This design comes from an exercise in tuning for small area on the open sky130 flow, not from production work.
In this exercise RTL edits were held to simulation tests only and were not proved equivalent to the original.
Not every run is shown, and edits may drop behaviour that the tests do not exercise.

==> flow/design.v <==
module rover_dff (
    input  wire clk,
    input  wire rst_n,
    input  wire d,
    output reg  q
);
  always @(posedge clk) begin
    if (!rst_n) q <= 1'b0;
    else        q <= d;
  end
endmodule
module mux_4bit #(
    parameter BITS = 8
) (
    input  wire [BITS-1:0] a,
    input  wire [BITS-1:0] b,
    input  wire [BITS-1:0] c,
    input  wire [BITS-1:0] d,
    input  wire [BITS-1:0] e,
    input  wire [BITS-1:0] f,
    input  wire [BITS-1:0] g,
    input  wire [3:0]      sel,
    output reg  [BITS-1:0] out
);
  always @(*) begin
    case (sel)
      4'b0000: out = a;
      4'b0001: out = b;
      4'b0010: out = c;
      4'b0011: out = d;
      4'b0100: out = e;
      4'b0101: out = f;
      4'b0110: out = g;
      default: out = {BITS{1'b0}};
    endcase
  end
endmodule
module heartbeat_counter (
    input  wire clk,
    input  wire rst_n,
    output wire counter_out
);
  reg [31:0] counter_data;
  always @(posedge clk) begin
    if (!rst_n) counter_data <= 32'd0;
    else        counter_data <= counter_data + 1'b1;
  end
  assign counter_out = counter_data[21];
endmodule
module pulse_width_measure #(
    parameter W = 20
) (
    input  wire         clk,
    input  wire         rst_n,
    input  wire         pulse_signal,
    output reg  [W-1:0] pulse_width
);
  localparam S_RESET = 2'd0, S_START = 2'd1, S_COUNT = 2'd2, S_STOP = 2'd3;
  reg  [1:0]   measurement_state;
  reg  [W-1:0] pulse_counter;
  wire         q1, q2;
  rover_dff inst_dff1 (.clk(clk), .rst_n(rst_n), .d(pulse_signal), .q(q1));
  rover_dff inst_dff2 (.clk(clk), .rst_n(rst_n), .d(q1),           .q(q2));
  always @(posedge clk) begin
    if (!rst_n) begin
      measurement_state <= S_RESET;
      pulse_counter     <= {W{1'b0}};
      pulse_width       <= {W{1'b0}};
    end else begin
      case (measurement_state)
        S_RESET: begin
          if (q1 && !q2) measurement_state <= S_START;
        end
        S_START: begin
          if (q1 && q2) measurement_state <= S_COUNT;
          pulse_counter <= {W{1'b0}};
        end
        S_COUNT: begin
          if (!q1 && q2) measurement_state <= S_STOP;
          pulse_counter <= pulse_counter + 1'b1;
        end
        default: begin  
          if (!q1 && !q2) measurement_state <= S_RESET;
          pulse_width <= pulse_counter + 1'b1;
        end
      endcase
    end
  end
endmodule
module pulse_width_measure_toggle #(
    parameter W = 20
) (
    input  wire         clk,
    input  wire         rst_n,
    input  wire         pulse_signal,
    output reg  [W-1:0] pulse_width,
    output reg          digital_output
);
  localparam S_RESET = 2'd0, S_START = 2'd1, S_COUNT = 2'd2, S_STOP = 2'd3;
  reg  [1:0]   measurement_state;
  reg  [W-1:0] pulse_counter;
  wire         q1, q2;
  rover_dff inst_dff1 (.clk(clk), .rst_n(rst_n), .d(pulse_signal), .q(q1));
  rover_dff inst_dff2 (.clk(clk), .rst_n(rst_n), .d(q1),           .q(q2));
  always @(posedge clk) begin
    if (!rst_n) begin
      measurement_state <= S_RESET;
      pulse_counter     <= {W{1'b0}};
      pulse_width       <= {W{1'b0}};
      digital_output    <= 1'b0;
    end else begin
      case (measurement_state)
        S_RESET: begin
          if (q1 && !q2) measurement_state <= S_START;
        end
        S_START: begin
          if (q1 && q2) measurement_state <= S_COUNT;
          pulse_counter <= {W{1'b0}};
        end
        S_COUNT: begin
          if (!q1 && q2) measurement_state <= S_STOP;
          pulse_counter <= pulse_counter + 1'b1;
        end
        default: begin  
          if (!q1 && !q2) measurement_state <= S_RESET;
          pulse_width    <= pulse_counter + 1'b1;
          digital_output <= (pulse_counter <= 75000);
        end
      endcase
    end
  end
endmodule
module he_counter #(
    parameter W = 16
) (
    input  wire         clk,
    input  wire         rst_n,
    input  wire         pulse_signal,
    output reg  [W-1:0] pulse_counts
);
  localparam S_RISING = 2'd0, S_HIGH = 2'd1, S_FALLING = 2'd2, S_LOW = 2'd3;
  reg  [1:0]   measurement_state;
  reg  [W-1:0] sig_pulse_counter;
  wire         q1, q2;
  rover_dff inst_dff1 (.clk(clk), .rst_n(rst_n), .d(pulse_signal), .q(q1));
  rover_dff inst_dff2 (.clk(clk), .rst_n(rst_n), .d(q1),           .q(q2));
  always @(posedge clk) begin
    if (!rst_n) begin
      measurement_state <= S_RISING;
      sig_pulse_counter <= {W{1'b0}};
      pulse_counts      <= {W{1'b0}};
    end else begin
      case (measurement_state)
        S_RISING: begin
          if (q1 && !q2) measurement_state <= S_HIGH;
        end
        S_HIGH: begin
          if (q1 && q2) begin
            measurement_state <= S_FALLING;
            sig_pulse_counter <= sig_pulse_counter + 1'b1;
            pulse_counts      <= sig_pulse_counter;
          end
        end
        S_FALLING: begin
          if (!q1 && q2) measurement_state <= S_LOW;
        end
        default: begin  
          if (!q1 && !q2) measurement_state <= S_RISING;
        end
      endcase
    end
  end
endmodule
module pwm #(
    parameter integer SYS_CLK         = 50000000,
    parameter integer PWM_FREQ        = 50,
    parameter integer BITS_RESOLUTION = 15
) (
    input  wire                       clk,
    input  wire                       rst_n,
    input  wire                       ena,
    input  wire [BITS_RESOLUTION-1:0] duty,
    output reg                        pwm_out
);
  localparam integer PERIOD = SYS_CLK / PWM_FREQ;
  localparam integer CW     = $clog2(PERIOD);
  localparam integer HW     = $clog2(PERIOD / 2 + 1);
  localparam integer PW     = BITS_RESOLUTION + CW;
  reg  [CW-1:0] count;
  reg  [HW-1:0] half_duty;
  wire [PW-1:0] duty_x_period = duty * PERIOD;
  always @(posedge clk) begin
    if (!rst_n) begin
      count     <= {CW{1'b0}};
      half_duty <= {HW{1'b0}};
      pwm_out   <= 1'b0;
    end else begin
      if (ena)
        half_duty <= duty_x_period >> (BITS_RESOLUTION + 1);
      if (count == PERIOD - 1)
        count <= {CW{1'b0}};
      else
        count <= count + 1'b1;
      if (count == half_duty)
        pwm_out <= 1'b0;
      else if (count == PERIOD - half_duty)
        pwm_out <= 1'b1;
    end
  end
endmodule
module rover_io (
    input  wire        clk,               
    input  wire        rst_n,             
    input  wire [5:0]  rc_in,             
    input  wire        hall_in,           
    input  wire [3:0]  dip_sw,            
    input  wire [15:0] steer_duty,        
    input  wire [14:0] throttle_duty,     
    input  wire [15:0] led_value,         
    output wire [19:0] pulse_width0,
    output wire [19:0] pulse_width1,
    output wire [19:0] pulse_width2,
    output wire [19:0] pulse_width3,
    output wire [19:0] pulse_width4,
    output wire [19:0] pulse_width5,
    output wire [15:0] hall_count,
    output wire        pwm_steering,
    output wire        pwm_throttle,
    output wire        digital_output1,
    output wire [7:0]  led
);
  wire       heartbeat;
  wire       pwm_steering_gen;
  wire       pwm_throttle_gen;
  wire [19:0] toggle_width_unused;
  he_counter #(.W(16)) inst_HE_sensor (
      .clk(clk), .rst_n(rst_n), .pulse_signal(hall_in), .pulse_counts(hall_count));
  mux_4bit #(.BITS(8)) inst_mux_LED (
      .a({1'b1, 1'b1, heartbeat, heartbeat, heartbeat, 1'b1, heartbeat, 1'b1}),
      .b(led_value[7:0]),
      .c(led_value[15:8]),
      .d({1'b1, 1'b1, heartbeat, heartbeat, heartbeat, 1'b1, heartbeat, 1'b1}),
      .e(steer_duty[7:0]),
      .f(steer_duty[15:8]),
      .g({hall_count[6:0], hall_in}),
      .sel(dip_sw),
      .out(led));
  mux_4bit #(.BITS(1)) inst_mux_steering (
      .a(pwm_steering_gen), .b(rc_in[3]), .c(1'b0), .d(1'b0),
      .e(pwm_steering_gen), .f(pwm_steering_gen), .g(1'b0),
      .sel(dip_sw), .out(pwm_steering));
  mux_4bit #(.BITS(1)) inst_mux_throttle (
      .a(pwm_throttle_gen), .b(rc_in[2]), .c(1'b0), .d(1'b0),
      .e(1'b0), .f(1'b0), .g(1'b0),
      .sel(dip_sw), .out(pwm_throttle));
  pwm #(.SYS_CLK(50000000), .PWM_FREQ(50), .BITS_RESOLUTION(15)) inst_pwmGen_steering (
      .clk(clk), .rst_n(rst_n), .ena(1'b1), .duty(steer_duty[14:0]),
      .pwm_out(pwm_steering_gen));
  pwm #(.SYS_CLK(50000000), .PWM_FREQ(50), .BITS_RESOLUTION(15)) inst_pwmGen_Throttle (
      .clk(clk), .rst_n(rst_n), .ena(1'b1), .duty(throttle_duty),
      .pwm_out(pwm_throttle_gen));
  heartbeat_counter inst_counter (.clk(clk), .rst_n(rst_n), .counter_out(heartbeat));
  pulse_width_measure #(.W(20)) inst_pwM1 (
      .clk(clk), .rst_n(rst_n), .pulse_signal(rc_in[0]), .pulse_width(pulse_width0));
  pulse_width_measure #(.W(20)) inst_pwM2 (
      .clk(clk), .rst_n(rst_n), .pulse_signal(rc_in[1]), .pulse_width(pulse_width1));
  pulse_width_measure #(.W(20)) inst_pwM3 (
      .clk(clk), .rst_n(rst_n), .pulse_signal(rc_in[2]), .pulse_width(pulse_width2));
  pulse_width_measure #(.W(20)) inst_pwM4 (
      .clk(clk), .rst_n(rst_n), .pulse_signal(rc_in[3]), .pulse_width(pulse_width3));
  pulse_width_measure #(.W(20)) inst_pwM5 (
      .clk(clk), .rst_n(rst_n), .pulse_signal(rc_in[4]), .pulse_width(pulse_width4));
  pulse_width_measure #(.W(20)) inst_pwM6 (
      .clk(clk), .rst_n(rst_n), .pulse_signal(rc_in[5]), .pulse_width(pulse_width5));
  pulse_width_measure_toggle #(.W(20)) inst_pwMt (
      .clk(clk), .rst_n(rst_n), .pulse_signal(rc_in[5]),
      .pulse_width(toggle_width_unused), .digital_output(digital_output1));
endmodule
==> flow/run.sh <==
#!/bin/bash
# synth_recipe.tcl (not shown) runs the flow's synth.tcl, then flattens the netlist and writes it again
# the make line also repeats each setting of config.mk as NAME=value (left out here)
make -C /OpenROAD-flow-scripts/flow DESIGN_CONFIG=/design/flow/config.mk WORK_HOME=/design/flow/orfs CLKGATE_MAP_FILE= SYNTH_SCRIPT=/design/flow/synth_recipe.tcl finish
==> flow/config.mk <==
export PLATFORM = sky130hd
export DESIGN_NAME = rover_io
export DESIGN_NICKNAME = rover_io
export VERILOG_FILES = /design/flow/design.v
export SDC_FILE = /design/flow/constraint.sdc
export NUM_CORES = 4
export LEC_CHECK = 0
export CAP_MARGIN = 20
export CORE_MARGIN = 2
export CORE_UTILIZATION = 40
export SLEW_MARGIN = 20
==> flow/constraint.sdc <==
create_clock -name core_clock -period 20.0 [get_ports {clk}]
set_input_delay 4.0000 -clock core_clock [delete_from_list [all_inputs] [get_ports {clk}]]
set_output_delay 4.0000 -clock core_clock [all_outputs]
set_load 0.01 [all_outputs]
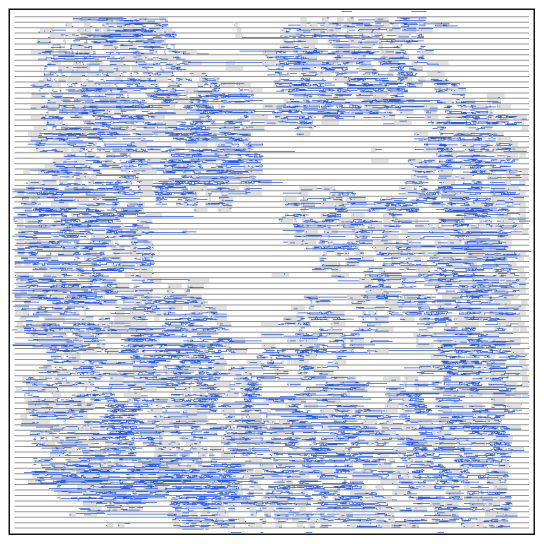
(run_1/met1.png)
Scale: 2 px per micron. Supply wires on this layer in grey. Cells faint in the background.
3451 nets have wire on it. The layer holds 50% of the routed length. The layer carries 29.4 mm of wire.
total number of vias: 21000
Detailed Route WL: 58.6 mm

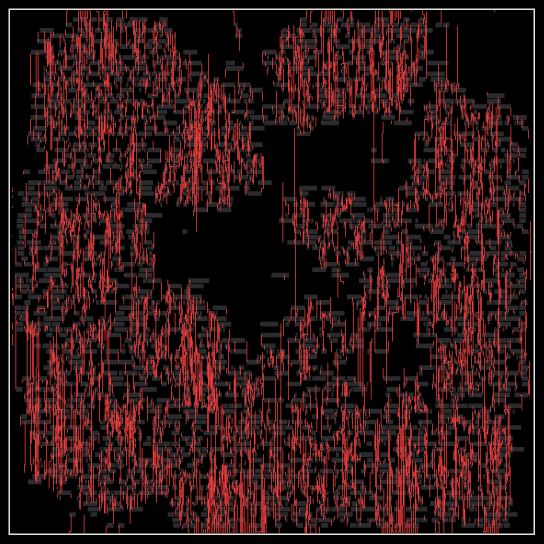
(run_1/met2.png)
Scale: 2 px per micron. Cells faint in the background.
The layer holds 45% of the routed length. 2848 nets have wire on it. The wires run mostly vertical. The layer carries 26.4 mm of wire.
met2 usage: 27.9%

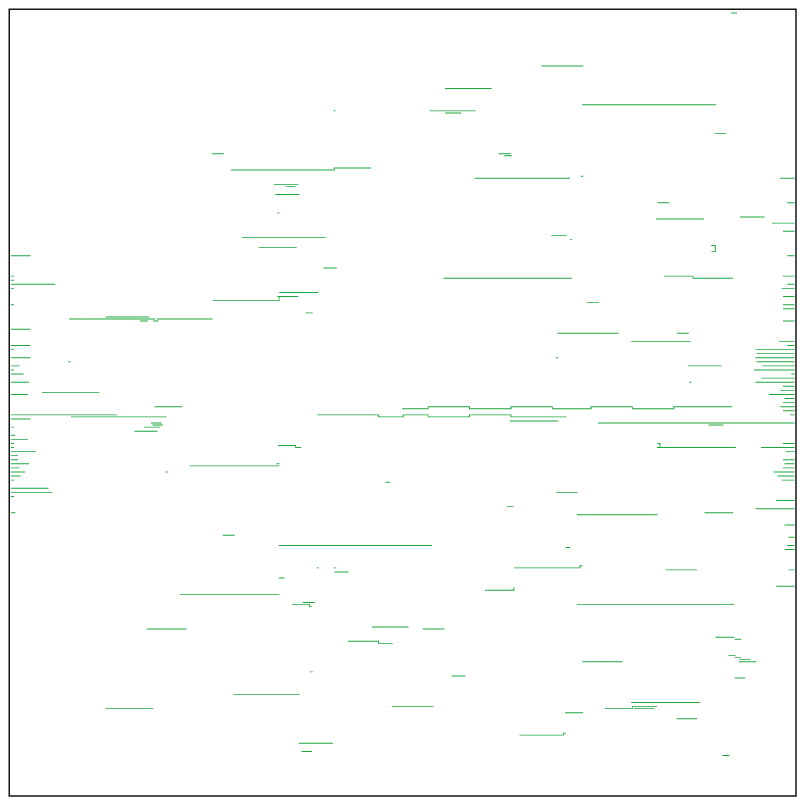
(run_1/met3.png)
Scale: 3 px per micron.
The layer holds 3.2% of the routed length. The layer carries 1860 microns of wire.
met3 Usage GRT: 2.24%

==> run summary, run 1 <==
number of synthesized register bits 425; critical path class input port to output pin; Netlist Area Pre-Place 26600 sq um; layout cells sized above 1 3.98%; RSZ-0062 raised after global routing no; HPWL Detailed 42.1 mm; largest fanout on the critical path 28; Routed WL per cell 14.0 microns; syn avg cell area 8.45 sq um; Ant. Diodes 0; P&R area growth vs syn 17.1%; Synth top area share 32.0%; Final nets 3689; crit path time final 10.42 ns; crit path capture type output pin; CTS Buf Count 50; largest cells by area after synthesis dfxtp_1 (32%), ha_1 (12%), fa_1 (7.4%); CP most frequent cell clkdlybuf4s50_1; status complete, no violations; CTS sink count 425; GRT Residual Overflow 0; measured slew at the worst slew-check pin 1.12 ns; maxcap violations 0; setup bufs post-CTS 0; Synth top cells by count nor2_1 (468), dfxtp_1 (425), ha_1 (252)
## run 1: worst max-delay path, delay by kind of cell
family	cells	cell delay, ns
buffers and inverters	2	1.56
AOI/OAI and AO/OA	2	0.29
and+or+nand+nor	2	0.57
## run 1: logic make-up after synthesis
group | Yosys count | synth area share (%)
flops | 425 | 32.0
xor+xnor | 287 | 9.46
simple gates | 1141 | 19.9
fa+ha+maj | 350 | 19.2
mux | 31 | 1.19
buf+inv | 383 | 5.46
compound gates | 529 | 12.8
## run 1: flip-flops by register name, indices dropped and copies added (netlist names), 19 cells and up
register,count
inst_counter.counter_data,22
inst_pwM1.pulse_counter,20
inst_pwM1.pulse_width,20
inst_pwM2.pulse_counter,20
inst_pwM2.pulse_width,20
inst_pwM3.pulse_counter,20
inst_pwM3.pulse_width,20
inst_pwM4.pulse_counter,20
inst_pwM4.pulse_width,20
inst_pwM5.pulse_counter,20
inst_pwM5.pulse_width,20
inst_pwM6.pulse_counter,20
inst_pwM6.pulse_width,20
inst_pwMt.pulse_counter,20
inst_pwmGen_Throttle.count,20
inst_pwmGen_Throttle.half_duty,19
inst_pwmGen_steering.count,20
inst_pwmGen_steering.half_duty,19
## run 1: placed cells by master, fill, tap and decap left out, drive strengths merged, types with 30 or more instances in the layout
cell / Yosys / routed
and3: 53 / 53
xnor2: 139 / 139
dfxtp: 425 / 425
clkbuf: 122 / 67
a211oi: 115 / 115
nand2: 219 / 219
nor2: 469 / 469
ha: 252 / 252
clkdlybuf4s50: 0 / 205
nand3: 127 / 127
nor3: 83 / 83
a21oi: 166 / 166
inv: 246 / 249
a22oi: 30 / 30
xor2: 148 / 148
and2: 35 / 35
fa: 98 / 98
o21ai: 102 / 102
## run 1: area by class of cell
type	instances	area [sq um]
Fill cell	6458	34600
Multi-Input combinational cell	2338	16600
Sequential cell	425	8510
Timing Repair Buffer	218	2150
Clock buffer	67	1450
Tap cell	864	1080
Inverter	246	931
Clock inverter	25	380
## run 1: final timing paths
kind / start / to / slack [ns] / depth (start not counted)
max: dip_sw[2] / led[4] / 9.58 / 6
min: inst_counter.counter_data[0] / inst_counter.counter_data[0] / 0.44 / 1
max reg2reg: inst_HE_sensor.measurement_state[1] / inst_HE_sensor.sig_pulse_counter[15] / 17.18 / 8
min reg2reg: inst_counter.counter_data[0] / inst_counter.counter_data[0] / 0.44 / 1
## run 1: routing by layer
metal  part of all wire (%)  track usage (%)
met5                  0.020                0
met4                    1.7             4.07
met3                    3.2             2.24
met2                     45             27.9
met1                     50             23.8
## run 1: metrics by stage
stage                     instances  utilization (%)  hold slack, ns
final                          4183             47.3           0.438
after global routing           4183             47.3           0.479
after CTS                      4183             47.3           0.445
after detailed placement       4091             44.5           0.437
after global placement         4091             44.5           0.427
after floorplan                3146                -           0.413
==> run 2: a larger rewrite; changed files in full <==
==> flow/design.v <==
module rover_dff (
    input  wire clk,
    input  wire rst_n,
    input  wire d,
    output reg  q
);
  always @(posedge clk) begin
    if (!rst_n) q <= 1'b0;
    else        q <= d;
  end
endmodule
module mux_4bit #(
    parameter BITS = 8
) (
    input  wire [BITS-1:0] a,
    input  wire [BITS-1:0] b,
    input  wire [BITS-1:0] c,
    input  wire [BITS-1:0] d,
    input  wire [BITS-1:0] e,
    input  wire [BITS-1:0] f,
    input  wire [BITS-1:0] g,
    input  wire [3:0]      sel,
    output reg  [BITS-1:0] out
);
  always @(*) begin
    case (sel)
      4'b0000: out = a;
      4'b0001: out = b;
      4'b0010: out = c;
      4'b0011: out = d;
      4'b0100: out = e;
      4'b0101: out = f;
      4'b0110: out = g;
      default: out = {BITS{1'b0}};
    endcase
  end
endmodule
module heartbeat_counter (
    input  wire clk,
    input  wire rst_n,
    output wire counter_out
);
  reg [21:0] counter_data;
  always @(posedge clk) begin
    if (!rst_n) counter_data <= 22'd0;
    else        counter_data <= counter_data + 1'b1;
  end
  assign counter_out = counter_data[21];
endmodule
module pulse_width_measure #(
    parameter W = 20
) (
    input  wire         clk,
    input  wire         rst_n,
    input  wire         pulse_signal,
    output reg  [W-1:0] pulse_width
);
  reg  [1:0]   st;
  reg  [W-1:0] cp;
  wire         q1, q2;
  rover_dff inst_dff1 (.clk(clk), .rst_n(rst_n), .d(pulse_signal), .q(q1));
  rover_dff inst_dff2 (.clk(clk), .rst_n(rst_n), .d(q1),           .q(q2));
  always @(posedge clk) begin
    if (!rst_n) st <= 2'b00;
    else case (st)
      2'b00: if (q1 && !q2)  st <= 2'b01;
      2'b01: if (q1 && q2)   st <= 2'b11;
      2'b11: if (!q1 && q2)  st <= 2'b10;
      default: if (!q1 && !q2) st <= 2'b00;
    endcase
  end
  always @(posedge clk) begin
    if (!st[1])     cp <= {{(W-1){1'b0}}, 1'b1};
    else if (st[0]) cp <= cp + 1'b1;
  end
  always @(posedge clk) begin
    if (!rst_n)              pulse_width <= {W{1'b0}};
    else if (st == 2'b10)    pulse_width <= cp;
  end
endmodule
module pulse_width_measure_toggle #(
    parameter W = 20
) (
    input  wire         clk,
    input  wire         rst_n,
    input  wire         pulse_signal,
    output reg  [W-1:0] pulse_width,
    output reg          digital_output
);
  reg  [1:0]   st;
  reg  [W-1:0] cp;
  wire         q1, q2;
  rover_dff inst_dff1 (.clk(clk), .rst_n(rst_n), .d(pulse_signal), .q(q1));
  rover_dff inst_dff2 (.clk(clk), .rst_n(rst_n), .d(q1),           .q(q2));
  always @(posedge clk) begin
    if (!rst_n) st <= 2'b00;
    else case (st)
      2'b00: if (q1 && !q2)  st <= 2'b01;
      2'b01: if (q1 && q2)   st <= 2'b11;
      2'b11: if (!q1 && q2)  st <= 2'b10;
      default: if (!q1 && !q2) st <= 2'b00;
    endcase
  end
  always @(posedge clk) begin
    if (!st[1])     cp <= {{(W-1){1'b0}}, 1'b1};
    else if (st[0]) cp <= cp + 1'b1;
  end
  always @(posedge clk) begin
    if (!rst_n) begin
      pulse_width    <= {W{1'b0}};
      digital_output <= 1'b0;
    end else if (st == 2'b10) begin
      pulse_width    <= cp;
      digital_output <= (cp != {W{1'b0}}) && (cp <= 75001);
    end
  end
endmodule
module he_counter #(
    parameter W = 16
) (
    input  wire         clk,
    input  wire         rst_n,
    input  wire         pulse_signal,
    output reg  [W-1:0] pulse_counts
);
  localparam S_RISING = 2'd0, S_HIGH = 2'd1, S_FALLING = 2'd3, S_LOW = 2'd2;
  reg  [1:0] measurement_state;
  reg        seen;
  wire       q1, q2;
  rover_dff inst_dff1 (.clk(clk), .rst_n(rst_n), .d(pulse_signal), .q(q1));
  rover_dff inst_dff2 (.clk(clk), .rst_n(rst_n), .d(q1),           .q(q2));
  always @(posedge clk) begin
    if (!rst_n) begin
      measurement_state <= S_RISING;
      seen              <= 1'b0;
      pulse_counts      <= {W{1'b0}};
    end else begin
      case (measurement_state)
        S_RISING: begin
          if (q1 && !q2) measurement_state <= S_HIGH;
        end
        S_HIGH: begin
          if (q1 && q2) begin
            measurement_state <= S_FALLING;
            seen              <= 1'b1;
            pulse_counts      <= pulse_counts + seen;
          end
        end
        S_FALLING: begin
          if (!q1 && q2) measurement_state <= S_LOW;
        end
        default: begin  
          if (!q1 && !q2) measurement_state <= S_RISING;
        end
      endcase
    end
  end
endmodule
module pwm_timebase (
    input  wire        clk,
    input  wire        rst_n,
    output wire [15:0] t,
    output wire        valid,    
    output wire        down      
);
  reg [15:0] T;
  reg [3:0]  hi;    
  reg [9:0]  lo;    
  reg        dn;
  wire up_wrap = (hi == 4'd0);
  wire dn_wrap = (hi == 4'd15) || (hi == 4'd14 && lo >= 10'd265);
  wire [10:0] lo_add = {1'b0, lo} + 11'd265;
  always @(posedge clk) begin
    if (!rst_n) begin
      T  <= 16'd1;
      hi <= 4'd14;
      lo <= 10'd265;
      dn <= 1'b0;
    end else if (!dn) begin
      if (up_wrap) begin
        T  <= T + 1'b1;
        lo <= lo_add[9:0];
        hi <= {3'b111, lo_add[10]};
      end else begin
        hi <= hi - 1'b1;
      end
      if (T[15] && hi == 4'd1) dn <= 1'b1;
    end else begin
      if (dn_wrap) begin
        T  <= T - 1'b1;
        lo <= lo - 10'd265;
        hi <= 4'd0;
      end else begin
        hi <= hi + 1'b1;
      end
      if (dn_wrap && T == 16'd1) dn <= 1'b0;
    end
  end
  assign t     = T;
  assign valid = (hi == 4'd0);
  assign down  = dn;
endmodule
module pwm #(
    parameter integer BITS_RESOLUTION = 15
) (
    input  wire                       clk,
    input  wire                       rst_n,
    input  wire [BITS_RESOLUTION-1:0] duty,
    input  wire [15:0]                t,
    input  wire                       valid,
    input  wire                       down,
    output reg                        pwm_out
);
  reg  nxt;   
  wire hit = valid && (t == {1'b0, duty});
  always @(posedge clk) begin
    if (!rst_n) begin
      nxt     <= 1'b0;
      pwm_out <= 1'b0;
    end else begin
      if (hit) nxt <= down;
      pwm_out <= nxt;
    end
  end
endmodule
module rover_io (
    input  wire        clk,               
    input  wire        rst_n,             
    input  wire [5:0]  rc_in,             
    input  wire        hall_in,           
    input  wire [3:0]  dip_sw,            
    input  wire [15:0] steer_duty,        
    input  wire [14:0] throttle_duty,     
    input  wire [15:0] led_value,         
    output wire [19:0] pulse_width0,
    output wire [19:0] pulse_width1,
    output wire [19:0] pulse_width2,
    output wire [19:0] pulse_width3,
    output wire [19:0] pulse_width4,
    output wire [19:0] pulse_width5,
    output wire [15:0] hall_count,
    output wire        pwm_steering,
    output wire        pwm_throttle,
    output wire        digital_output1,
    output wire [7:0]  led
);
  wire       heartbeat;
  wire       pwm_steering_gen;
  wire       pwm_throttle_gen;
  he_counter #(.W(16)) inst_HE_sensor (
      .clk(clk), .rst_n(rst_n), .pulse_signal(hall_in), .pulse_counts(hall_count));
  mux_4bit #(.BITS(8)) inst_mux_LED (
      .a({1'b1, 1'b1, heartbeat, heartbeat, heartbeat, 1'b1, heartbeat, 1'b1}),
      .b(led_value[7:0]),
      .c(led_value[15:8]),
      .d({1'b1, 1'b1, heartbeat, heartbeat, heartbeat, 1'b1, heartbeat, 1'b1}),
      .e(steer_duty[7:0]),
      .f(steer_duty[15:8]),
      .g({hall_count[6:0], hall_in}),
      .sel(dip_sw),
      .out(led));
  mux_4bit #(.BITS(1)) inst_mux_steering (
      .a(pwm_steering_gen), .b(rc_in[3]), .c(1'b0), .d(1'b0),
      .e(pwm_steering_gen), .f(pwm_steering_gen), .g(1'b0),
      .sel(dip_sw), .out(pwm_steering));
  mux_4bit #(.BITS(1)) inst_mux_throttle (
      .a(pwm_throttle_gen), .b(rc_in[2]), .c(1'b0), .d(1'b0),
      .e(1'b0), .f(1'b0), .g(1'b0),
      .sel(dip_sw), .out(pwm_throttle));
  wire [15:0] pwm_t;
  wire        pwm_valid, pwm_down;
  pwm_timebase inst_pwm_timebase (
      .clk(clk), .rst_n(rst_n), .t(pwm_t), .valid(pwm_valid), .down(pwm_down));
  pwm #(.BITS_RESOLUTION(15)) inst_pwmGen_steering (
      .clk(clk), .rst_n(rst_n), .duty(steer_duty[14:0]),
      .t(pwm_t), .valid(pwm_valid), .down(pwm_down), .pwm_out(pwm_steering_gen));
  pwm #(.BITS_RESOLUTION(15)) inst_pwmGen_Throttle (
      .clk(clk), .rst_n(rst_n), .duty(throttle_duty),
      .t(pwm_t), .valid(pwm_valid), .down(pwm_down), .pwm_out(pwm_throttle_gen));
  heartbeat_counter inst_counter (.clk(clk), .rst_n(rst_n), .counter_out(heartbeat));
  pulse_width_measure #(.W(20)) inst_pwM1 (
      .clk(clk), .rst_n(rst_n), .pulse_signal(rc_in[0]), .pulse_width(pulse_width0));
  pulse_width_measure #(.W(20)) inst_pwM2 (
      .clk(clk), .rst_n(rst_n), .pulse_signal(rc_in[1]), .pulse_width(pulse_width1));
  pulse_width_measure #(.W(20)) inst_pwM3 (
      .clk(clk), .rst_n(rst_n), .pulse_signal(rc_in[2]), .pulse_width(pulse_width2));
  pulse_width_measure #(.W(20)) inst_pwM4 (
      .clk(clk), .rst_n(rst_n), .pulse_signal(rc_in[3]), .pulse_width(pulse_width3));
  pulse_width_measure #(.W(20)) inst_pwM5 (
      .clk(clk), .rst_n(rst_n), .pulse_signal(rc_in[4]), .pulse_width(pulse_width4));
  pulse_width_measure_toggle #(.W(20)) inst_pwM6 (
      .clk(clk), .rst_n(rst_n), .pulse_signal(rc_in[5]),
      .pulse_width(pulse_width5), .digital_output(digital_output1));
endmodule
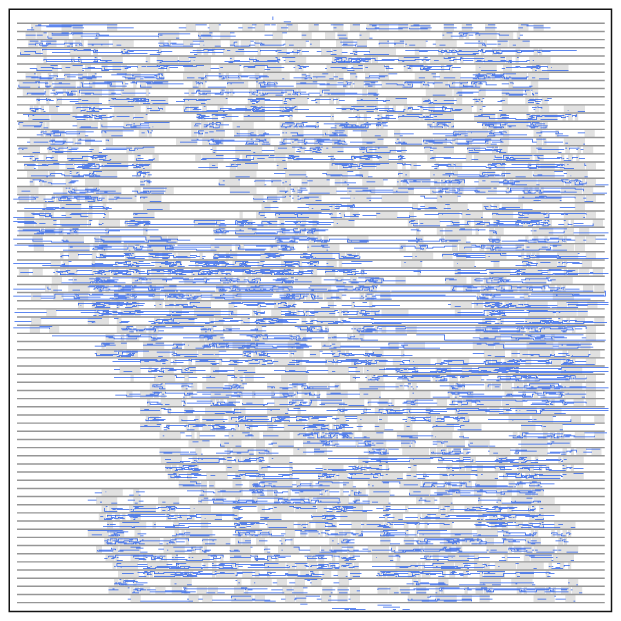
(run_2/met1.png)
Scale: 3 px per micron. Supply wires on this layer in grey. Cells faint in the background.
total number of vias: 13000
GRT met1 Usage: 24.8%
Detailed Route WL: 39.4 mm

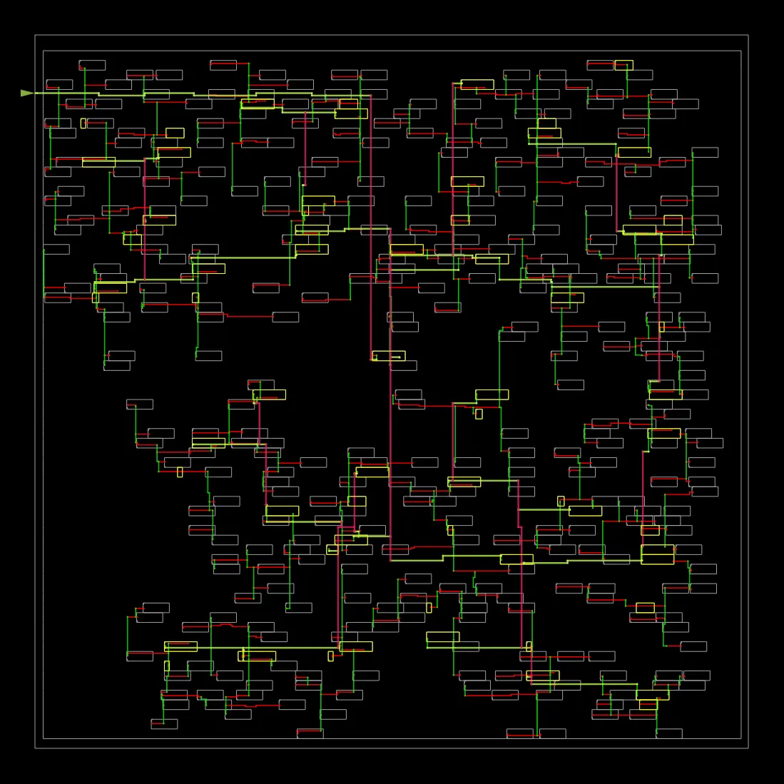
(run_2/final_clocks.png)
Clock Skew: 0.0206 ns
seq_cells: 343
CTS Buf Count: 38

==> run 2 against run 1 <==
  * Utilization increased by 2.8 points
  * Sequential share of layout area increased by 8.9 points
  * Register-to-register slack improved by 0.10 ns
  * Clock skew decreased by 0.014 ns
  * Synthesized area decreased by 42%
  * Setup slack got worse by 0.91 ns
  * Non-clock buffer count decreased by 3
  * Flip-flop and latch count decreased by 82
  * Cell count decreased by 39%
  * Die area decreased by 41%
  * Critical path depth increased by 1
==> run summary, run 2 <==
CTS sink count 343; met3 Usage GRT 2.88%; reg2reg end inst_pwm_timebase.lo[9]; max FFs per register 22; syn avg cell area 8.31 sq um; maxcap violations 0; Worst Reg-to-Reg Cells 7; CP Capture Point led[5]; R2R Path Start inst_pwm_timebase.lo[0]; CP Depth 7; Synth top area share 44.6%; Final nets 2087; Routed WL per cell 15.5 microns; crit path capture type output pin; layer with the highest usage met2; GRT Residual Overflow 0; RSZ-0062 raised after global routing no; Synth top cells by count nand2_1 (349), dfxtp_1 (343), a21oi_1 (173); met2 usage 32.2%; most frequent cells in the layout nand2_1 (349), dfxtp_1 (343), clkdlybuf4s50_1 (205), a21oi_1 (173), and2_1 (107); HPWL Detailed 28.0 mm; Netlist Area Pre-Place 15400 sq um; CP delay by family, top buffers and inverters; status complete, no violations
==> run 2: area by class of cell <==
cell class / count / area, sq um / area share (%)
flip-flops and latches: 343 / 6870 / 36.2
inverters: 41 / 159 / 0.838
repair buffers: 215 / 2120 / 11.2
well taps: 511 / 639 / 3.37
clock buffers: 59 / 1160 / 6.12
clock inverters: 6 / 33.8 / 0.178
multi-input cells: 1362 / 7980 / 42.1
==> run 2: layer usage <==
metal / vias up / wire, microns
li1: 6588 / -
met1: 6120 / 18000
met2: 250 / 18400
met3: 77 / 1520
met4: 2 / 1500
met5: - / 13
==> run 2: how the worst min path moves through the flow <==
stage | startpoint | endpoint | depth (start not counted)
final | inst_pwmGen_Throttle.nxt | inst_pwmGen_Throttle.pwm_out | 1
after floorplan | inst_pwmGen_Throttle.nxt | inst_pwmGen_Throttle.pwm_out | 1
after global placement | inst_pwmGen_steering.nxt | inst_pwmGen_steering.pwm_out | 1
after global routing | inst_pwmGen_Throttle.nxt | inst_pwmGen_Throttle.pwm_out | 1
after detailed placement | inst_pwmGen_Throttle.nxt | inst_pwmGen_Throttle.pwm_out | 1
after CTS | inst_pwmGen_Throttle.nxt | inst_pwmGen_Throttle.pwm_out | 1
==> run 2: cell families (layout without fill, tap and decap cells) <==
| family | Yosys count | after routing | synth area share (%) |
|---|---|---|---|
| AND/OR/NAND/NOR | 835 | 835 | 27.3 |
| flip-flops | 343 | 343 | 44.6 |
| AO/OA/AOI/OAI | 323 | 323 | 12.0 |
| XOR/XNOR | 155 | 155 | 8.81 |
| buffers and inverters | 150 | 321 | 3.72 |
| adder cells (fa/ha/maj) | 26 | 26 | 2.11 |
| multiplexers | 23 | 23 | 1.53 |
==> run 2: worst reg2reg max path, cell delays in order (launching register included) <==
cell and delay [ns]:
dfxtp_1 0.42, inv_1 0.10, ha_1 0.23, nor3b_1 0.15, o211a_1 0.28, o41a_2 0.75, or4_1 0.58, a21oi_1 0.15
==> run 2: metrics by stage <==
step                      cell area, sq um  setup WS, ns  cells  utilization, %
after global routing                 19000          8.66   2537            50.1
final                                19000          8.67   2537            50.1
after floorplan                      15400         10.90   1855               -
after global placement               17800          8.76   2472            46.9
after CTS                            19000          8.78   2537            50.1
after detailed placement             17800          8.79   2472            46.9
==> run 3: changes to the inputs <==
--- a/flow/design.v
+++ b/flow/design.v
@@ -42,8 +42,18 @@
 );
-  reg [21:0] counter_data;
+  reg [21:0] q;
+  reg [22:0] c;
+  reg [21:0] d;
+  integer i;
+  always @(*) begin
+    c[0] = 1'b1;
+    for (i = 0; i < 22; i = i + 1) begin
+      d[i]   = q[i] ^ c[i];
+      c[i+1] = q[i] & c[i];
+    end
+  end
   always @(posedge clk) begin
-    if (!rst_n) counter_data <= 22'd0;
-    else        counter_data <= counter_data + 1'b1;
+    if (!rst_n) q <= 22'd0;
+    else        q <= d;
   end
-  assign counter_out = counter_data[21];
+  assign counter_out = q[21];
 endmodule
@@ -71,5 +81,15 @@
   end
+  reg [W:0]   c;
+  reg [W-1:0] inc;
+  integer i;
+  always @(*) begin
+    c[0] = st[0];
+    for (i = 0; i < W; i = i + 1) begin
+      inc[i] = cp[i] ^ c[i];
+      c[i+1] = cp[i] & c[i];
+    end
+  end
   always @(posedge clk) begin
-    if (!st[1])     cp <= {{(W-1){1'b0}}, 1'b1};
-    else if (st[0]) cp <= cp + 1'b1;
+    if (!st[1]) cp <= {{(W-1){1'b0}}, 1'b1};
+    else        cp <= inc;
   end
@@ -103,5 +123,22 @@
   end
+  reg [W:0]   c;
+  reg [W-1:0] inc;
+  integer i;
+  always @(*) begin
+    c[0] = st[0];
+    for (i = 0; i < W; i = i + 1) begin
+      inc[i] = cp[i] ^ c[i];
+      c[i+1] = cp[i] & c[i];
+    end
+  end
   always @(posedge clk) begin
-    if (!st[1])     cp <= {{(W-1){1'b0}}, 1'b1};
-    else if (st[0]) cp <= cp + 1'b1;
+    if (!st[1]) cp <= {{(W-1){1'b0}}, 1'b1};
+    else        cp <= inc;
+  end
+  localparam [W-1:0] K = 75002;
+  reg lt;
+  always @(*) begin
+    lt = 1'b0;
+    for (i = 0; i < W; i = i + 1)
+      lt = K[i] ? (!cp[i] | lt) : (!cp[i] & lt);
   end
@@ -113,3 +150,3 @@
       pulse_width    <= cp;
-      digital_output <= (cp != {W{1'b0}}) && (cp <= 75001);
+      digital_output <= (|cp) && lt;
     end
@@ -131,2 +168,13 @@
   rover_dff inst_dff2 (.clk(clk), .rst_n(rst_n), .d(q1),           .q(q2));
+  wire count = (measurement_state == S_HIGH) && q1 && q2;
+  reg [W:0]   c;
+  reg [W-1:0] nxt;
+  integer i;
+  always @(*) begin
+    c[0] = count & seen;
+    for (i = 0; i < W; i = i + 1) begin
+      nxt[i] = pulse_counts[i] ^ c[i];
+      c[i+1] = pulse_counts[i] & c[i];
+    end
+  end
   always @(posedge clk) begin
@@ -137,19 +185,9 @@
     end else begin
+      pulse_counts <= nxt;
+      if (count) seen <= 1'b1;
       case (measurement_state)
-        S_RISING: begin
-          if (q1 && !q2) measurement_state <= S_HIGH;
-        end
-        S_HIGH: begin
-          if (q1 && q2) begin
-            measurement_state <= S_FALLING;
-            seen              <= 1'b1;
-            pulse_counts      <= pulse_counts + seen;
-          end
-        end
-        S_FALLING: begin
-          if (!q1 && q2) measurement_state <= S_LOW;
-        end
-        default: begin  
-          if (!q1 && !q2) measurement_state <= S_RISING;
-        end
+        S_RISING:  if (q1 && !q2)  measurement_state <= S_HIGH;
+        S_HIGH:    if (q1 && q2)   measurement_state <= S_FALLING;
+        S_FALLING: if (!q1 && q2)  measurement_state <= S_LOW;
+        default:   if (!q1 && !q2) measurement_state <= S_RISING;
       endcase
@@ -166,8 +204,43 @@
   reg [15:0] T;
-  reg [3:0]  hi;    
-  reg [9:0]  lo;    
+  reg [3:0]  hi;
   reg        dn;
+  reg [9:0]  s1, lo;
+  reg [10:0] cy;
+  reg        lt_up, lt_dn;
+  integer i;
+  always @(*) begin
+    cy[0] = 1'b0;
+    for (i = 0; i < 10; i = i + 1) begin
+      if (i < 3) begin
+        s1[i]   = T[i];
+        cy[i+1] = 1'b0;
+      end else begin
+        s1[i]   = T[i] ^ T[i-3] ^ cy[i];
+        cy[i+1] = (T[i] & T[i-3]) | (T[i] & cy[i]) | (T[i-3] & cy[i]);
+      end
+    end
+    lo      = s1;
+    lo[8]   = s1[8] ^ T[0];
+    lo[9]   = s1[9] ^ T[1] ^ (s1[8] & T[0]);
+    lt_up = 1'b0;
+    lt_dn = 1'b0;
+    for (i = 0; i < 10; i = i + 1) begin
+      lt_up = (10'd759 >> i) & 1 ? (!lo[i] | lt_up) : (!lo[i] & lt_up);
+      lt_dn = (10'd265 >> i) & 1 ? (!lo[i] | lt_dn) : (!lo[i] & lt_dn);
+    end
+  end
+  wire f_up = !lt_up;    
+  wire f_dn = !lt_dn;    
   wire up_wrap = (hi == 4'd0);
-  wire dn_wrap = (hi == 4'd15) || (hi == 4'd14 && lo >= 10'd265);
-  wire [10:0] lo_add = {1'b0, lo} + 11'd265;
+  wire dn_wrap = (hi == 4'd15) || (hi == 4'd14 && f_dn);
+  wire wrap    = dn ? dn_wrap : up_wrap;
+  reg [16:0] tc;
+  reg [15:0] tn;
+  always @(*) begin
+    tc[0] = wrap;
+    for (i = 0; i < 16; i = i + 1) begin
+      tn[i]   = T[i] ^ tc[i];
+      tc[i+1] = (T[i] ^ dn) & tc[i];
+    end
+  end
   always @(posedge clk) begin
@@ -176,22 +249,12 @@
       hi <= 4'd14;
-      lo <= 10'd265;
       dn <= 1'b0;
-    end else if (!dn) begin
-      if (up_wrap) begin
-        T  <= T + 1'b1;
-        lo <= lo_add[9:0];
-        hi <= {3'b111, lo_add[10]};
-      end else begin
-        hi <= hi - 1'b1;
-      end
-      if (T[15] && hi == 4'd1) dn <= 1'b1;
     end else begin
-      if (dn_wrap) begin
-        T  <= T - 1'b1;
-        lo <= lo - 10'd265;
-        hi <= 4'd0;
+      T <= tn;
+      if (!dn) begin
+        hi <= up_wrap ? {3'b111, f_up} : hi - 1'b1;
+        if (T[15] && hi == 4'd1) dn <= 1'b1;
       end else begin
-        hi <= hi + 1'b1;
+        hi <= dn_wrap ? 4'd0 : hi + 1'b1;
+        if (dn_wrap && T == 16'd1) dn <= 1'b0;
       end
-      if (dn_wrap && T == 16'd1) dn <= 1'b0;
     end
--- a/flow/config.mk
+++ b/flow/config.mk
@@ -9,3 +9,4 @@
 export CORE_MARGIN = 2
-export CORE_UTILIZATION = 40
+export CORE_UTILIZATION = 65
+export CTS_BUF_LIST = sky130_fd_sc_hd__clkbuf_4
 export SLEW_MARGIN = 20
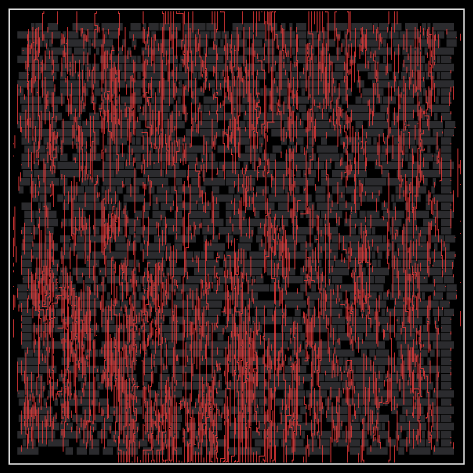
(run_3/met2.png)
Scale: 3 px per micron. Cells faint in the background.
1588 nets have wire on it. The layer holds 50% of the routed length. The longest straight run is 49.8 microns. The wires run mostly vertical. The layer carries 14300 microns of wire.
Detailed Route WL: 28.7 mm
met2 usage: 45.1%
total number of vias: 10800

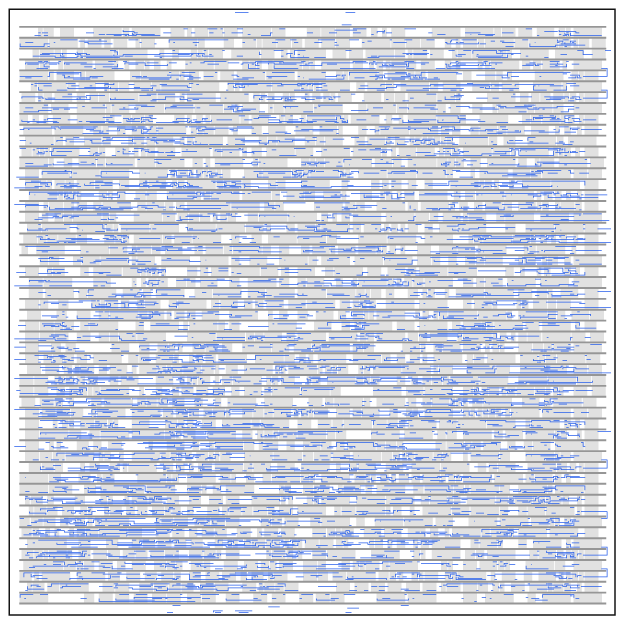
(run_3/met1.png)
Scale: 4 px per micron. Supply wires on this layer in grey. Cells faint in the background.
The wires run mostly horizontal. 1781 nets have wire on it.
GRT met1 Usage: 30.0%

==> run 3 against run 2 <==
  * Sequential share of layout area grew 2.5 points
  * Synthesized cell count is 20% lower
  * Utilization grew 31 points
  * Routed wire length down 27%
  * Clock skew rose by 0.022 ns
  * Fmax is 7.5% higher
  * Final area shrank 9.3%
  * Flip-flop and latch count down 10
  * Count of clock-buffer cells in the layout up 63
  * Register-to-register slack worse by 2.8 ns
  * First-iteration DRC count decreased by 35%
  * Die area shrank 43%
==> run summary, run 3 <==
CTS Buf Count 85; number of synthesized register bits 333; crit path capture type output pin; Worst Setup SP dip_sw[2]; sequential cell area 6670 sq um; maxcap violations 0; measured slew at the worst slew-check pin 0.951 ns; Unique masters post-synth 59; Synth top area share 47.4%; period utilisation layout 52.7%; Core ar. 21200 sq um; Hold Path Class flop to flop; WP data required 16.00 ns; Clock transition at path regs 0.06 ns; Syn. warnings 9; maximum clock path buffer count 3; most frequent cells in the layout dfxtp_1 (333), nand2_1 (263), clkdlybuf4s50_1 (205), and2_1 (171), ha_1 (159); syn avg cell area 9.50 sq um; CTS tree yes; critical path class input port to output pin; worst slack at placement 9.52 ns; max FFs per register 22; Hold Startpoint inst_counter.q[0]; largest cells by area after synthesis dfxtp_1 (47%), ha_1 (14%), and2_1 (7.6%); layout cells sized above 1 8.60%; largest fanout on the critical path 17; CP Data Arrival Time 6.54 ns; setup bufs post-CTS 0; num rows 53; R2R setup slack 14.48 ns; HPWL Detailed 19.9 mm; Die ar. 22800 sq um; Multi-input gate area 6960 sq um; R2R Path Start inst_pwm_timebase.T[0]; DR vias/cell 5.34; status complete, no violations; CTS sink count 333; Final WS setup 9.46 ns; P&R area growth vs syn 22.3%; DR pass1 iterations 4; GRT Residual Overflow 0; Netlist Area Pre-Place 14100 sq um; Routed WL per cell 14.2 microns; Main synth FF type dfxtp_1; Mapped Cells 1481; Reg with most FFs inst_counter.q; die width 151 microns; Synth top cells by count dfxtp_1 (333), nand2_1 (263), and2_1 (171); most common cell after layout, fill and taps aside dfxtp_1; syn nets 1705; Filler Cell Count 1418; crit path time final 10.54 ns; Clock Skew 0.0426 ns; Final nets 1923; RSZ-0062 raised after global routing no
## run 3: worst paths after layout
| check | to | cells after the start |
|---|---|---|
| worst max-delay path | led[0] | 6 |
| worst min-delay path | inst_counter.q[0] | 1 |
| worst max register to register | inst_pwm_timebase.T[12] | 15 |
| worst min register to register | inst_counter.q[0] | 1 |
## run 3: kinds of logic after synthesis
| kind of cell | synth area share [%] |
|---|---|
| AND/OR/NAND/NOR | 19.3 |
| flip-flops | 47.4 |
| AO/OA/AOI/OAI | 9.96 |
| adder cells (fa/ha/maj) | 14.9 |
| buffers and inverters | 3.11 |
| XOR/XNOR | 3.90 |
| multiplexers | 1.44 |
## run 3: area by class of cell
type	instances	share of cell area, %
antenna	1	0.0146
clock buffer	122	5.33
clock inverter	11	0.466
inverter	23	0.517
multi-input combinational	1039	40.5
sequential	333	38.8
tap	275	2.00
timing repair buffer	217	12.4
## run 3: through the flow
stage	std cells	hold slack (ns)	utilization [%]	area (sq um)
after floorplan	1481	0.399	-	14100
after global placement	1887	0.409	76.6	16200
after detailed placement	1887	0.413	76.6	16200
after CTS	2020	0.427	81.3	17200
after global routing	2021	0.462	81.3	17200
final	2021	0.421	81.3	17200
## run 3: critical path, cell delays in order
cell,delay [ns]
clkdlybuf4s50_1,0.45
buf_4,0.25
nor2b_1,0.65
a21oi_1,0.26
a211oi_1,0.32
clkdlybuf4s50_1,0.60
## run 3: metal layers
metal | GRT usage, % | routed length [microns] | vias up
li1 | - | - | 5429
met1 | 30.0 | 12200 | 5025
met2 | 45.1 | 14300 | 285
met3 | 6.02 | 1600 | 45
met4 | 9.16 | 568 | 0
met5 | 0 | 0 | -
==> run 4: changes to the inputs <==
--- a/flow/config.mk
+++ b/flow/config.mk
@@ -9,4 +9,3 @@
 export CORE_MARGIN = 2
-export CORE_UTILIZATION = 65
-export CTS_BUF_LIST = sky130_fd_sc_hd__clkbuf_4
+export CORE_UTILIZATION = 40
 export SLEW_MARGIN = 20
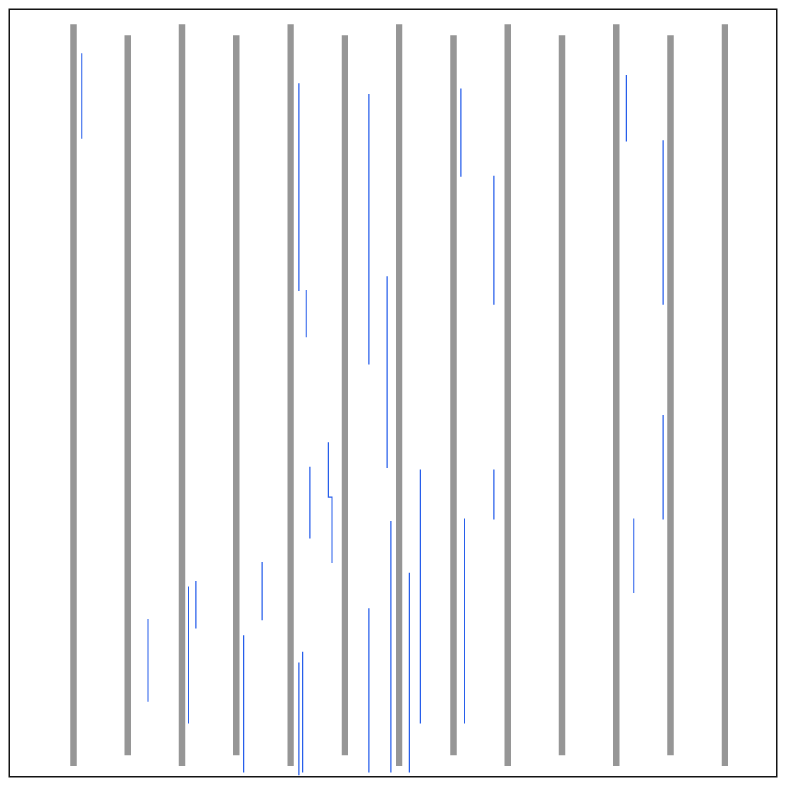
(run_4/met4.png)
Scale: 4 px per micron. Supply wires on this layer in grey.
The layer holds 2.8% of the routed length. The longest straight run is 67.3 microns. 16 nets have wire on it. The wires run mostly vertical. The layer carries 854 microns of wire.
total number of vias: 10300
Detailed Route WL: 30.1 mm

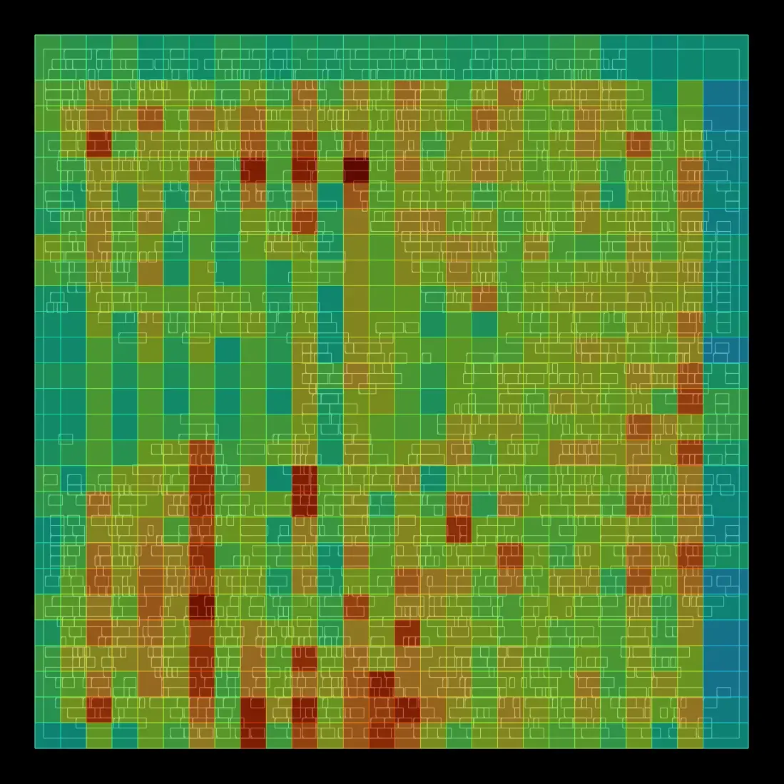
(run_4/final_congestion.png)
GRT met1 Usage: 21.8%
met2 usage: 28.1%
layer with the highest usage: met2
total track usage: 16.7%
Routed WL per cell: 14.1 microns

==> run 4 against run 3 <==
  * Critical path depth up 1
  * Global-route usage down 8.7 points
  * Cell count up 5.7%
  * Register-to-register slack worse by 0.03 ns
  * Highest routed layer unchanged
==> run summary, run 4 <==
Worst Reg-to-Reg Cells 15; Final nets 1875; critical path class input port to output pin; num rows 68; HPWL Detailed 21.2 mm; Syn. warnings 9; number of synthesized register bits 333; Multi-input gate area 6960 sq um; Final Non-Filler Cells 2136; measured slew at the worst slew-check pin 1.09 ns; mux contribution to synthesized area 1.44%; crit-path max cell delay 0.97 ns; most common cell after layout, fill and taps aside dfxtp_1; Mapped Cells 1481; Filler Cell Count 3261; Compound-Gate Fraction of Synth Area 9.96%; crit path time final 10.73 ns; Max stage delay cell, worst path clkdlybuf4s50_1; GRT Residual Overflow 0; crit-path cells clkdlybuf4s50_1 -> nor2b_1 -> a211oi_1 -> a211oi_1 -> a31oi_1 -> o22ai_1 -> clkdlybuf4s50_1; R2R setup slack 14.45 ns; CP Data Arrival Time 6.73 ns; Synth top cells by count dfxtp_1 (333), nand2_1 (263), and2_1 (171); DR vias/cell 4.81; Ant. Diodes 0; Hold Startpoint inst_counter.q[0]; period utilisation layout 53.7%; Reg with most FFs inst_counter.q; Main synth FF type dfxtp_1; Clock Skew 0.00987 ns; area share of fa/ha/maj cells after synthesis 14.9%; Die ar. 36700 sq um; status complete, no violations; Synth top area share 47.4%; area share of and/or/nand/nor cells after synthesis 19.3%; largest cells by area after synthesis dfxtp_1 (47%), ha_1 (14%), and2_1 (7.6%); CTS Buf Count 39; Final Util 51.4%; Placed Instances 2065; maxcap violations 0; Unique masters post-synth 59; DR pass1 iterations 4; maximum clock path buffer count 3; RSZ-0062 raised after global routing no; Core ar. 34500 sq um; CTS tree yes
==> run 4: cell counts after synthesis <==
Identical to the previous run, type by type.
==> run 4: worst max-delay path, delay by kind of cell <==
| kind | cells | cell delay, ns |
|---|---|---|
| compound gates | 4 | 0.69 |
| buf+inv | 2 | 1.54 |
| simple gates | 1 | 0.49 |
==> run 4: worst max-delay path by stage <==
stage                          from     end  slack (ns)  cells after the start
after floorplan           dip_sw[0]  led[1]       10.80                      6
after global placement    dip_sw[0]  led[3]        9.35                      7
after detailed placement  dip_sw[0]  led[7]        9.31                      5
after CTS                 dip_sw[0]  led[0]        9.31                      5
after global routing      dip_sw[0]  led[3]        9.04                      7
final                     dip_sw[0]  led[3]        9.27                      7
==> run 4: area by class of cell <==
| type | instances | share of cell area (%) |
|---|---|---|
| repair buffers | 215 | 12.0 |
| inverters | 23 | 0.500 |
| well taps | 455 | 3.21 |
| multi-input cells | 1039 | 39.2 |
| clock buffers | 59 | 6.61 |
| flip-flops and latches | 333 | 37.5 |
| clock inverters | 12 | 0.986 |
==> run 4: logic make-up after synthesis <==
logic type,count (synthesis)
AND/OR/NAND/NOR,556
multiplexers,20
buffers and inverters,109
adder cells (fa/ha/maj),164
XOR/XNOR,61
flip-flops,333
AO/OA/AOI/OAI,238
==> run 4: through the flow <==
| step | area, sq um | hold WS, ns | worst slack, ns |
|---|---|---|---|
| floorplan | 14100 | 0.399 | 10.80 |
| global placement | 16400 | 0.407 | 9.35 |
| detailed placement | 16400 | 0.411 | 9.31 |
| CTS | 17800 | 0.420 | 9.31 |
| global route | 17800 | 0.422 | 9.04 |
| finish | 17800 | 0.420 | 9.27 |
==> run 4: metal layers <==
layer / part of all wire (%) / GRT usage, % / wire (microns) / vias up
met3: 4.1 / 2.92 / 1230 / 63
met1: 47 / 21.8 / 14100 / 4737
met2: 46 / 28.1 / 13900 / 179
li1: - / - / - / 5301
met4: 2.8 / 5.12 / 854 / 0
met5: 0 / 0 / 0 / -
==> run 5: changes to the inputs <==
==> flow/flow/run.sh (new file) <==
#!/bin/bash
# Standard layout with smaller port buffers and a clock tree without dummy loads.
set -euo pipefail
bash standard.sh \
  "BUFFER_PORTS_ARGS=-buffer_cell sky130_fd_sc_hd__buf_1" \
  "CTS_ARGS=-sink_clustering_enable -repair_clock_nets -dont_use_dummy_load -buf_list sky130_fd_sc_hd__clkbuf_4" \
  finish > standard_flow.log 2>&1
==> flow/standard.sh (new file) <==
#!/bin/bash
# synth_recipe.tcl (not shown) runs the flow's synth.tcl, then flattens the netlist and writes it again
# the make line also repeats each setting of config.mk as NAME=value (left out here)
make -C /OpenROAD-flow-scripts/flow DESIGN_CONFIG=/design/flow/config.mk WORK_HOME=/design/flow/orfs CLKGATE_MAP_FILE= SYNTH_SCRIPT=/design/flow/synth_recipe.tcl "${@:-finish}"
--- a/flow/config.mk
+++ b/flow/config.mk
@@ -9,3 +9,3 @@
 export CORE_MARGIN = 2
-export CORE_UTILIZATION = 40
+export CORE_UTILIZATION = 65
 export SLEW_MARGIN = 20
removed: flow/run.sh
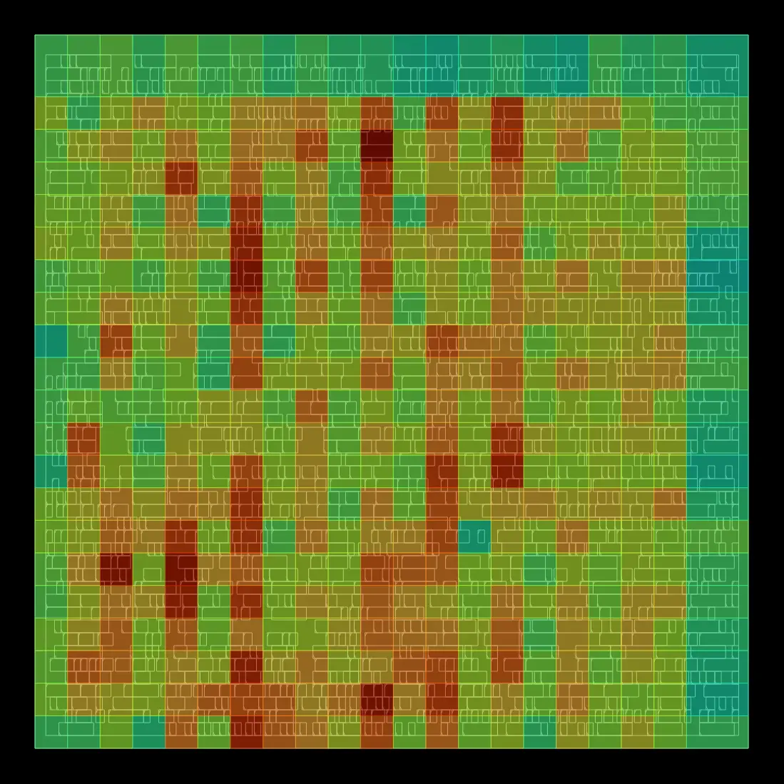
(run_5/final_congestion.png)
GRT met1 Usage: 29.3%
total track usage: 23.6%
Routed WL per cell: 13.5 microns
Final Util: 73.5%

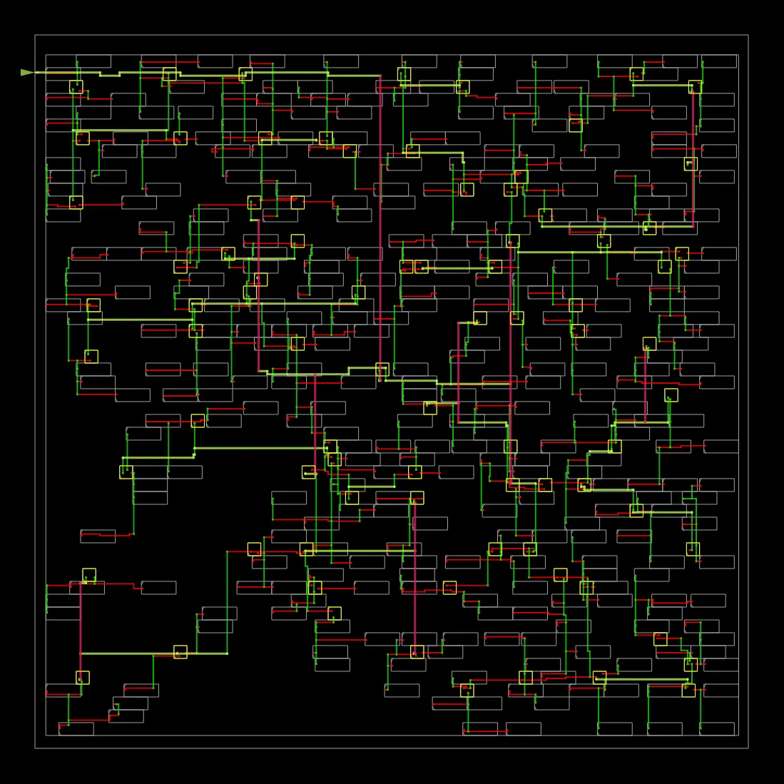
(run_5/final_clocks.png)
seq_cells: 333
CTS Buf Count: 83

==> run 5 against run 4 <==
  * Still clean
  * Register-to-register slack improved by 0.09 ns
  * Die area decreased by 38%
  * Critical endpoint is now led[0]
==> run summary, run 5 <==
maxcap violations 0; layout cells sized above 1 6.19%; Synth top cells by count dfxtp_1 (333), nand2_1 (263), and2_1 (171); total number of vias 10400; GRT Residual Overflow 0; DR pass1 iterations 5; Reg with most FFs inst_counter.q; critical path class input port to output pin; Syn. warnings 9; Final Non-Filler Cells 1971; status complete, no violations; Max stage delay cell, worst path nor2b_1; Placed Instances 1887; DR vias/cell 5.28; measured slew at the worst slew-check pin 0.997 ns; Detailed Route WL 26.7 mm; Clock Skew 0.0723 ns; Mapped Cells 1481; num rows 53; syn avg cell area 9.50 sq um; Final nets 1921; Unique masters post-synth 59; Synth top area share 47.4%; CTS tree yes; setup bufs post-CTS 0; crit-path max cell delay 0.63 ns; max FFs per register 22; fin area 15500 sq um; Clock transition at path regs 0.06 ns; syn nets 1705; period utilisation layout 48.6%; most frequent cells in the layout dfxtp_1 (333), nand2_1 (263), buf_1 (205), and2_1 (171), ha_1 (159); largest cells by area after synthesis dfxtp_1 (47%), ha_1 (14%), and2_1 (7.6%); number of synthesized register bits 333; HPWL Detailed 18.7 mm; hold_ws 0.402 ns; WP data required 16.00 ns; CTS sink count 333; maximum clock path buffer count 3; CP most frequent cell buf_1; Post-DP Area 14900 sq um; CP Data Arrival Time 5.72 ns; Die ar. 22800 sq um
run 5: cell counts after synthesis:
Identical to the previous run, type by type.
run 5: worst paths after layout:
kind                     startpoint                        end  slack, ns  cells after the start
min                inst_pwM2.cp[16]  inst_pwM2.pulse_width[16]       0.40                      2
max reg2reg  inst_pwm_timebase.T[0]    inst_pwm_timebase.T[12]      14.54                     15
min reg2reg        inst_pwM2.cp[16]  inst_pwM2.pulse_width[16]       0.40                      2
max                       dip_sw[2]                     led[0]      10.28                      6
run 5: metrics by stage:
| stage | setup WS (ns) | utilization (%) |
|---|---|---|
| CTS | 10.31 | 73.5 |
| detailed placement | 10.31 | 70.5 |
| global placement | 10.29 | 70.5 |
| floorplan | 10.80 | - |
| finish | 10.28 | 73.5 |
| global route | 10.22 | 73.5 |
run 5: final cells by class:
| class | instances | area (sq um) |
|---|---|---|
| multi-input cells | 1039 | 6960 |
| flip-flops and latches | 333 | 6670 |
| fillers | 1737 | 5610 |
| repair buffers | 217 | 857 |
| clock buffers | 83 | 623 |
| well taps | 275 | 344 |
| inverters | 23 | 88.8 |
| diodes | 1 | 2.50 |
run 5: kinds of logic after synthesis:
family	Yosys count	synth area share, %
flip-flops	333	47.4
AND/OR/NAND/NOR	556	19.3
buffers and inverters	109	3.11
multiplexers	20	1.44
XOR/XNOR	61	3.90
AO/OA/AOI/OAI	238	9.96
adder cells (fa/ha/maj)	164	14.9
run 5: metal layers:
metal	routed length [microns]	global-route usage, %
met3	1260	5.03
met1	12100	29.3
met5	0	0
met2	12700	40.1
met4	566	9.44
run 5: worst max-delay path: cells and delay by family:
| kind | cells | cell delay (ns) |
|---|---|---|
| AOI/OAI and AO/OA | 2 | 0.58 |
| buffers and inverters | 3 | 0.50 |
| and+or+nand+nor | 1 | 0.63 |
==> run 6: changes to the inputs <==
==> flow/flow/run.sh (replaced) <==
#!/bin/bash
# Standard layout with smaller port buffers and a clock tree without dummy loads.
set -euo pipefail
bash standard.sh \
  "BUFFER_PORTS_ARGS=-buffer_cell sky130_fd_sc_hd__buf_1" \
  "CTS_ARGS=-sink_clustering_enable -repair_clock_nets -dont_use_dummy_load -buf_list sky130_fd_sc_hd__clkbuf_4 -sink_clustering_size 12 -sink_clustering_max_diameter 60" \
  finish > standard_flow.log 2>&1
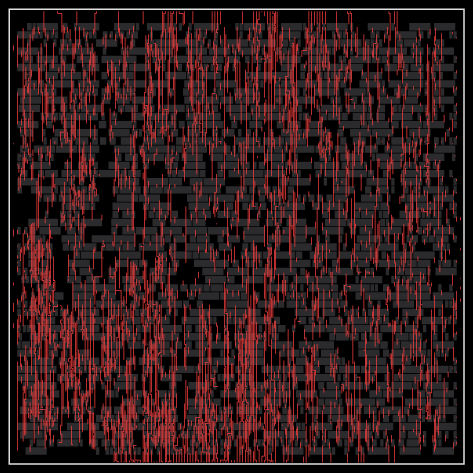
(run_6/met2.png)
Scale: 3 px per micron. Cells faint in the background.
The layer carries 12200 microns of wire. The longest straight run is 63.9 microns. The layer holds 47% of the routed length. The wires run mostly vertical.
met2 usage: 39.4%
Detailed Route WL: 26.3 mm
total number of vias: 10200

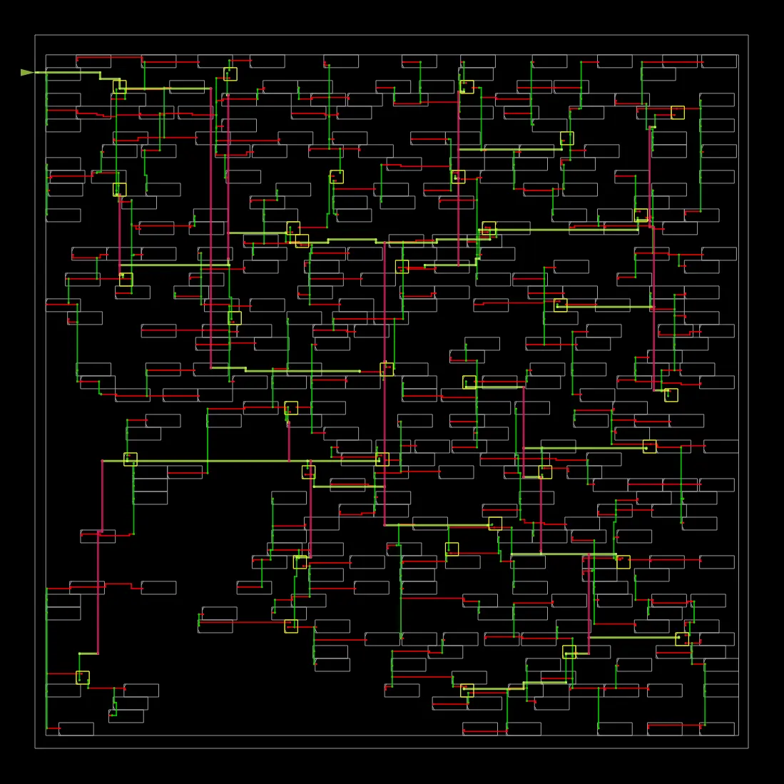
(run_6/final_clocks.png)
CTS sink count: 333
clk latency of the worst-skew pair: 0.64 ns
Clock Skew: 0.0756 ns

==> run 6 against run 5 <==
  * Flip-flop and latch count did not move
  * Sequential share of layout area up 1.0 points
  * Count of clock-buffer cells in the layout decreased by 49
  * Synthesized area stayed put
  * Critical path type unchanged
  * Largest cell class unchanged
==> run summary, run 6 <==
crit-path max cell delay 0.63 ns; Die ar. 22800 sq um; Netlist Area Pre-Place 14100 sq um; CP most frequent cell buf_1; syn avg cell area 9.50 sq um; area share of fa/ha/maj cells after synthesis 14.9%; crit path time final 9.70 ns; Routed WL per cell 13.7 microns; syn nets 1705; CTS Buf Count 34; Final Non-Filler Cells 1922; fin area 15200 sq um; status complete, no violations; Hold Path Depth 2; Mapped Cells 1481; number of synthesized register bits 333; HPWL Detailed 18.7 mm; most frequent cells in the layout dfxtp_1 (333), nand2_1 (263), buf_1 (205), and2_1 (171), ha_1 (159); layout cells sized above 1 3.40%; mux contribution to synthesized area 1.44%; CTS tree yes; die width 151 microns; Worst Reg-to-Reg Cells 15; Worst Setup SP dip_sw[2]; Synth top cells by count dfxtp_1 (333), nand2_1 (263), and2_1 (171); Hold Startpoint inst_pwM5.cp[12]; P&R area growth vs syn 7.89%; num rows 53; max FFs per register 22
## run 6: changes by cell type in the layout (fill, tap and decap cells not counted), sizes merged
cell | before | now
clkbuf | 84 | 35
## run 6: logic make-up (layout without fill, tap and decap cells)
logic type / count (synthesis) / after routing
mux: 20 / 20
xor+xnor: 61 / 61
simple gates: 556 / 556
fa+ha+maj: 164 / 164
flops: 333 / 333
other cells: 0 / 1
buf+inv: 109 / 274
compound gates: 238 / 238
## run 6: final cells by class
class                           count  area (sq um)
Timing Repair Buffer              217           857
Tap cell                          275           344
Clock buffer                       34           255
Fill cell                        1753          5980
Inverter                           23          88.8
Sequential cell                   333          6670
Multi-Input combinational cell   1039          6960
Antenna cell                        1          2.50
## run 6: per-layer routing
metal  wire length (microns)  part of all wire (%)  global-route usage (%)  vias up
met5                       0                     0                       0        -
met1                   12200                    46                    29.8     4624
met4                     679                   2.6                    7.38        0
li1                        -                     -                       -     5265
met3                    1190                   4.5                    4.07       50
met2                   12200                    47                    39.4      214
## run 6: tightest hold or removal path, cell delays in order (launching register included)
cell and delay [ns]:
dfxtp_1 0.33, nand2_1 0.05, a21oi_1 0.05
## run 6: worst paths after layout
check / endpoint / slack, ns
setup / recovery: led[0] / 10.30
hold / removal: inst_pwM5.pulse_width[12] / 0.41
setup reg to reg: inst_pwm_timebase.T[12] / 14.50
hold reg to reg: inst_pwM5.pulse_width[12] / 0.41
## run 6: metrics by stage
step / util (%) / worst slack [ns] / hold slack (ns)
3_5_place_dp: 70.5 / 10.31 / 0.422
3_3_place_gp: 70.5 / 10.29 / 0.409
2_1_floorplan: - / 10.80 / 0.399
5_1_grt: 71.7 / 10.22 / 0.447
6_report: 71.7 / 10.30 / 0.414
4_1_cts: 71.7 / 10.31 / 0.428
==> run 7: changes to the inputs <==
==> flow/flow/run.sh (replaced) <==
#!/bin/bash
# The standard layout (standard.sh) with three changes:
#  - synthesis leaves adders to abc (no ADDER_MAP_FILE) and runs abc with the
#    area-oriented script flow/abc_area.script instead of ORFS's;
#  - ports are buffered with buf_1;
#  - the clock tree uses clkbuf_4 leaf clusters of 10 sinks and no dummy loads.
# Everything else (registers, floorplan, power grid, routing) is the standard flow.
# The output of the whole run goes to standard_flow.log; ORFS keeps each
# step's own log under orfs/logs/.
set -euo pipefail
W=$(pwd)
cat > "$W/area_synth.tcl" <<EOF
proc abc {args} {
  set i [lsearch -exact \$args -script]
  if { \$i >= 0 } { set args [lreplace \$args [expr {\$i + 1}] [expr {\$i + 1}] $W/flow/abc_area.script] }
  yosys abc {*}\$args
}
source $W/synth_recipe.tcl
EOF
bash standard.sh \
  "SYNTH_SCRIPT=$W/area_synth.tcl" \
  "ADDER_MAP_FILE=" \
  "BUFFER_PORTS_ARGS=-buffer_cell sky130_fd_sc_hd__buf_1" \
  "CTS_ARGS=-sink_clustering_enable -repair_clock_nets -dont_use_dummy_load -buf_list sky130_fd_sc_hd__clkbuf_4 -sink_clustering_size 10 -sink_clustering_max_diameter 60" \
  finish > standard_flow.log 2>&1
==> flow/flow/abc_area.script (new file) <==
strash
balance
rewrite
refactor
balance
rewrite
rewrite -z
balance
refactor -z
rewrite -z
balance
&get -n
&st
&dch -f
&nf -a -R 1000
&put
strash
balance
rewrite
refactor
balance
rewrite
rewrite -z
balance
refactor -z
rewrite -z
balance
&get -n
&st
&dch -f
&nf -a -R 1000
&put
strash
balance
rewrite
refactor
balance
rewrite
rewrite -z
balance
refactor -z
rewrite -z
balance
&get -n
&st
&dch -f
&nf -a -R 1000
&put
strash
balance
rewrite
refactor
balance
rewrite
rewrite -z
balance
refactor -z
rewrite -z
balance
&get -n
&st
&dch -f
&nf -a -R 1000
&put
strash
balance
rewrite
refactor
balance
rewrite
rewrite -z
balance
refactor -z
rewrite -z
balance
&get -n
&st
&dch -f
&nf -a -R 1000
&put
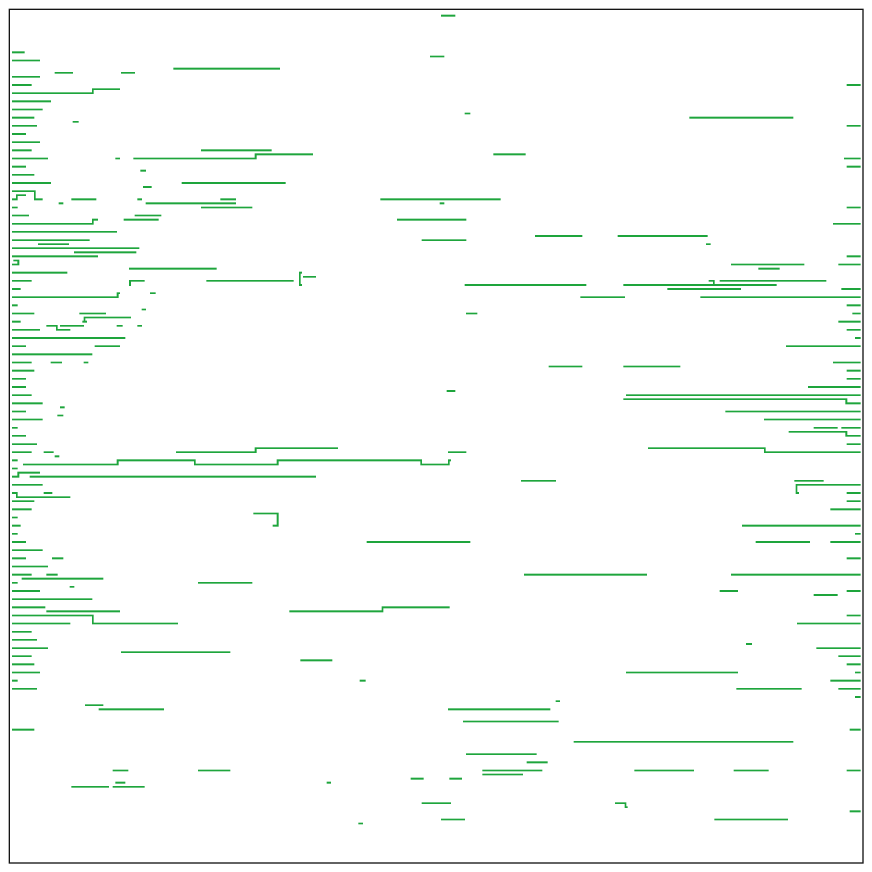
(run_7/met3.png)
Scale: 6 px per micron.
The layer holds 6.2% of the routed length. The longest straight run is 47.4 microns. The wires run mostly horizontal.
met3 Usage GRT: 5.01%
Detailed Route WL: 27.9 mm
total number of vias: 11100

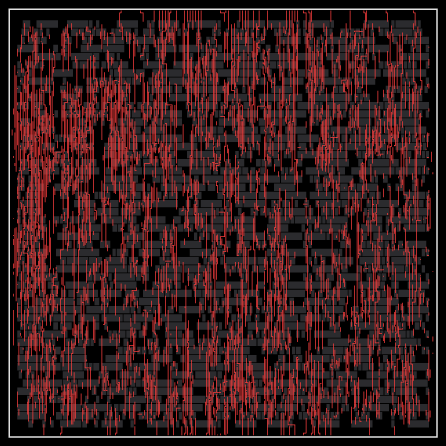
(run_7/met2.png)
Scale: 3 px per micron. Cells faint in the background.
The longest straight run is 51.8 microns. The layer carries 13100 microns of wire.
met2 usage: 45.8%

==> run 7 against run 6 <==
  * Synthesized area down 12%
  * Via count is 9.6% higher
  * Routed wire length increased by 6.3%
  * Critical endpoint is now led[4]
  * Largest cell class is now flip-flops and latches
==> run summary, run 7 <==
status complete, no violations; Hold Path Class flop to flop; Final Non-Filler Cells 1926; syn avg cell area 8.58 sq um; largest cells by area after synthesis dfxtp_1 (54%), o21ai_0 (10%), nor2_1 (9.3%); maxcap violations 0; CP Data Arrival Time 5.57 ns; R2R setup slack 14.39 ns; Hold Startpoint inst_pwM4.cp[19]; most common cell after layout, fill and taps aside dfxtp_1; crit path time final 9.57 ns; Die ar. 20200 sq um; period utilisation layout 47.9%; RSZ-0062 raised after global routing no; Synth top cells by count dfxtp_1 (333), nor2_1 (306), o21ai_0 (250); largest fanout on the critical path 8; reg2reg end inst_pwm_timebase.T[15]; critical path class input port to output pin; Routed WL per cell 14.5 microns; max FFs per register 22; Hold EP inst_pwM4.cp[19]; Synth top area share 53.8%; HPWL Detailed 19.1 mm; Worst Reg-to-Reg Cells 25; total track usage 27.1%; Final WS setup 10.43 ns; Placed Instances 1886; Syn. warnings 9; crit path capture type output pin; DR vias/cell 5.78; Netlist Area Pre-Place 12400 sq um; layout cells sized above 1 2.72%; WP data required 16.00 ns; worst slack at placement 10.20 ns; R2R Path Start inst_pwm_timebase.T[0]; GRT Residual Overflow 0; maximum clock path buffer count 3; syn nets 1504; Mapped Cells 1444; CTS Buf Count 39; clk latency of the worst-skew pair 0.64 ns; hold_ws 0.456 ns; Final nets 1753; P&R area growth vs syn 11.3%; DR pass1 iterations 5; Reg with most FFs inst_counter.q; number of synthesized register bits 333; Main synth FF type dfxtp_1; Unique masters post-synth 43; CTS sink count 333; Hold Path Depth 1; setup bufs post-CTS 0
run 7: cell types whose count changed after synthesis, moves of 54 or more:
cell and delta:
clkbuf_1 -74, nor2_1 +256, ha_1 -159, and2_0 +61
nand2_1 -229, and3_1 +54, and2_1 -171, o21ai_0 +225
run 7: cells by family after synthesis:
group           after synthesis  share of synthesized area, %
simple gates                577                          21.9
compound gates              465                          20.6
flops                       333                          53.8
xor+xnor                     38                          2.69
buf+inv                      29                         0.879
mux                           1                        0.0808
fa+ha+maj                     1                        0.0808
run 7: cell type report:
class	count	area, sq um	area share, %
sequential	333	6670	48.4
multi-input combinational	1082	5620	40.8
inverter	29	109	0.790
clock buffer	39	293	2.12
timing repair buffer	208	796	5.77
tap	234	293	2.12
antenna	1	2.50	0.0182
run 7: per-stage QoR:
step / instance area, sq um / utilization, %
after floorplan: 12400 / -
after global placement: 13500 / 72.0
after detailed placement: 13500 / 72.0
after CTS: 13800 / 73.6
after global routing: 13800 / 73.7
final: 13800 / 73.7
run 7: routing by layer:
layer	up-vias	GRT usage [%]	share of wire [%]
li1	5627	-	-
met1	5117	34.8	44
met2	325	45.8	47
met3	54	5.01	6.2
met4	0	10.1	2.6
met5	-	0	0
run 7: how the worst max path moves through the flow:
stage	startpoint	endpoint	cells past startpoint
finish	dip_sw[3]	led[4]	6
detailed placement	dip_sw[1]	led[0]	6
global route	dip_sw[3]	led[1]	6
CTS	dip_sw[1]	led[0]	6
global placement	dip_sw[1]	led[0]	6
floorplan	dip_sw[1]	led[0]	4
run 7: worst max-delay path: stages:
cell and delay, ns:
buf_1 0.12, nand2b_1 0.20, nor3_1 0.67, a221oi_1 0.27, nand3_1 0.15, buf_1 0.16
==> run 8: changes to the inputs <==
--- a/flow/design.v
+++ b/flow/design.v
@@ -42,18 +42,16 @@
 );
-  reg [21:0] q;
-  reg [22:0] c;
-  reg [21:0] d;
-  integer i;
-  always @(*) begin
-    c[0] = 1'b1;
-    for (i = 0; i < 22; i = i + 1) begin
-      d[i]   = q[i] ^ c[i];
-      c[i+1] = q[i] & c[i];
-    end
-  end
+  reg  [20:0] s;
+  reg         hb;
+  wire        z  = (s[19:0] == 20'd0);
+  wire        fb = s[20] ^ s[18] ^ z;
   always @(posedge clk) begin
-    if (!rst_n) q <= 22'd0;
-    else        q <= d;
+    if (!rst_n) begin
+      s  <= 21'd0;
+      hb <= 1'b0;
+    end else begin
+      s  <= {s[19:0], fb};
+      hb <= hb ^ (s[20] & z);
+    end
   end
-  assign counter_out = q[21];
+  assign counter_out = hb;
 endmodule
@@ -71,3 +69,5 @@
   rover_dff inst_dff1 (.clk(clk), .rst_n(rst_n), .d(pulse_signal), .q(q1));
-  rover_dff inst_dff2 (.clk(clk), .rst_n(rst_n), .d(q1),           .q(q2));
+  reg q2_r;
+  always @(posedge clk) q2_r <= q1;
+  assign q2 = q2_r;
   always @(posedge clk) begin
@@ -95,6 +95,5 @@
   end
-  always @(posedge clk) begin
-    if (!rst_n)              pulse_width <= {W{1'b0}};
-    else if (st == 2'b10)    pulse_width <= cp;
-  end
+  wire ld = rst_n & st[1] & !st[0];
+  wire hd = rst_n & !(st[1] & !st[0]);
+  always @(posedge clk) pulse_width <= ({W{ld}} & cp) | ({W{hd}} & pulse_width);
 endmodule
@@ -113,3 +112,5 @@
   rover_dff inst_dff1 (.clk(clk), .rst_n(rst_n), .d(pulse_signal), .q(q1));
-  rover_dff inst_dff2 (.clk(clk), .rst_n(rst_n), .d(q1),           .q(q2));
+  reg q2_r;
+  always @(posedge clk) q2_r <= q1;
+  assign q2 = q2_r;
   always @(posedge clk) begin
@@ -144,10 +145,7 @@
   end
+  wire ld = rst_n & st[1] & !st[0];
+  wire hd = rst_n & !(st[1] & !st[0]);
   always @(posedge clk) begin
-    if (!rst_n) begin
-      pulse_width    <= {W{1'b0}};
-      digital_output <= 1'b0;
-    end else if (st == 2'b10) begin
-      pulse_width    <= cp;
-      digital_output <= (|cp) && lt;
-    end
+    pulse_width    <= ({W{ld}} & cp) | ({W{hd}} & pulse_width);
+    digital_output <= (ld & (|cp) & lt) | (hd & digital_output);
   end
@@ -167,3 +165,5 @@
   rover_dff inst_dff1 (.clk(clk), .rst_n(rst_n), .d(pulse_signal), .q(q1));
-  rover_dff inst_dff2 (.clk(clk), .rst_n(rst_n), .d(q1),           .q(q2));
+  reg q2_r;
+  always @(posedge clk) q2_r <= q1;
+  assign q2 = q2_r;
   wire count = (measurement_state == S_HIGH) && q1 && q2;
@@ -203,4 +203,4 @@
 );
-  reg [15:0] T;
-  reg [3:0]  hi;
+  reg [15:0] U;
+  reg [3:0]  x;
   reg        dn;
@@ -208,3 +208,3 @@
   reg [10:0] cy;
-  reg        lt_up, lt_dn;
+  reg        lt;
   integer i;
@@ -214,31 +214,28 @@
       if (i < 3) begin
-        s1[i]   = T[i];
+        s1[i]   = U[i];
         cy[i+1] = 1'b0;
       end else begin
-        s1[i]   = T[i] ^ T[i-3] ^ cy[i];
-        cy[i+1] = (T[i] & T[i-3]) | (T[i] & cy[i]) | (T[i-3] & cy[i]);
+        s1[i]   = U[i] ^ U[i-3] ^ cy[i];
+        cy[i+1] = (U[i] & U[i-3]) | (U[i] & cy[i]) | (U[i-3] & cy[i]);
       end
     end
-    lo      = s1;
-    lo[8]   = s1[8] ^ T[0];
-    lo[9]   = s1[9] ^ T[1] ^ (s1[8] & T[0]);
-    lt_up = 1'b0;
-    lt_dn = 1'b0;
-    for (i = 0; i < 10; i = i + 1) begin
-      lt_up = (10'd759 >> i) & 1 ? (!lo[i] | lt_up) : (!lo[i] & lt_up);
-      lt_dn = (10'd265 >> i) & 1 ? (!lo[i] | lt_dn) : (!lo[i] & lt_dn);
-    end
+    lo    = s1;
+    lo[8] = s1[8] ^ U[0];
+    lo[9] = s1[9] ^ U[1] ^ (s1[8] & U[0]);
+    lt = 1'b0;
+    for (i = 0; i < 10; i = i + 1)
+      lt = (10'd759 >> i) & 1 ? (!lo[i] | lt) : (!lo[i] & lt);
   end
-  wire f_up = !lt_up;    
-  wire f_dn = !lt_dn;    
-  wire up_wrap = (hi == 4'd0);
-  wire dn_wrap = (hi == 4'd15) || (hi == 4'd14 && f_dn);
-  wire wrap    = dn ? dn_wrap : up_wrap;
-  reg [16:0] tc;
-  reg [15:0] tn;
+  wire f = !lt;
+  wire last = (x[3:1] == 3'b111) && (x[0] == f);    
+  wire top  = U[15];                                
+  wire bot  = dn && (U == 16'd0) && (x == 4'd13);   
+  wire wrap = last | top;
+  reg [16:0] uc;
+  reg [15:0] un;
   always @(*) begin
-    tc[0] = wrap;
+    uc[0] = wrap;
     for (i = 0; i < 16; i = i + 1) begin
-      tn[i]   = T[i] ^ tc[i];
-      tc[i+1] = (T[i] ^ dn) & tc[i];
+      un[i]   = U[i] ^ uc[i];
+      uc[i+1] = (U[i] ^ dn) & uc[i];
     end
@@ -247,18 +244,13 @@
     if (!rst_n) begin
-      T  <= 16'd1;
-      hi <= 4'd14;
+      U  <= 16'd0;
+      x  <= 4'd1;
       dn <= 1'b0;
     end else begin
-      T <= tn;
-      if (!dn) begin
-        hi <= up_wrap ? {3'b111, f_up} : hi - 1'b1;
-        if (T[15] && hi == 4'd1) dn <= 1'b1;
-      end else begin
-        hi <= dn_wrap ? 4'd0 : hi + 1'b1;
-        if (dn_wrap && T == 16'd1) dn <= 1'b0;
-      end
+      U  <= un;
+      x  <= (wrap | bot) ? 4'd0 : x + 1'b1;
+      dn <= !bot & (dn | un[15]);
     end
   end
-  assign t     = T;
-  assign valid = (hi == 4'd0);
+  assign t     = U;
+  assign valid = dn ? last : (x == 4'd0);
   assign down  = dn;
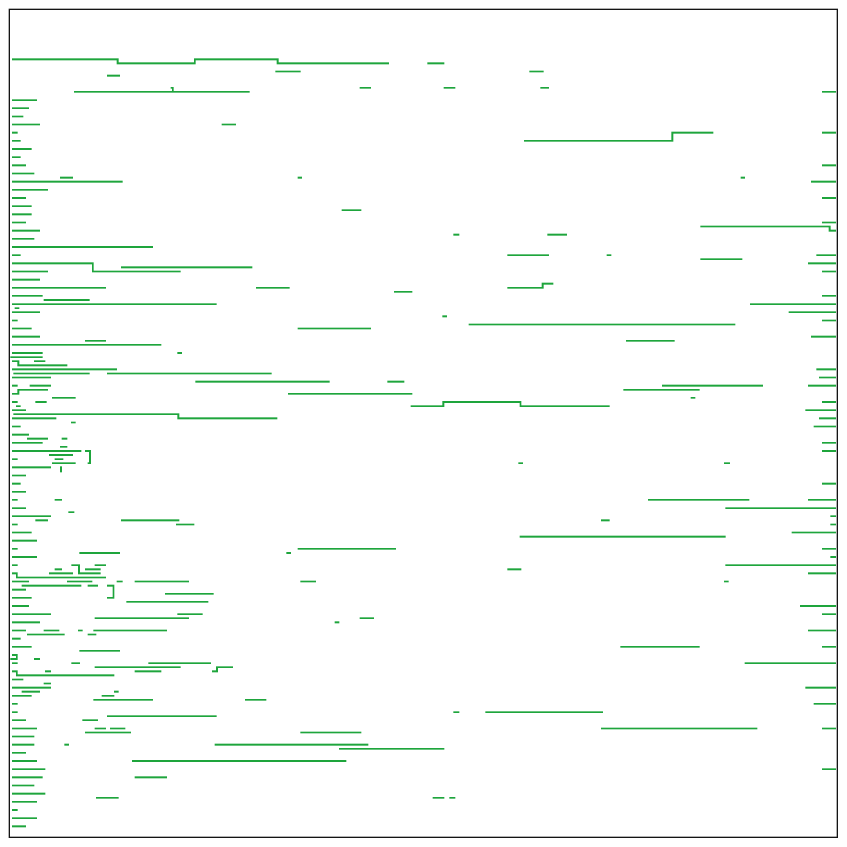
(run_8/met3.png)
Scale: 6 px per micron.
207 nets have wire on it. The wires run mostly horizontal. The layer holds 6.1% of the routed length. The layer carries 1610 microns of wire. The longest straight run is 44.2 microns.
total number of vias: 9782
met3 Usage GRT: 5.30%
Detailed Route WL: 26.3 mm

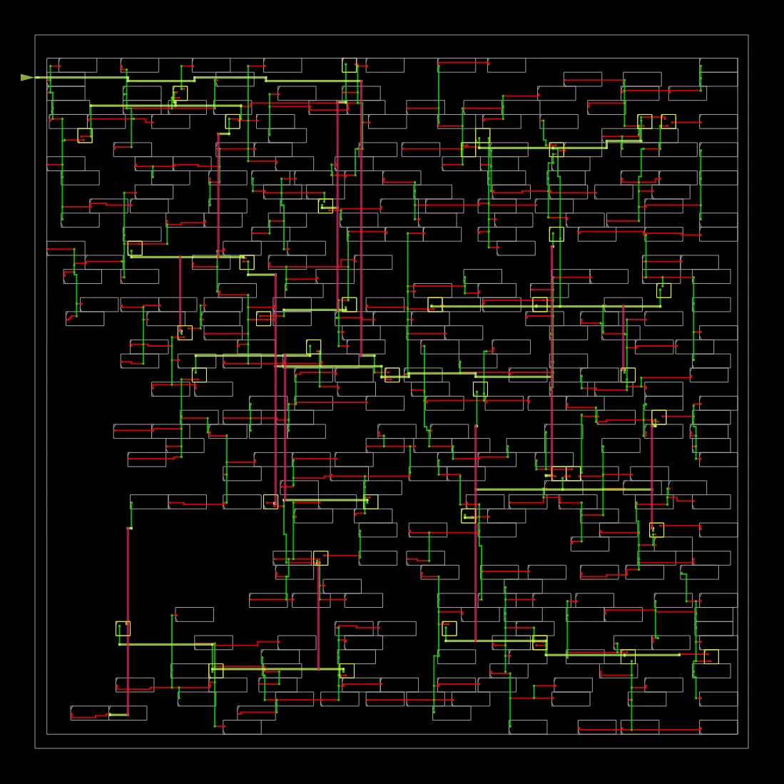
(run_8/final_clocks.png)
clk latency of the worst-skew pair: 0.65 ns
Clock Skew: 0.0449 ns
clock buffers: 39
CTS Buf Count: 39

==> run 8 against run 7 <==
  * Still clean
  * Via count fell by 12%
  * Utilization rose by 1.4 points
  * Count of clock-buffer cells in the layout did not move
  * Cell count fell by 15%
  * Critical path depth did not move
  * Largest cell class unchanged
==> run summary, run 8 <==
worst path bufs/invs 2; Netlist Area Pre-Place 11600 sq um; die height 138 microns; crit path time final 9.66 ns; Hold Path Class flop to flop; die width 138 microns; PortBufs 206; CP Capture Point led[4]; worst slack at placement 10.03 ns; most frequent cells in the layout dfxtp_1 (333), buf_1 (205), a21oi_1 (124), a22o_1 (122), o21ai_0 (109); setup bufs post-CTS 0; crit-path cells buf_1 -> nand2b_1 -> nor3_1 -> a22oi_1 -> nand3_1 -> buf_1; CP most frequent cell buf_1; P&R area growth vs syn 12.4%; RSZ-0062 raised after global routing no; DR pass1 iterations 6; HPWL Detailed 18.1 mm; largest cells by area after synthesis dfxtp_1 (57%), a22o_1 (9.2%), a21oi_1 (5.3%); largest fanout on the critical path 8; DR vias/cell 5.99; crit-path max cell delay 0.68 ns; Reg with most FFs inst_counter.s; Slew headroom 41.4%; Max stage delay cell, worst path nor3_1; Synth top cells by count dfxtp_1 (333), a21oi_1 (124), a22o_1 (122); most common cell after layout, fill and taps aside dfxtp_1; Clock transition at path regs 0.10 ns; maximum clock path buffer count 3; critical path class input port to output pin; total track usage 27.2%; Final WS setup 10.34 ns; layout cells sized above 1 3.91%; WP data required 16.00 ns; CTS sink count 333; max FFs per register 21; Final nets 1469; number of synthesized register bits 333; CP Data Arrival Time 5.66 ns; Final Util 75.1%; Unique masters post-synth 40; num rows 48; syn avg cell area 10.1 sq um; Core ar. 17400 sq um; R2R setup slack 14.89 ns; CP delay by family, top simple AND/OR/NAND/NOR gates; R2R Path Start inst_pwm_timebase.U[4]; crit path capture type output pin; syn nets 1214; measured slew at the worst slew-check pin 0.872 ns; status complete, no violations; CTS tree yes; Synth top area share 57.3%; Routed WL per cell 16.1 microns; Main synth FF type dfxtp_1; maxcap violations 0; Die ar. 19000 sq um
[run 8: cell count changes in the layout (fill, tap and decap cells not counted), sizes merged, moves of 9 or more]
cell,previous run,this run
a21oi,141,124
a221oi,11,2
a22o,2,122
nand2b,14,3
nor2,306,68
nor3,52,67
nor3b,13,0
o21ai,250,109
[run 8: worst register-to-register path, stage by stage (launching register included)]
cell	delay, ns
dfxtp_1	0.70
a22oi_1	0.18
o211ai_1	0.21
o221ai_1	0.13
nand2_1	0.13
xor2_1	0.18
xnor2_1	0.18
xnor2_1	0.16
nor2_1	0.08
o21ai_0	0.18
o311a_1	0.23
or2_0	0.17
nand2_1	0.12
nor3_1	0.34
nand2_1	0.14
nor2_1	0.19
nand2_1	0.12
nor3_1	0.30
nand2_1	0.14
nor2_1	0.26
o21ai_0	0.25
a21oi_1	0.26
nand2_1	0.09
xor2_1	0.16
a21oi_1	0.14
[run 8: through the flow]
| step | hold slack (ns) | std cells | instance area, sq um |
|---|---|---|---|
| 5_1_grt | 0.412 | 1633 | 13100 |
| 2_1_floorplan | 0.370 | 1154 | 11600 |
| 3_3_place_gp | 0.381 | 1592 | 12800 |
| 3_5_place_dp | 0.385 | 1593 | 12800 |
| 4_1_cts | 0.393 | 1632 | 13100 |
| 6_report | 0.397 | 1633 | 13100 |
[run 8: logic make-up (layout without fill, tap and decap cells)]
family | Yosys count | after routing | synth area share, %
compound gates | 417 | 417 | 23.6
flops | 333 | 333 | 57.3
simple gates | 328 | 328 | 14.6
xor+xnor | 45 | 45 | 3.39
buf+inv | 30 | 283 | 0.968
fa+ha+maj | 1 | 1 | 0.0861
other cells | 0 | 1 | 0
[run 8: final cells by class]
type                            count  area [sq um]
Antenna cell                        1          2.50
Clock buffer                       39           293
Fill cell                        1320          4340
Inverter                           30           113
Multi-Input combinational cell    791          4880
Sequential cell                   333          6670
Tap cell                          225           282
Timing Repair Buffer              214           835
[run 8: worst min-delay path by stage]
stage	start	end	slack (ns)	cells after the start
3_5_place_dp	inst_pwM1.inst_dff1.q	inst_pwM1.q2_r	0.38	0
3_3_place_gp	inst_pwM1.inst_dff1.q	inst_pwM1.q2_r	0.38	0
4_1_cts	inst_pwM1.inst_dff1.q	inst_pwM1.q2_r	0.39	0
6_report	inst_pwM1.inst_dff1.q	inst_pwM1.q2_r	0.40	0
2_1_floorplan	inst_pwM5.inst_dff1.q	inst_pwM5.q2_r	0.37	0
5_1_grt	inst_pwM5.inst_dff1.q	inst_pwM5.q2_r	0.41	0
[run 8: metal layers]
layer / up-vias / track usage, % / share of wire (%)
li1: 4830 / - / -
met1: 4541 / 34.6 / 44
met2: 340 / 45.7 / 47
met3: 71 / 5.30 / 6.1
met4: 0 / 10.5 / 3.0
met5: - / 0 / 0
==> run 9: changes to the inputs <==
--- a/flow/design.v
+++ b/flow/design.v
@@ -143,3 +143,4 @@
     for (i = 0; i < W; i = i + 1)
-      lt = K[i] ? (!cp[i] | lt) : (!cp[i] & lt);
+      lt = K[i] ? (!pulse_width[i] | lt) : (!pulse_width[i] & lt);
+    digital_output = (|pulse_width) & lt;
   end
@@ -147,6 +148,3 @@
   wire hd = rst_n & !(st[1] & !st[0]);
-  always @(posedge clk) begin
-    pulse_width    <= ({W{ld}} & cp) | ({W{hd}} & pulse_width);
-    digital_output <= (ld & (|cp) & lt) | (hd & digital_output);
-  end
+  always @(posedge clk) pulse_width <= ({W{ld}} & cp) | ({W{hd}} & pulse_width);
 endmodule
@@ -203,3 +201,3 @@
 );
-  reg [15:0] U;
+  reg [14:0] U;
   reg [3:0]  x;
@@ -229,11 +227,12 @@
   wire f = !lt;
+  wire u0   = (U == 15'd0);
   wire last = (x[3:1] == 3'b111) && (x[0] == f);    
-  wire top  = U[15];                                
-  wire bot  = dn && (U == 16'd0) && (x == 4'd13);   
+  wire top  = u0 && (x == 4'd15);                   
+  wire bot  = dn && u0 && (x == 4'd13);             
   wire wrap = last | top;
-  reg [16:0] uc;
-  reg [15:0] un;
+  reg [15:0] uc;
+  reg [14:0] un;
   always @(*) begin
     uc[0] = wrap;
-    for (i = 0; i < 16; i = i + 1) begin
+    for (i = 0; i < 15; i = i + 1) begin
       un[i]   = U[i] ^ uc[i];
@@ -242,5 +241,6 @@
   end
+  wire reach_top = !dn && uc[15];    
   always @(posedge clk) begin
     if (!rst_n) begin
-      U  <= 16'd0;
+      U  <= 15'd0;
       x  <= 4'd1;
@@ -249,7 +249,7 @@
       U  <= un;
-      x  <= (wrap | bot) ? 4'd0 : x + 1'b1;
-      dn <= !bot & (dn | un[15]);
+      x  <= reach_top ? 4'd15 : (wrap | bot) ? 4'd0 : x + 1'b1;
+      dn <= !bot & (dn | reach_top);
     end
   end
-  assign t     = U;
+  assign t     = {1'b0, U};
   assign valid = dn ? last : (x == 4'd0);
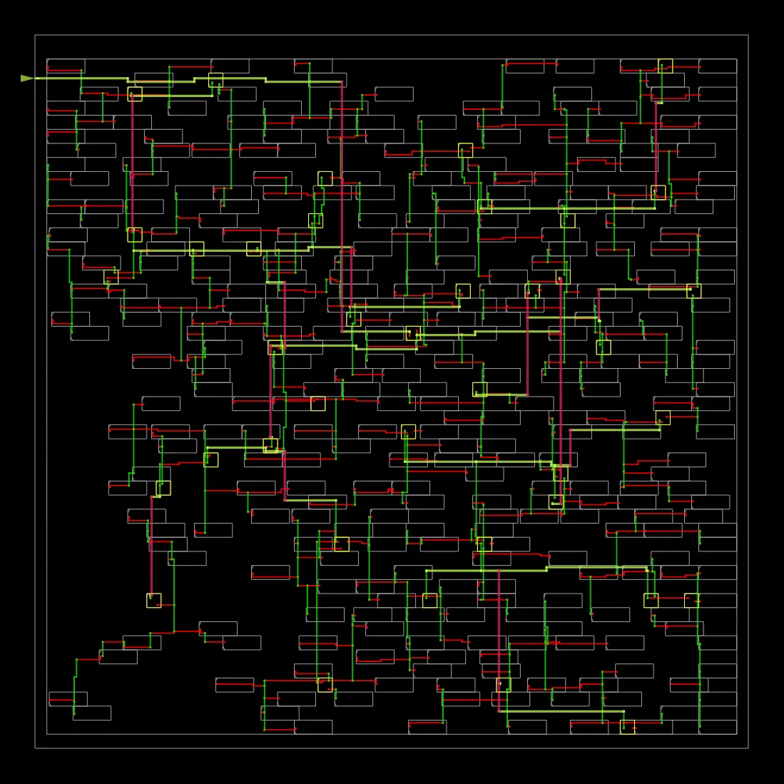
(run_9/final_clocks.png)
CTS sink count: 331
seq_cells: 331
clk latency of the worst-skew pair: 0.61 ns
Clock Skew: 0.0734 ns

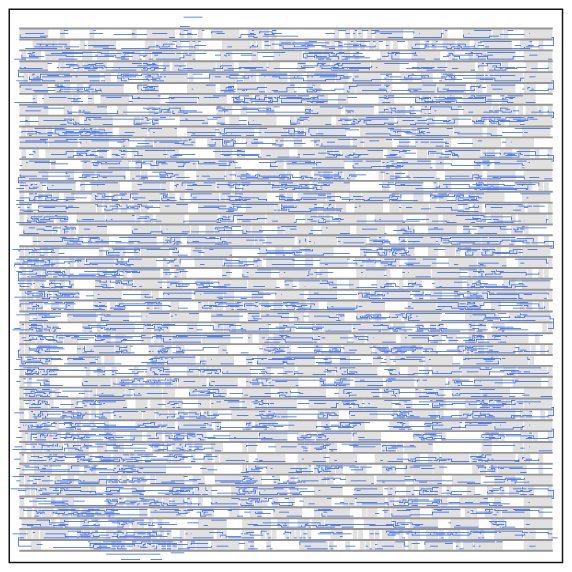
(run_9/met1.png)
Scale: 4 px per micron. Supply wires on this layer in grey. Cells faint in the background.
total number of vias: 9752
Detailed Route WL: 25.2 mm
GRT met1 Usage: 33.6%

==> run 9 against run 8 <==
  * Still clean
  * Synthesized area grew 0.26%
  * Register-to-register slack gained 0.09 ns
  * Final area is essentially flat
  * First-iteration DRC count grew 20%
  * Critical path type unchanged
==> run summary, run 9 <==
most frequent cells in the layout dfxtp_1 (331), buf_1 (205), a21oi_1 (128), a22o_1 (121), o21ai_0 (113); PortBufs 206; syn avg cell area 10.0 sq um; largest cells by area after synthesis dfxtp_1 (57%), a22o_1 (9.1%), a21oi_1 (5.5%); RSZ-0062 raised after global routing no; WP data required 16.00 ns; xor/xnor share of the synthesized area 2.63%; Final nets 1475; syn nets 1222; crit-path max cell delay 0.69 ns; CP Data Arrival Time 5.54 ns; die height 138 microns; crit path capture type output pin; hold_ws 0.398 ns; Syn. warnings 9; Compound-Gate Fraction of Synth Area 24.3%; crit path time final 9.54 ns; maxcap violations 0; status complete, no violations; DR vias/cell 5.95; critical path class input port to output pin; most common cell after layout, fill and taps aside dfxtp_1; DR pass1 iterations 6; die width 138 microns; Clock transition at path regs 0.10 ns; Synth top cells by count dfxtp_1 (331), a21oi_1 (128), a22o_1 (121); Main synth FF type dfxtp_1; Hold Path Class flop to flop; measured slew at the worst slew-check pin 0.924 ns; maximum clock path buffer count 3; Slew headroom 38.0%; Mapped Cells 1162; CP most frequent cell buf_1; total track usage 25.7%; number of synthesized register bits 331; Unique masters post-synth 39; Post-DP Area 12800 sq um; Core ar. 17400 sq um; GRT Residual Overflow 0; area share of and/or/nand/nor cells after synthesis 15.0%
## run 9: changes by cell type after synthesis, moves of 5 or more
cell and change:
nor3b_1 +6, and3_1 +7, and2_0 +7, nor3_1 -17, nand4_1 -5, clkinv_1 +5
a21boi_0 +10, nor2_1 -10, a221oi_1 +7, xor2_1 -8
## run 9: kinds of logic (layout without fill, tap and decap cells)
logic type	count (synthesis)	in the layout
buffers and inverters	35	286
muxes	1	1
and+or+nand+nor	327	327
AOI/OAI and AO/OA	432	432
adders and majority gates	1	1
DFF	331	331
other	0	1
xor gates and xnor gates	35	35
## run 9: final timing paths
kind | from | endpoint | slack [ns] | depth (start not counted)
setup / recovery | dip_sw[3] | led[0] | 10.46 | 6
hold / removal | inst_pwM2.inst_dff1.q | inst_pwM2.q2_r | 0.40 | 0
setup reg to reg | inst_pwm_timebase.U[5] | inst_pwm_timebase.x[3] | 14.98 | 24
hold reg to reg | inst_pwM2.inst_dff1.q | inst_pwM2.q2_r | 0.40 | 0
## run 9: final cells by class
class	instances	area share (%)
Inverter	35	1.01
Sequential cell	331	50.7
Antenna cell	1	0.0192
Multi-Input combinational cell	796	37.6
Clock buffer	39	2.24
Tap cell	225	2.15
Timing Repair Buffer	212	6.27
## run 9: through the flow
| step | cells | util [%] | setup slack (ns) |
|---|---|---|---|
| 4_1_cts | 1638 | 75.0 | 10.30 |
| 3_5_place_dp | 1599 | 73.3 | 10.29 |
| 3_3_place_gp | 1599 | 73.3 | 10.42 |
| 5_1_grt | 1639 | 75.0 | 10.29 |
| 2_1_floorplan | 1162 | - | 10.94 |
| 6_report | 1639 | 75.0 | 10.46 |
## run 9: worst max-delay path: cells and delay by family
family / cells / cell delay (ns)
simple gates: 3 / 0.99
buf+inv: 2 / 0.28
compound gates: 1 / 0.26
## run 9: routing by layer
metal | wire (microns) | vias up | global-route usage (%) | share of wire [%]
li1 | - | 4862 | - | -
met1 | 11100 | 4512 | 33.6 | 44
met2 | 11900 | 322 | 42.4 | 47
met3 | 1700 | 56 | 5.01 | 6.7
met4 | 562 | 0 | 9.18 | 2.2
met5 | 0 | - | 0 | 0
==> run 10: changes to the inputs <==
--- a/flow/config.mk
+++ b/flow/config.mk
@@ -7,5 +7,5 @@
 export LEC_CHECK = 0
-export CAP_MARGIN = 20
+export CAP_MARGIN = 0
 export CORE_MARGIN = 2
 export CORE_UTILIZATION = 65
-export SLEW_MARGIN = 20
+export SLEW_MARGIN = 0
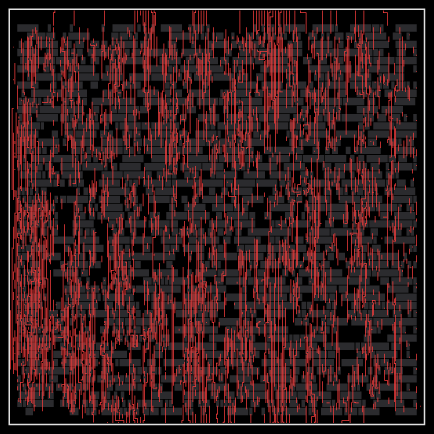
(run_10/met2.png)
Scale: 3 px per micron. Cells faint in the background.
1276 nets have wire on it. The longest straight run is 51.3 microns. The layer holds 47% of the routed length. The wires run mostly vertical.
met2 usage: 42.4%
total number of vias: 9736
Detailed Route WL: 25.2 mm

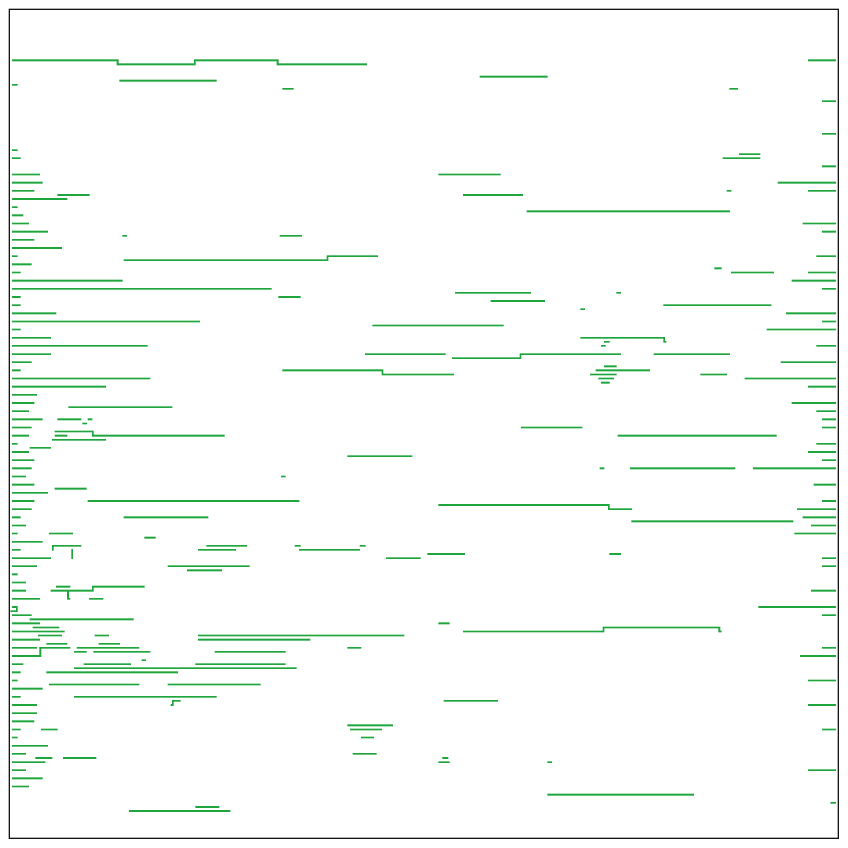
(run_10/met3.png)
Scale: 6 px per micron.
195 nets have wire on it. The wires run mostly horizontal. The longest straight run is 43.0 microns. The layer holds 6.8% of the routed length. The layer carries 1720 microns of wire.
met3 Usage GRT: 5.01%

==> run 10 against run 9 <==
  * Setup slack got worse by 0.15 ns
  * Clock skew up 0.0027 ns
  * Fmax fell by 1.5%
  * Routed wire length is 0.17% lower
  * Count of clock-buffer cells in the layout unchanged
  * Register-to-register slack better by 0.02 ns
  * Die area stayed put
  * Synthesized area unchanged
  * Flip-flop and latch count stayed put
  * Non-clock buffer count unchanged
  * Critical path type unchanged
  * Sequential share of layout area is essentially flat
  * Utilization about the same
==> run summary, run 10 <==
status complete, no violations; Netlist Area Pre-Place 11700 sq um; DR pass1 iterations 5; most frequent cells in the layout dfxtp_1 (331), buf_1 (205), a21oi_1 (128), a22o_1 (121), o21ai_0 (113); Synth top area share 56.8%; GRT Residual Overflow 0; P&R area growth vs syn 12.0%; max FFs per register 21; die width 138 microns; clk latency of the worst-skew pair 0.61 ns; Post-DP Area 12800 sq um; Mapped Cells 1162; most common cell after layout, fill and taps aside dfxtp_1; Clock Skew 0.0760 ns; Hold Path Class flop to flop; CTS sink count 331; num rows 48; PortBufs 206; Syn. warnings 9; Core ar. 17400 sq um; Unique masters post-synth 39; critical path class input port to output pin; Clock transition at path regs 0.10 ns; Reg with most FFs inst_counter.s; layout cells sized above 1 3.33%; measured slew at the worst slew-check pin 1.07 ns; CTS tree yes; fin area 13100 sq um; total track usage 25.7%; Final Util 75.0%; period utilisation layout 48.4%; Die ar. 19000 sq um; maximum clock path buffer count 3; setup bufs post-CTS 0; crit path time final 9.69 ns; Main synth FF type dfxtp_1; largest fanout on the critical path 10; Final nets 1475; Synth top cells by count dfxtp_1 (331), a21oi_1 (128), a22o_1 (121); crit path capture type output pin; DR vias/cell 5.94; largest cells by area after synthesis dfxtp_1 (57%), a22o_1 (9.1%), a21oi_1 (5.5%)
-- run 10: cell counts after synthesis --
No cell type changed its count.
-- run 10: layout make-up --
cell class	instances	area, sq um
Sequential cell	331	6630
Multi-Input combinational cell	796	4900
Fill cell	1317	4360
Timing Repair Buffer	212	820
Clock buffer	39	293
Tap cell	225	282
Inverter	35	131
Antenna cell	1	2.50
-- run 10: final timing paths --
check                         startpoint                endpoint  slack (ns)  cells past startpoint
setup / recovery               dip_sw[1]                  led[1]       10.32                      6
hold / removal     inst_pwM2.inst_dff1.q          inst_pwM2.q2_r        0.40                      0
setup reg to reg  inst_pwm_timebase.U[5]  inst_pwm_timebase.x[3]       15.00                     24
hold reg to reg    inst_pwM2.inst_dff1.q          inst_pwM2.q2_r        0.40                      0
-- run 10: cells by family after synthesis --
group	after synthesis	share of synthesized area, %
AO/OA/AOI/OAI	432	24.3
flip-flops	331	56.8
AND/OR/NAND/NOR	327	15.0
XOR/XNOR	35	2.63
buffers and inverters	35	1.13
multiplexers	1	0.0859
adder cells (fa/ha/maj)	1	0.0859
-- run 10: critical path, stage by stage --
cell and delay, ns:
buf_1 0.12, nand2b_1 0.20, nor3_1 0.83, a22oi_1 0.21
nand3_1 0.17, buf_1 0.16
-- run 10: per-layer routing --
| layer | vias up | GRT usage [%] | share of wire (%) |
|---|---|---|---|
| met5 | - | 0 | 0 |
| met4 | 0 | 9.18 | 2.2 |
| met3 | 53 | 5.01 | 6.8 |
| met2 | 320 | 42.4 | 47 |
| met1 | 4496 | 33.6 | 44 |
| li1 | 4867 | - | - |
-- run 10: metrics by stage --
stage / std cells / setup WS [ns]
4_1_cts: 1638 / 10.30
6_report: 1639 / 10.32
5_1_grt: 1639 / 10.05
3_5_place_dp: 1599 / 10.29
2_1_floorplan: 1162 / 10.94
3_3_place_gp: 1599 / 10.42
==> run 11: changes to the inputs <==
--- a/flow/flow/run.sh
+++ b/flow/flow/run.sh
@@ -23,3 +23,3 @@
   "BUFFER_PORTS_ARGS=-buffer_cell sky130_fd_sc_hd__buf_1" \
-  "CTS_ARGS=-sink_clustering_enable -repair_clock_nets -dont_use_dummy_load -buf_list sky130_fd_sc_hd__clkbuf_4 -sink_clustering_size 10 -sink_clustering_max_diameter 60" \
+  "CTS_ARGS=-sink_clustering_enable -repair_clock_nets -dont_use_dummy_load -buf_list sky130_fd_sc_hd__clkbuf_8 -sink_clustering_size 18 -sink_clustering_max_diameter 60" \
   finish > standard_flow.log 2>&1
--- a/flow/config.mk
+++ b/flow/config.mk
@@ -7,5 +7,5 @@
 export LEC_CHECK = 0
-export CAP_MARGIN = 0
+export CAP_MARGIN = 20
 export CORE_MARGIN = 2
 export CORE_UTILIZATION = 65
-export SLEW_MARGIN = 0
+export SLEW_MARGIN = 20
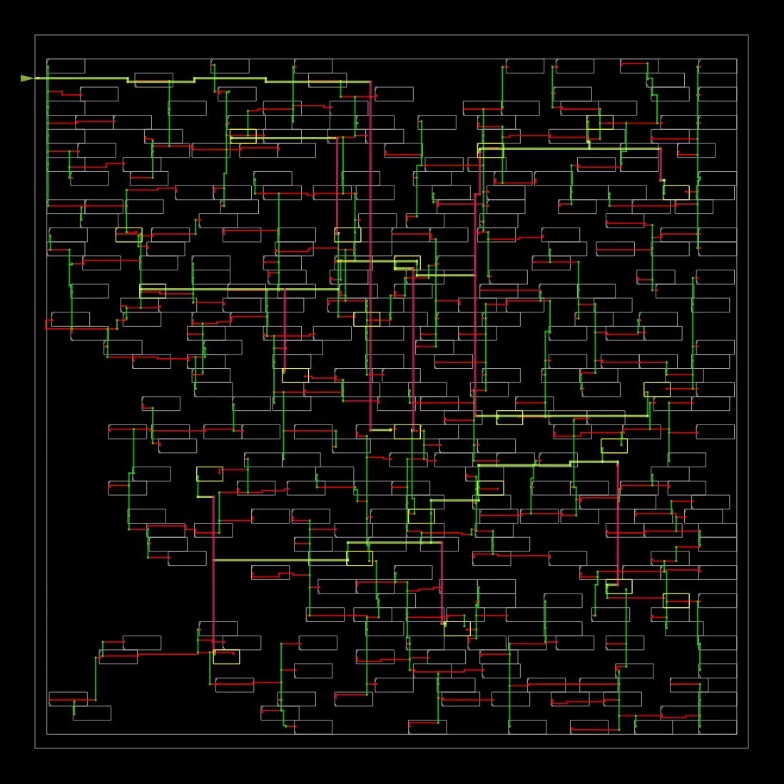
(run_11/final_clocks.png)
CTS Buf Count: 22
clock buffers: 22
Clock Skew: 0.0714 ns
clk latency of the worst-skew pair: 0.55 ns

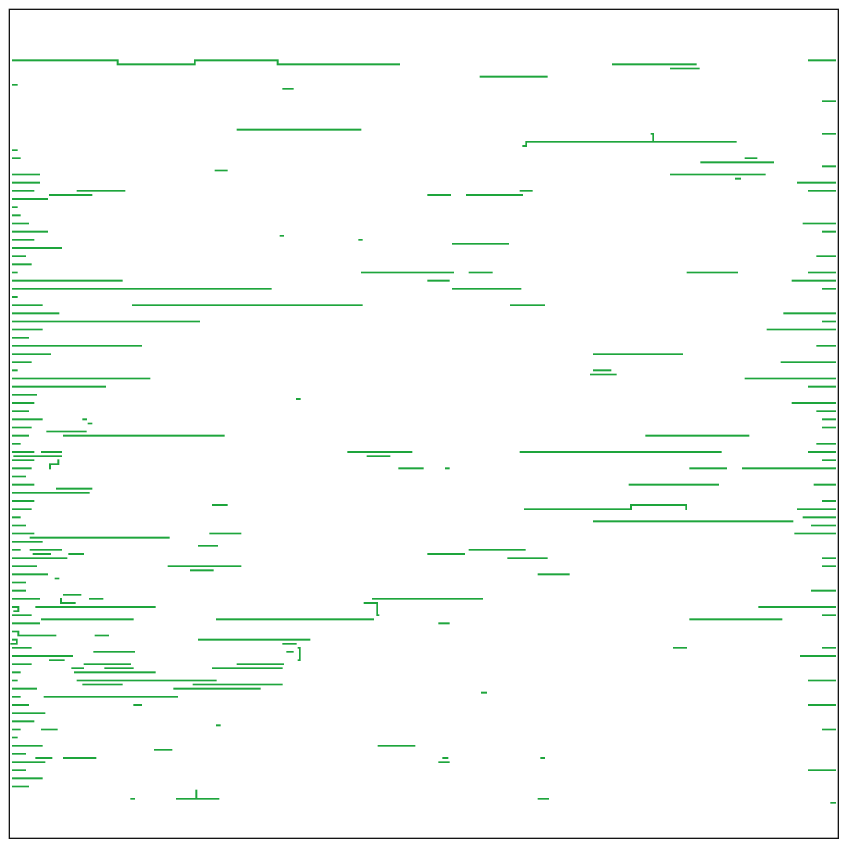
(run_11/met3.png)
Scale: 6 px per micron.
The wires run mostly horizontal. The layer carries 1540 microns of wire. 192 nets have wire on it. The layer holds 6.2% of the routed length. The longest straight run is 43.0 microns.
total number of vias: 9610
Detailed Route WL: 25.0 mm
met3 Usage GRT: 3.73%

==> run 11 against run 10 <==
  * Still clean
  * Fmax rose by 1.8%
  * Setup slack better by 0.17 ns
  * Clock skew shrank 0.0046 ns
  * Critical path depth stayed put
  * Sequential share of layout area hardly changed
  * Final area about the same
  * Register-to-register slack improved by 0.02 ns
  * Synthesized cell count unchanged
  * Die area unchanged
  * Critical endpoint is now led[2]
  * Largest cell class unchanged
==> run summary, run 11 <==
status complete, no violations; Final nets 1458; Hold Path Depth 0; Syn. warnings 9; WP data required 16.00 ns; worst slack at placement 10.29 ns; met2 routed WL 11.6 mm; syn avg cell area 10.0 sq um; Netlist Area Pre-Place 11700 sq um; Die ar. 19000 sq um; P&R area growth vs syn 12.1%; Hold Path Class flop to flop; DR pass1 iterations 7; Unique masters post-synth 39; number of synthesized register bits 331; RSZ-0062 raised after global routing no; Hold Startpoint inst_pwM1.inst_dff1.q; CTS sink count 331; die height 138 microns; Routed WL per cell 15.4 microns; maxcap violations 0; Placed Instances 1599; setup bufs post-CTS 0; critical path class input port to output pin; GRT Residual Overflow 0; num rows 48; crit path capture type output pin; R2R Path Start inst_pwm_timebase.U[5]
==> run 11: cell count changes in the layout (fill, tap and decap cells not counted), sizes merged <==
cell / delta
clkbuf: -17
diode: -1
==> run 11: final cells by class <==
cell class                      count  area, sq um  area share, %
Sequential cell                   331         6630           50.7
Timing Repair Buffer              212          820           6.27
Clock buffer                       22          303           2.32
Inverter                           35          131           1.01
Tap cell                          225          282           2.15
Multi-Input combinational cell    796         4910           37.6
==> run 11: critical path, cell delays in order <==
cell and delay, ns:
buf_1 0.13, nand2b_1 0.20, nor3_1 0.66, a222oi_1 0.27, nand2_1 0.10, buf_1 0.15
==> run 11: how the worst max path moves through the flow <==
stage / from / to / cells past startpoint
floorplan: dip_sw[1] / led[1] / 4
global placement: dip_sw[1] / led[1] / 6
detailed placement: dip_sw[1] / led[3] / 6
global route: dip_sw[3] / led[0] / 6
finish: dip_sw[3] / led[2] / 6
CTS: dip_sw[1] / led[3] / 6
==> run 11: cell families after synthesis <==
family | count (synthesis) | share of synthesized area (%)
adder cells (fa/ha/maj) | 1 | 0.0859
multiplexers | 1 | 0.0859
AO/OA/AOI/OAI | 432 | 24.3
buffers and inverters | 35 | 1.13
XOR/XNOR | 35 | 2.63
flip-flops | 331 | 56.8
AND/OR/NAND/NOR | 327 | 15.0
==> run 11: through the flow <==
step	util (%)	hold WS (ns)	cell area [sq um]
after floorplan	-	0.371	11700
after detailed placement	73.3	0.386	12800
after CTS	75.0	0.375	13100
after global placement	73.3	0.380	12800
final	75.1	0.369	13100
after global routing	75.1	0.377	13100
==> run 11: layer usage <==
| metal | up-vias | GRT usage [%] |
|---|---|---|
| met4 | 0 | 8.22 |
| met2 | 312 | 42.6 |
| met5 | - | 0 |
| li1 | 4812 | - |
| met3 | 51 | 3.73 |
| met1 | 4435 | 33.7 |

==> notes/layouts.md <==
Pictures saved along the way, in no particular order.

Metal 1.
(a)
Scale: 4 px per micron. Supply wires on this layer in grey. Cells faint in the background.
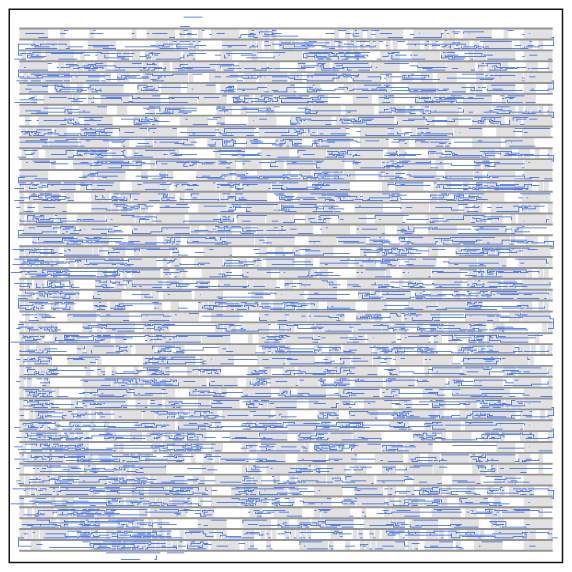
(b)
Scale: 4 px per micron. Supply wires on this layer in grey. Cells faint in the background.
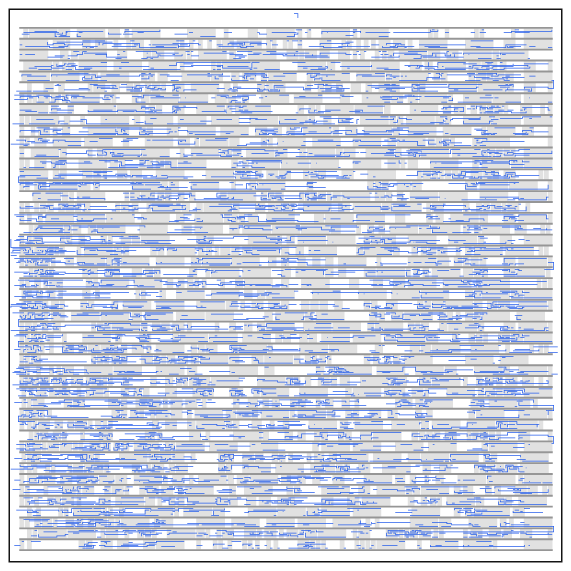
(c)
Scale: 4 px per micron. Supply wires on this layer in grey. Cells faint in the background.
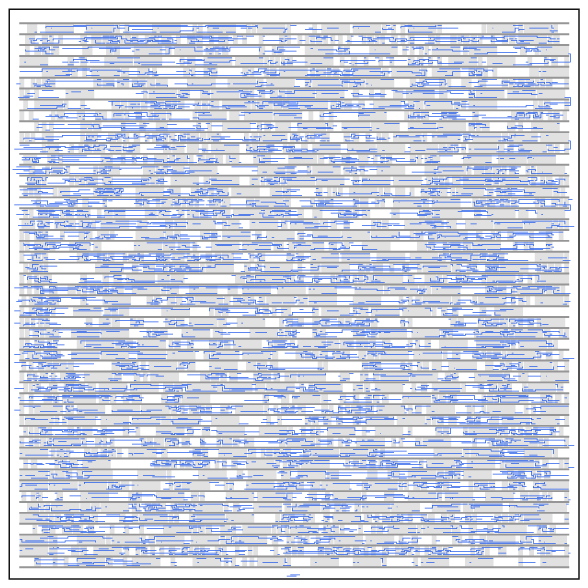
(d)
Scale: 4 px per micron. Supply wires on this layer in grey. Cells faint in the background.
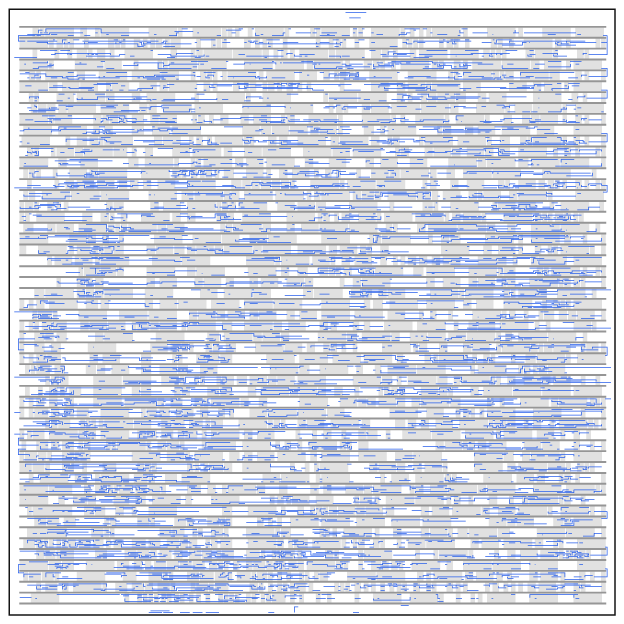
(e)
Scale: 3 px per micron. Supply wires on this layer in grey. Cells faint in the background.
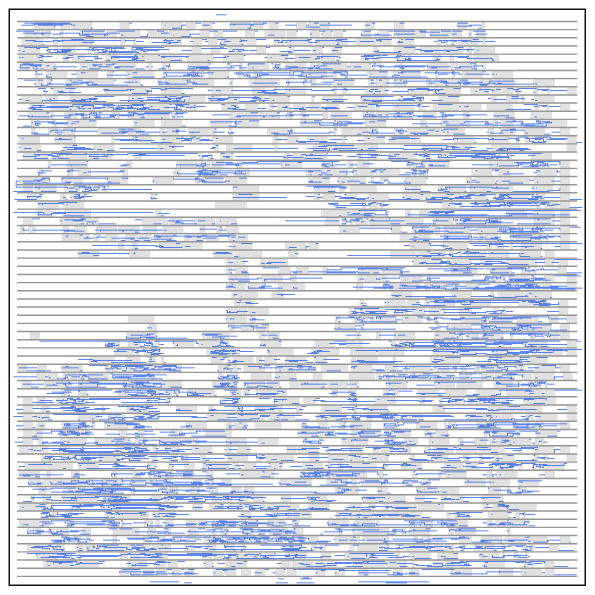
(d): run 6
(a): run 11
(c): run 7
(e): run 4
(b): run 8


## Gallery

Signal wires on met4.
shot_01.png
Scale: 4 px per micron. Supply wires on this layer in grey.
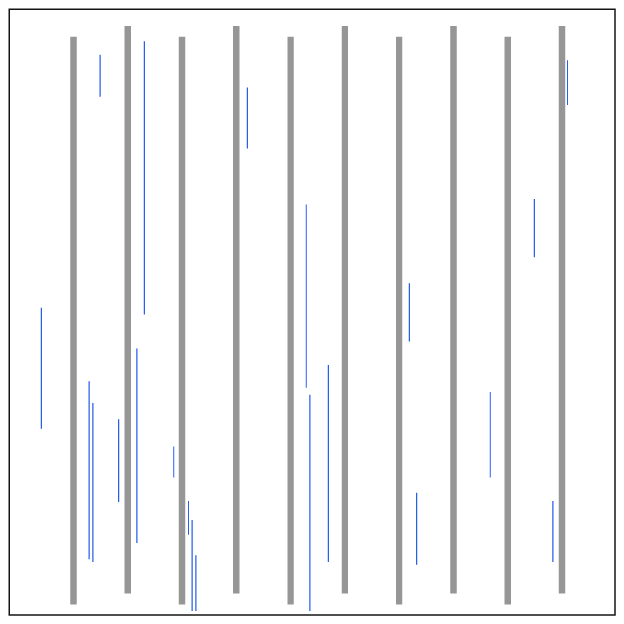
shot_02.png
Scale: 3 px per micron. Supply wires on this layer in grey.
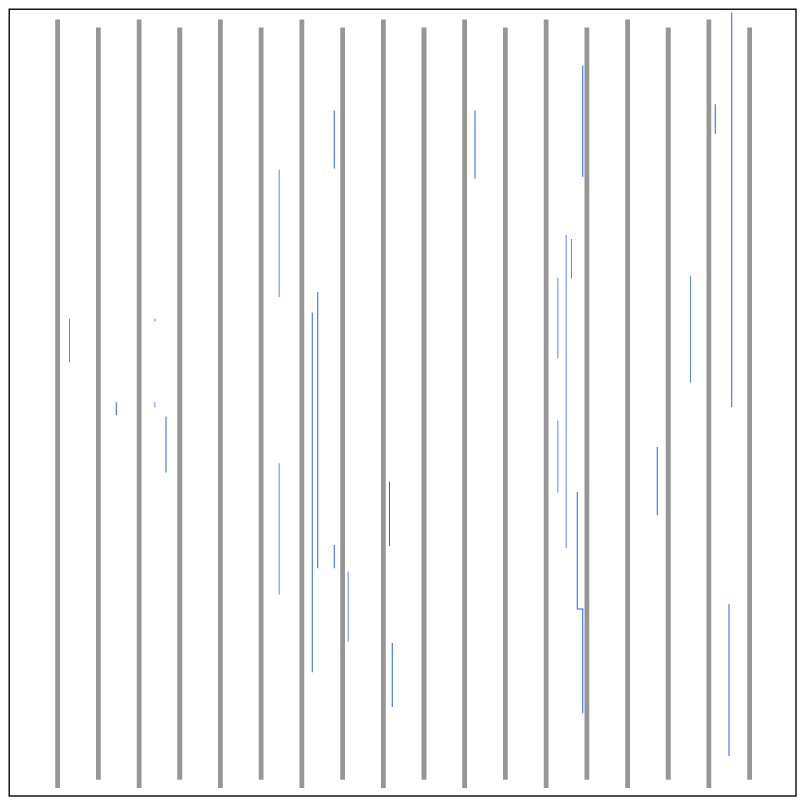
shot_03.png
Scale: 6 px per micron. Supply wires on this layer in grey.
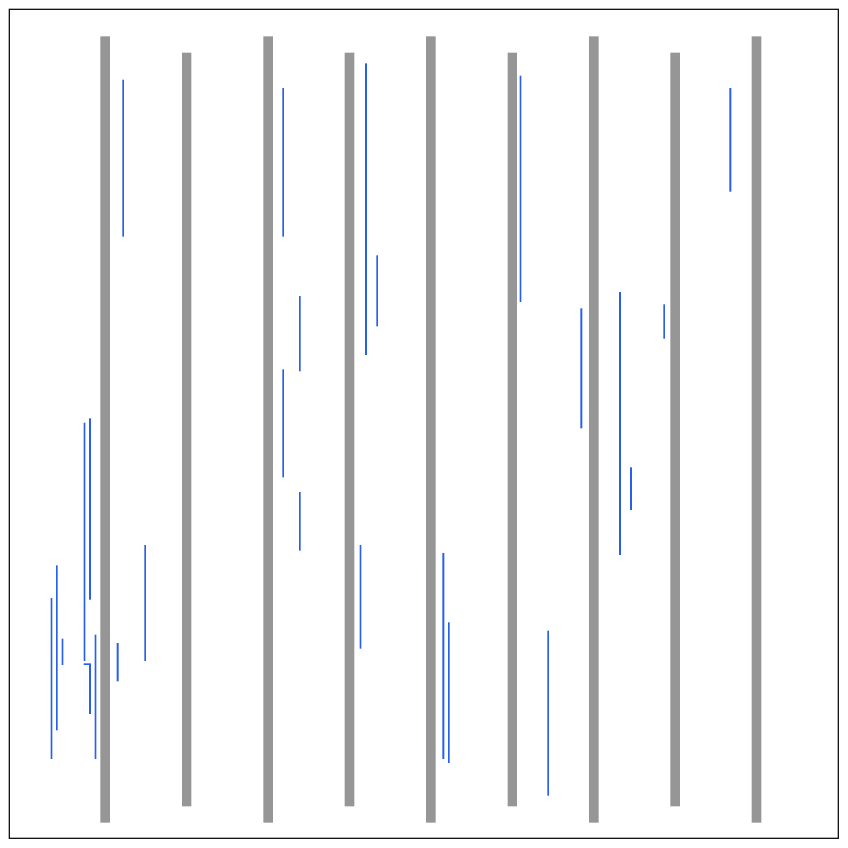
- shot_01.png = run 3
- shot_03.png = run 9
- shot_02.png = run 1

port drivers added, routing unchanged:
The results above use ideal ports. As a check the final layouts listed here were re-extracted and re-timed, cells and wires unchanged.
Step 1 assumes that a clkbuf_16 drives the clock port and a buf_2 every other input.
Step 2 adds t to the input delays and takes it off the output delays; t is the mean of the earliest and latest rising clock arrival at the registers after step 1. Input paths then give back, and output paths get back, about the clock's delay inside the block.
Three values: no drivers, after step 1, after step 2; two values: the first two.
run	t, ns	setup WS [ns]	hold WS [ns]	worst setup path at the end	latest minus earliest clock arrival (ns)
run 1	0.641	9.575 / 9.553 / 9.553	0.438 / 0.438 / 0.438	input to output	0.040 / 0.040
run 2	0.572	8.667 / 8.640 / 8.640	0.438 / 0.438 / 0.438	input to output	0.022 / 0.022
run 3	0.698	9.459 / 9.430 / 9.430	0.421 / 0.421 / 0.421	input to output	0.047 / 0.047
run 4	0.556	9.269 / 9.247 / 9.247	0.420 / 0.420 / 0.420	input to output	0.012 / 0.013
run 5	0.656	10.284 / 10.260 / 10.260	0.402 / 0.402 / 0.402	input to output	0.089 / 0.090
run 6	0.643	10.296 / 10.273 / 10.273	0.414 / 0.414 / 0.414	input to output	0.081 / 0.081
run 7	0.665	10.429 / 10.402 / 10.402	0.456 / 0.456 / 0.456	input to output	0.043 / 0.044
run 8	0.657	10.342 / 10.322 / 10.322	0.397 / 0.397 / 0.397	input to output	0.070 / 0.070
run 9	0.626	10.462 / 10.430 / 10.430	0.398 / 0.398 / 0.398	input to output	0.106 / 0.106
run 10	0.624	10.315 / 10.282 / 10.282	0.398 / 0.398 / 0.398	input to output	0.108 / 0.108
run 11	0.564	10.487 / 10.453 / 10.453	0.369 / 0.369 / 0.369	input to output	0.075 / 0.075
After both steps every run listed still meets setup and hold. The setup slack of run 11, which loses most, moves by -0.034 ns with the drivers and by -0.034 ns with both steps.
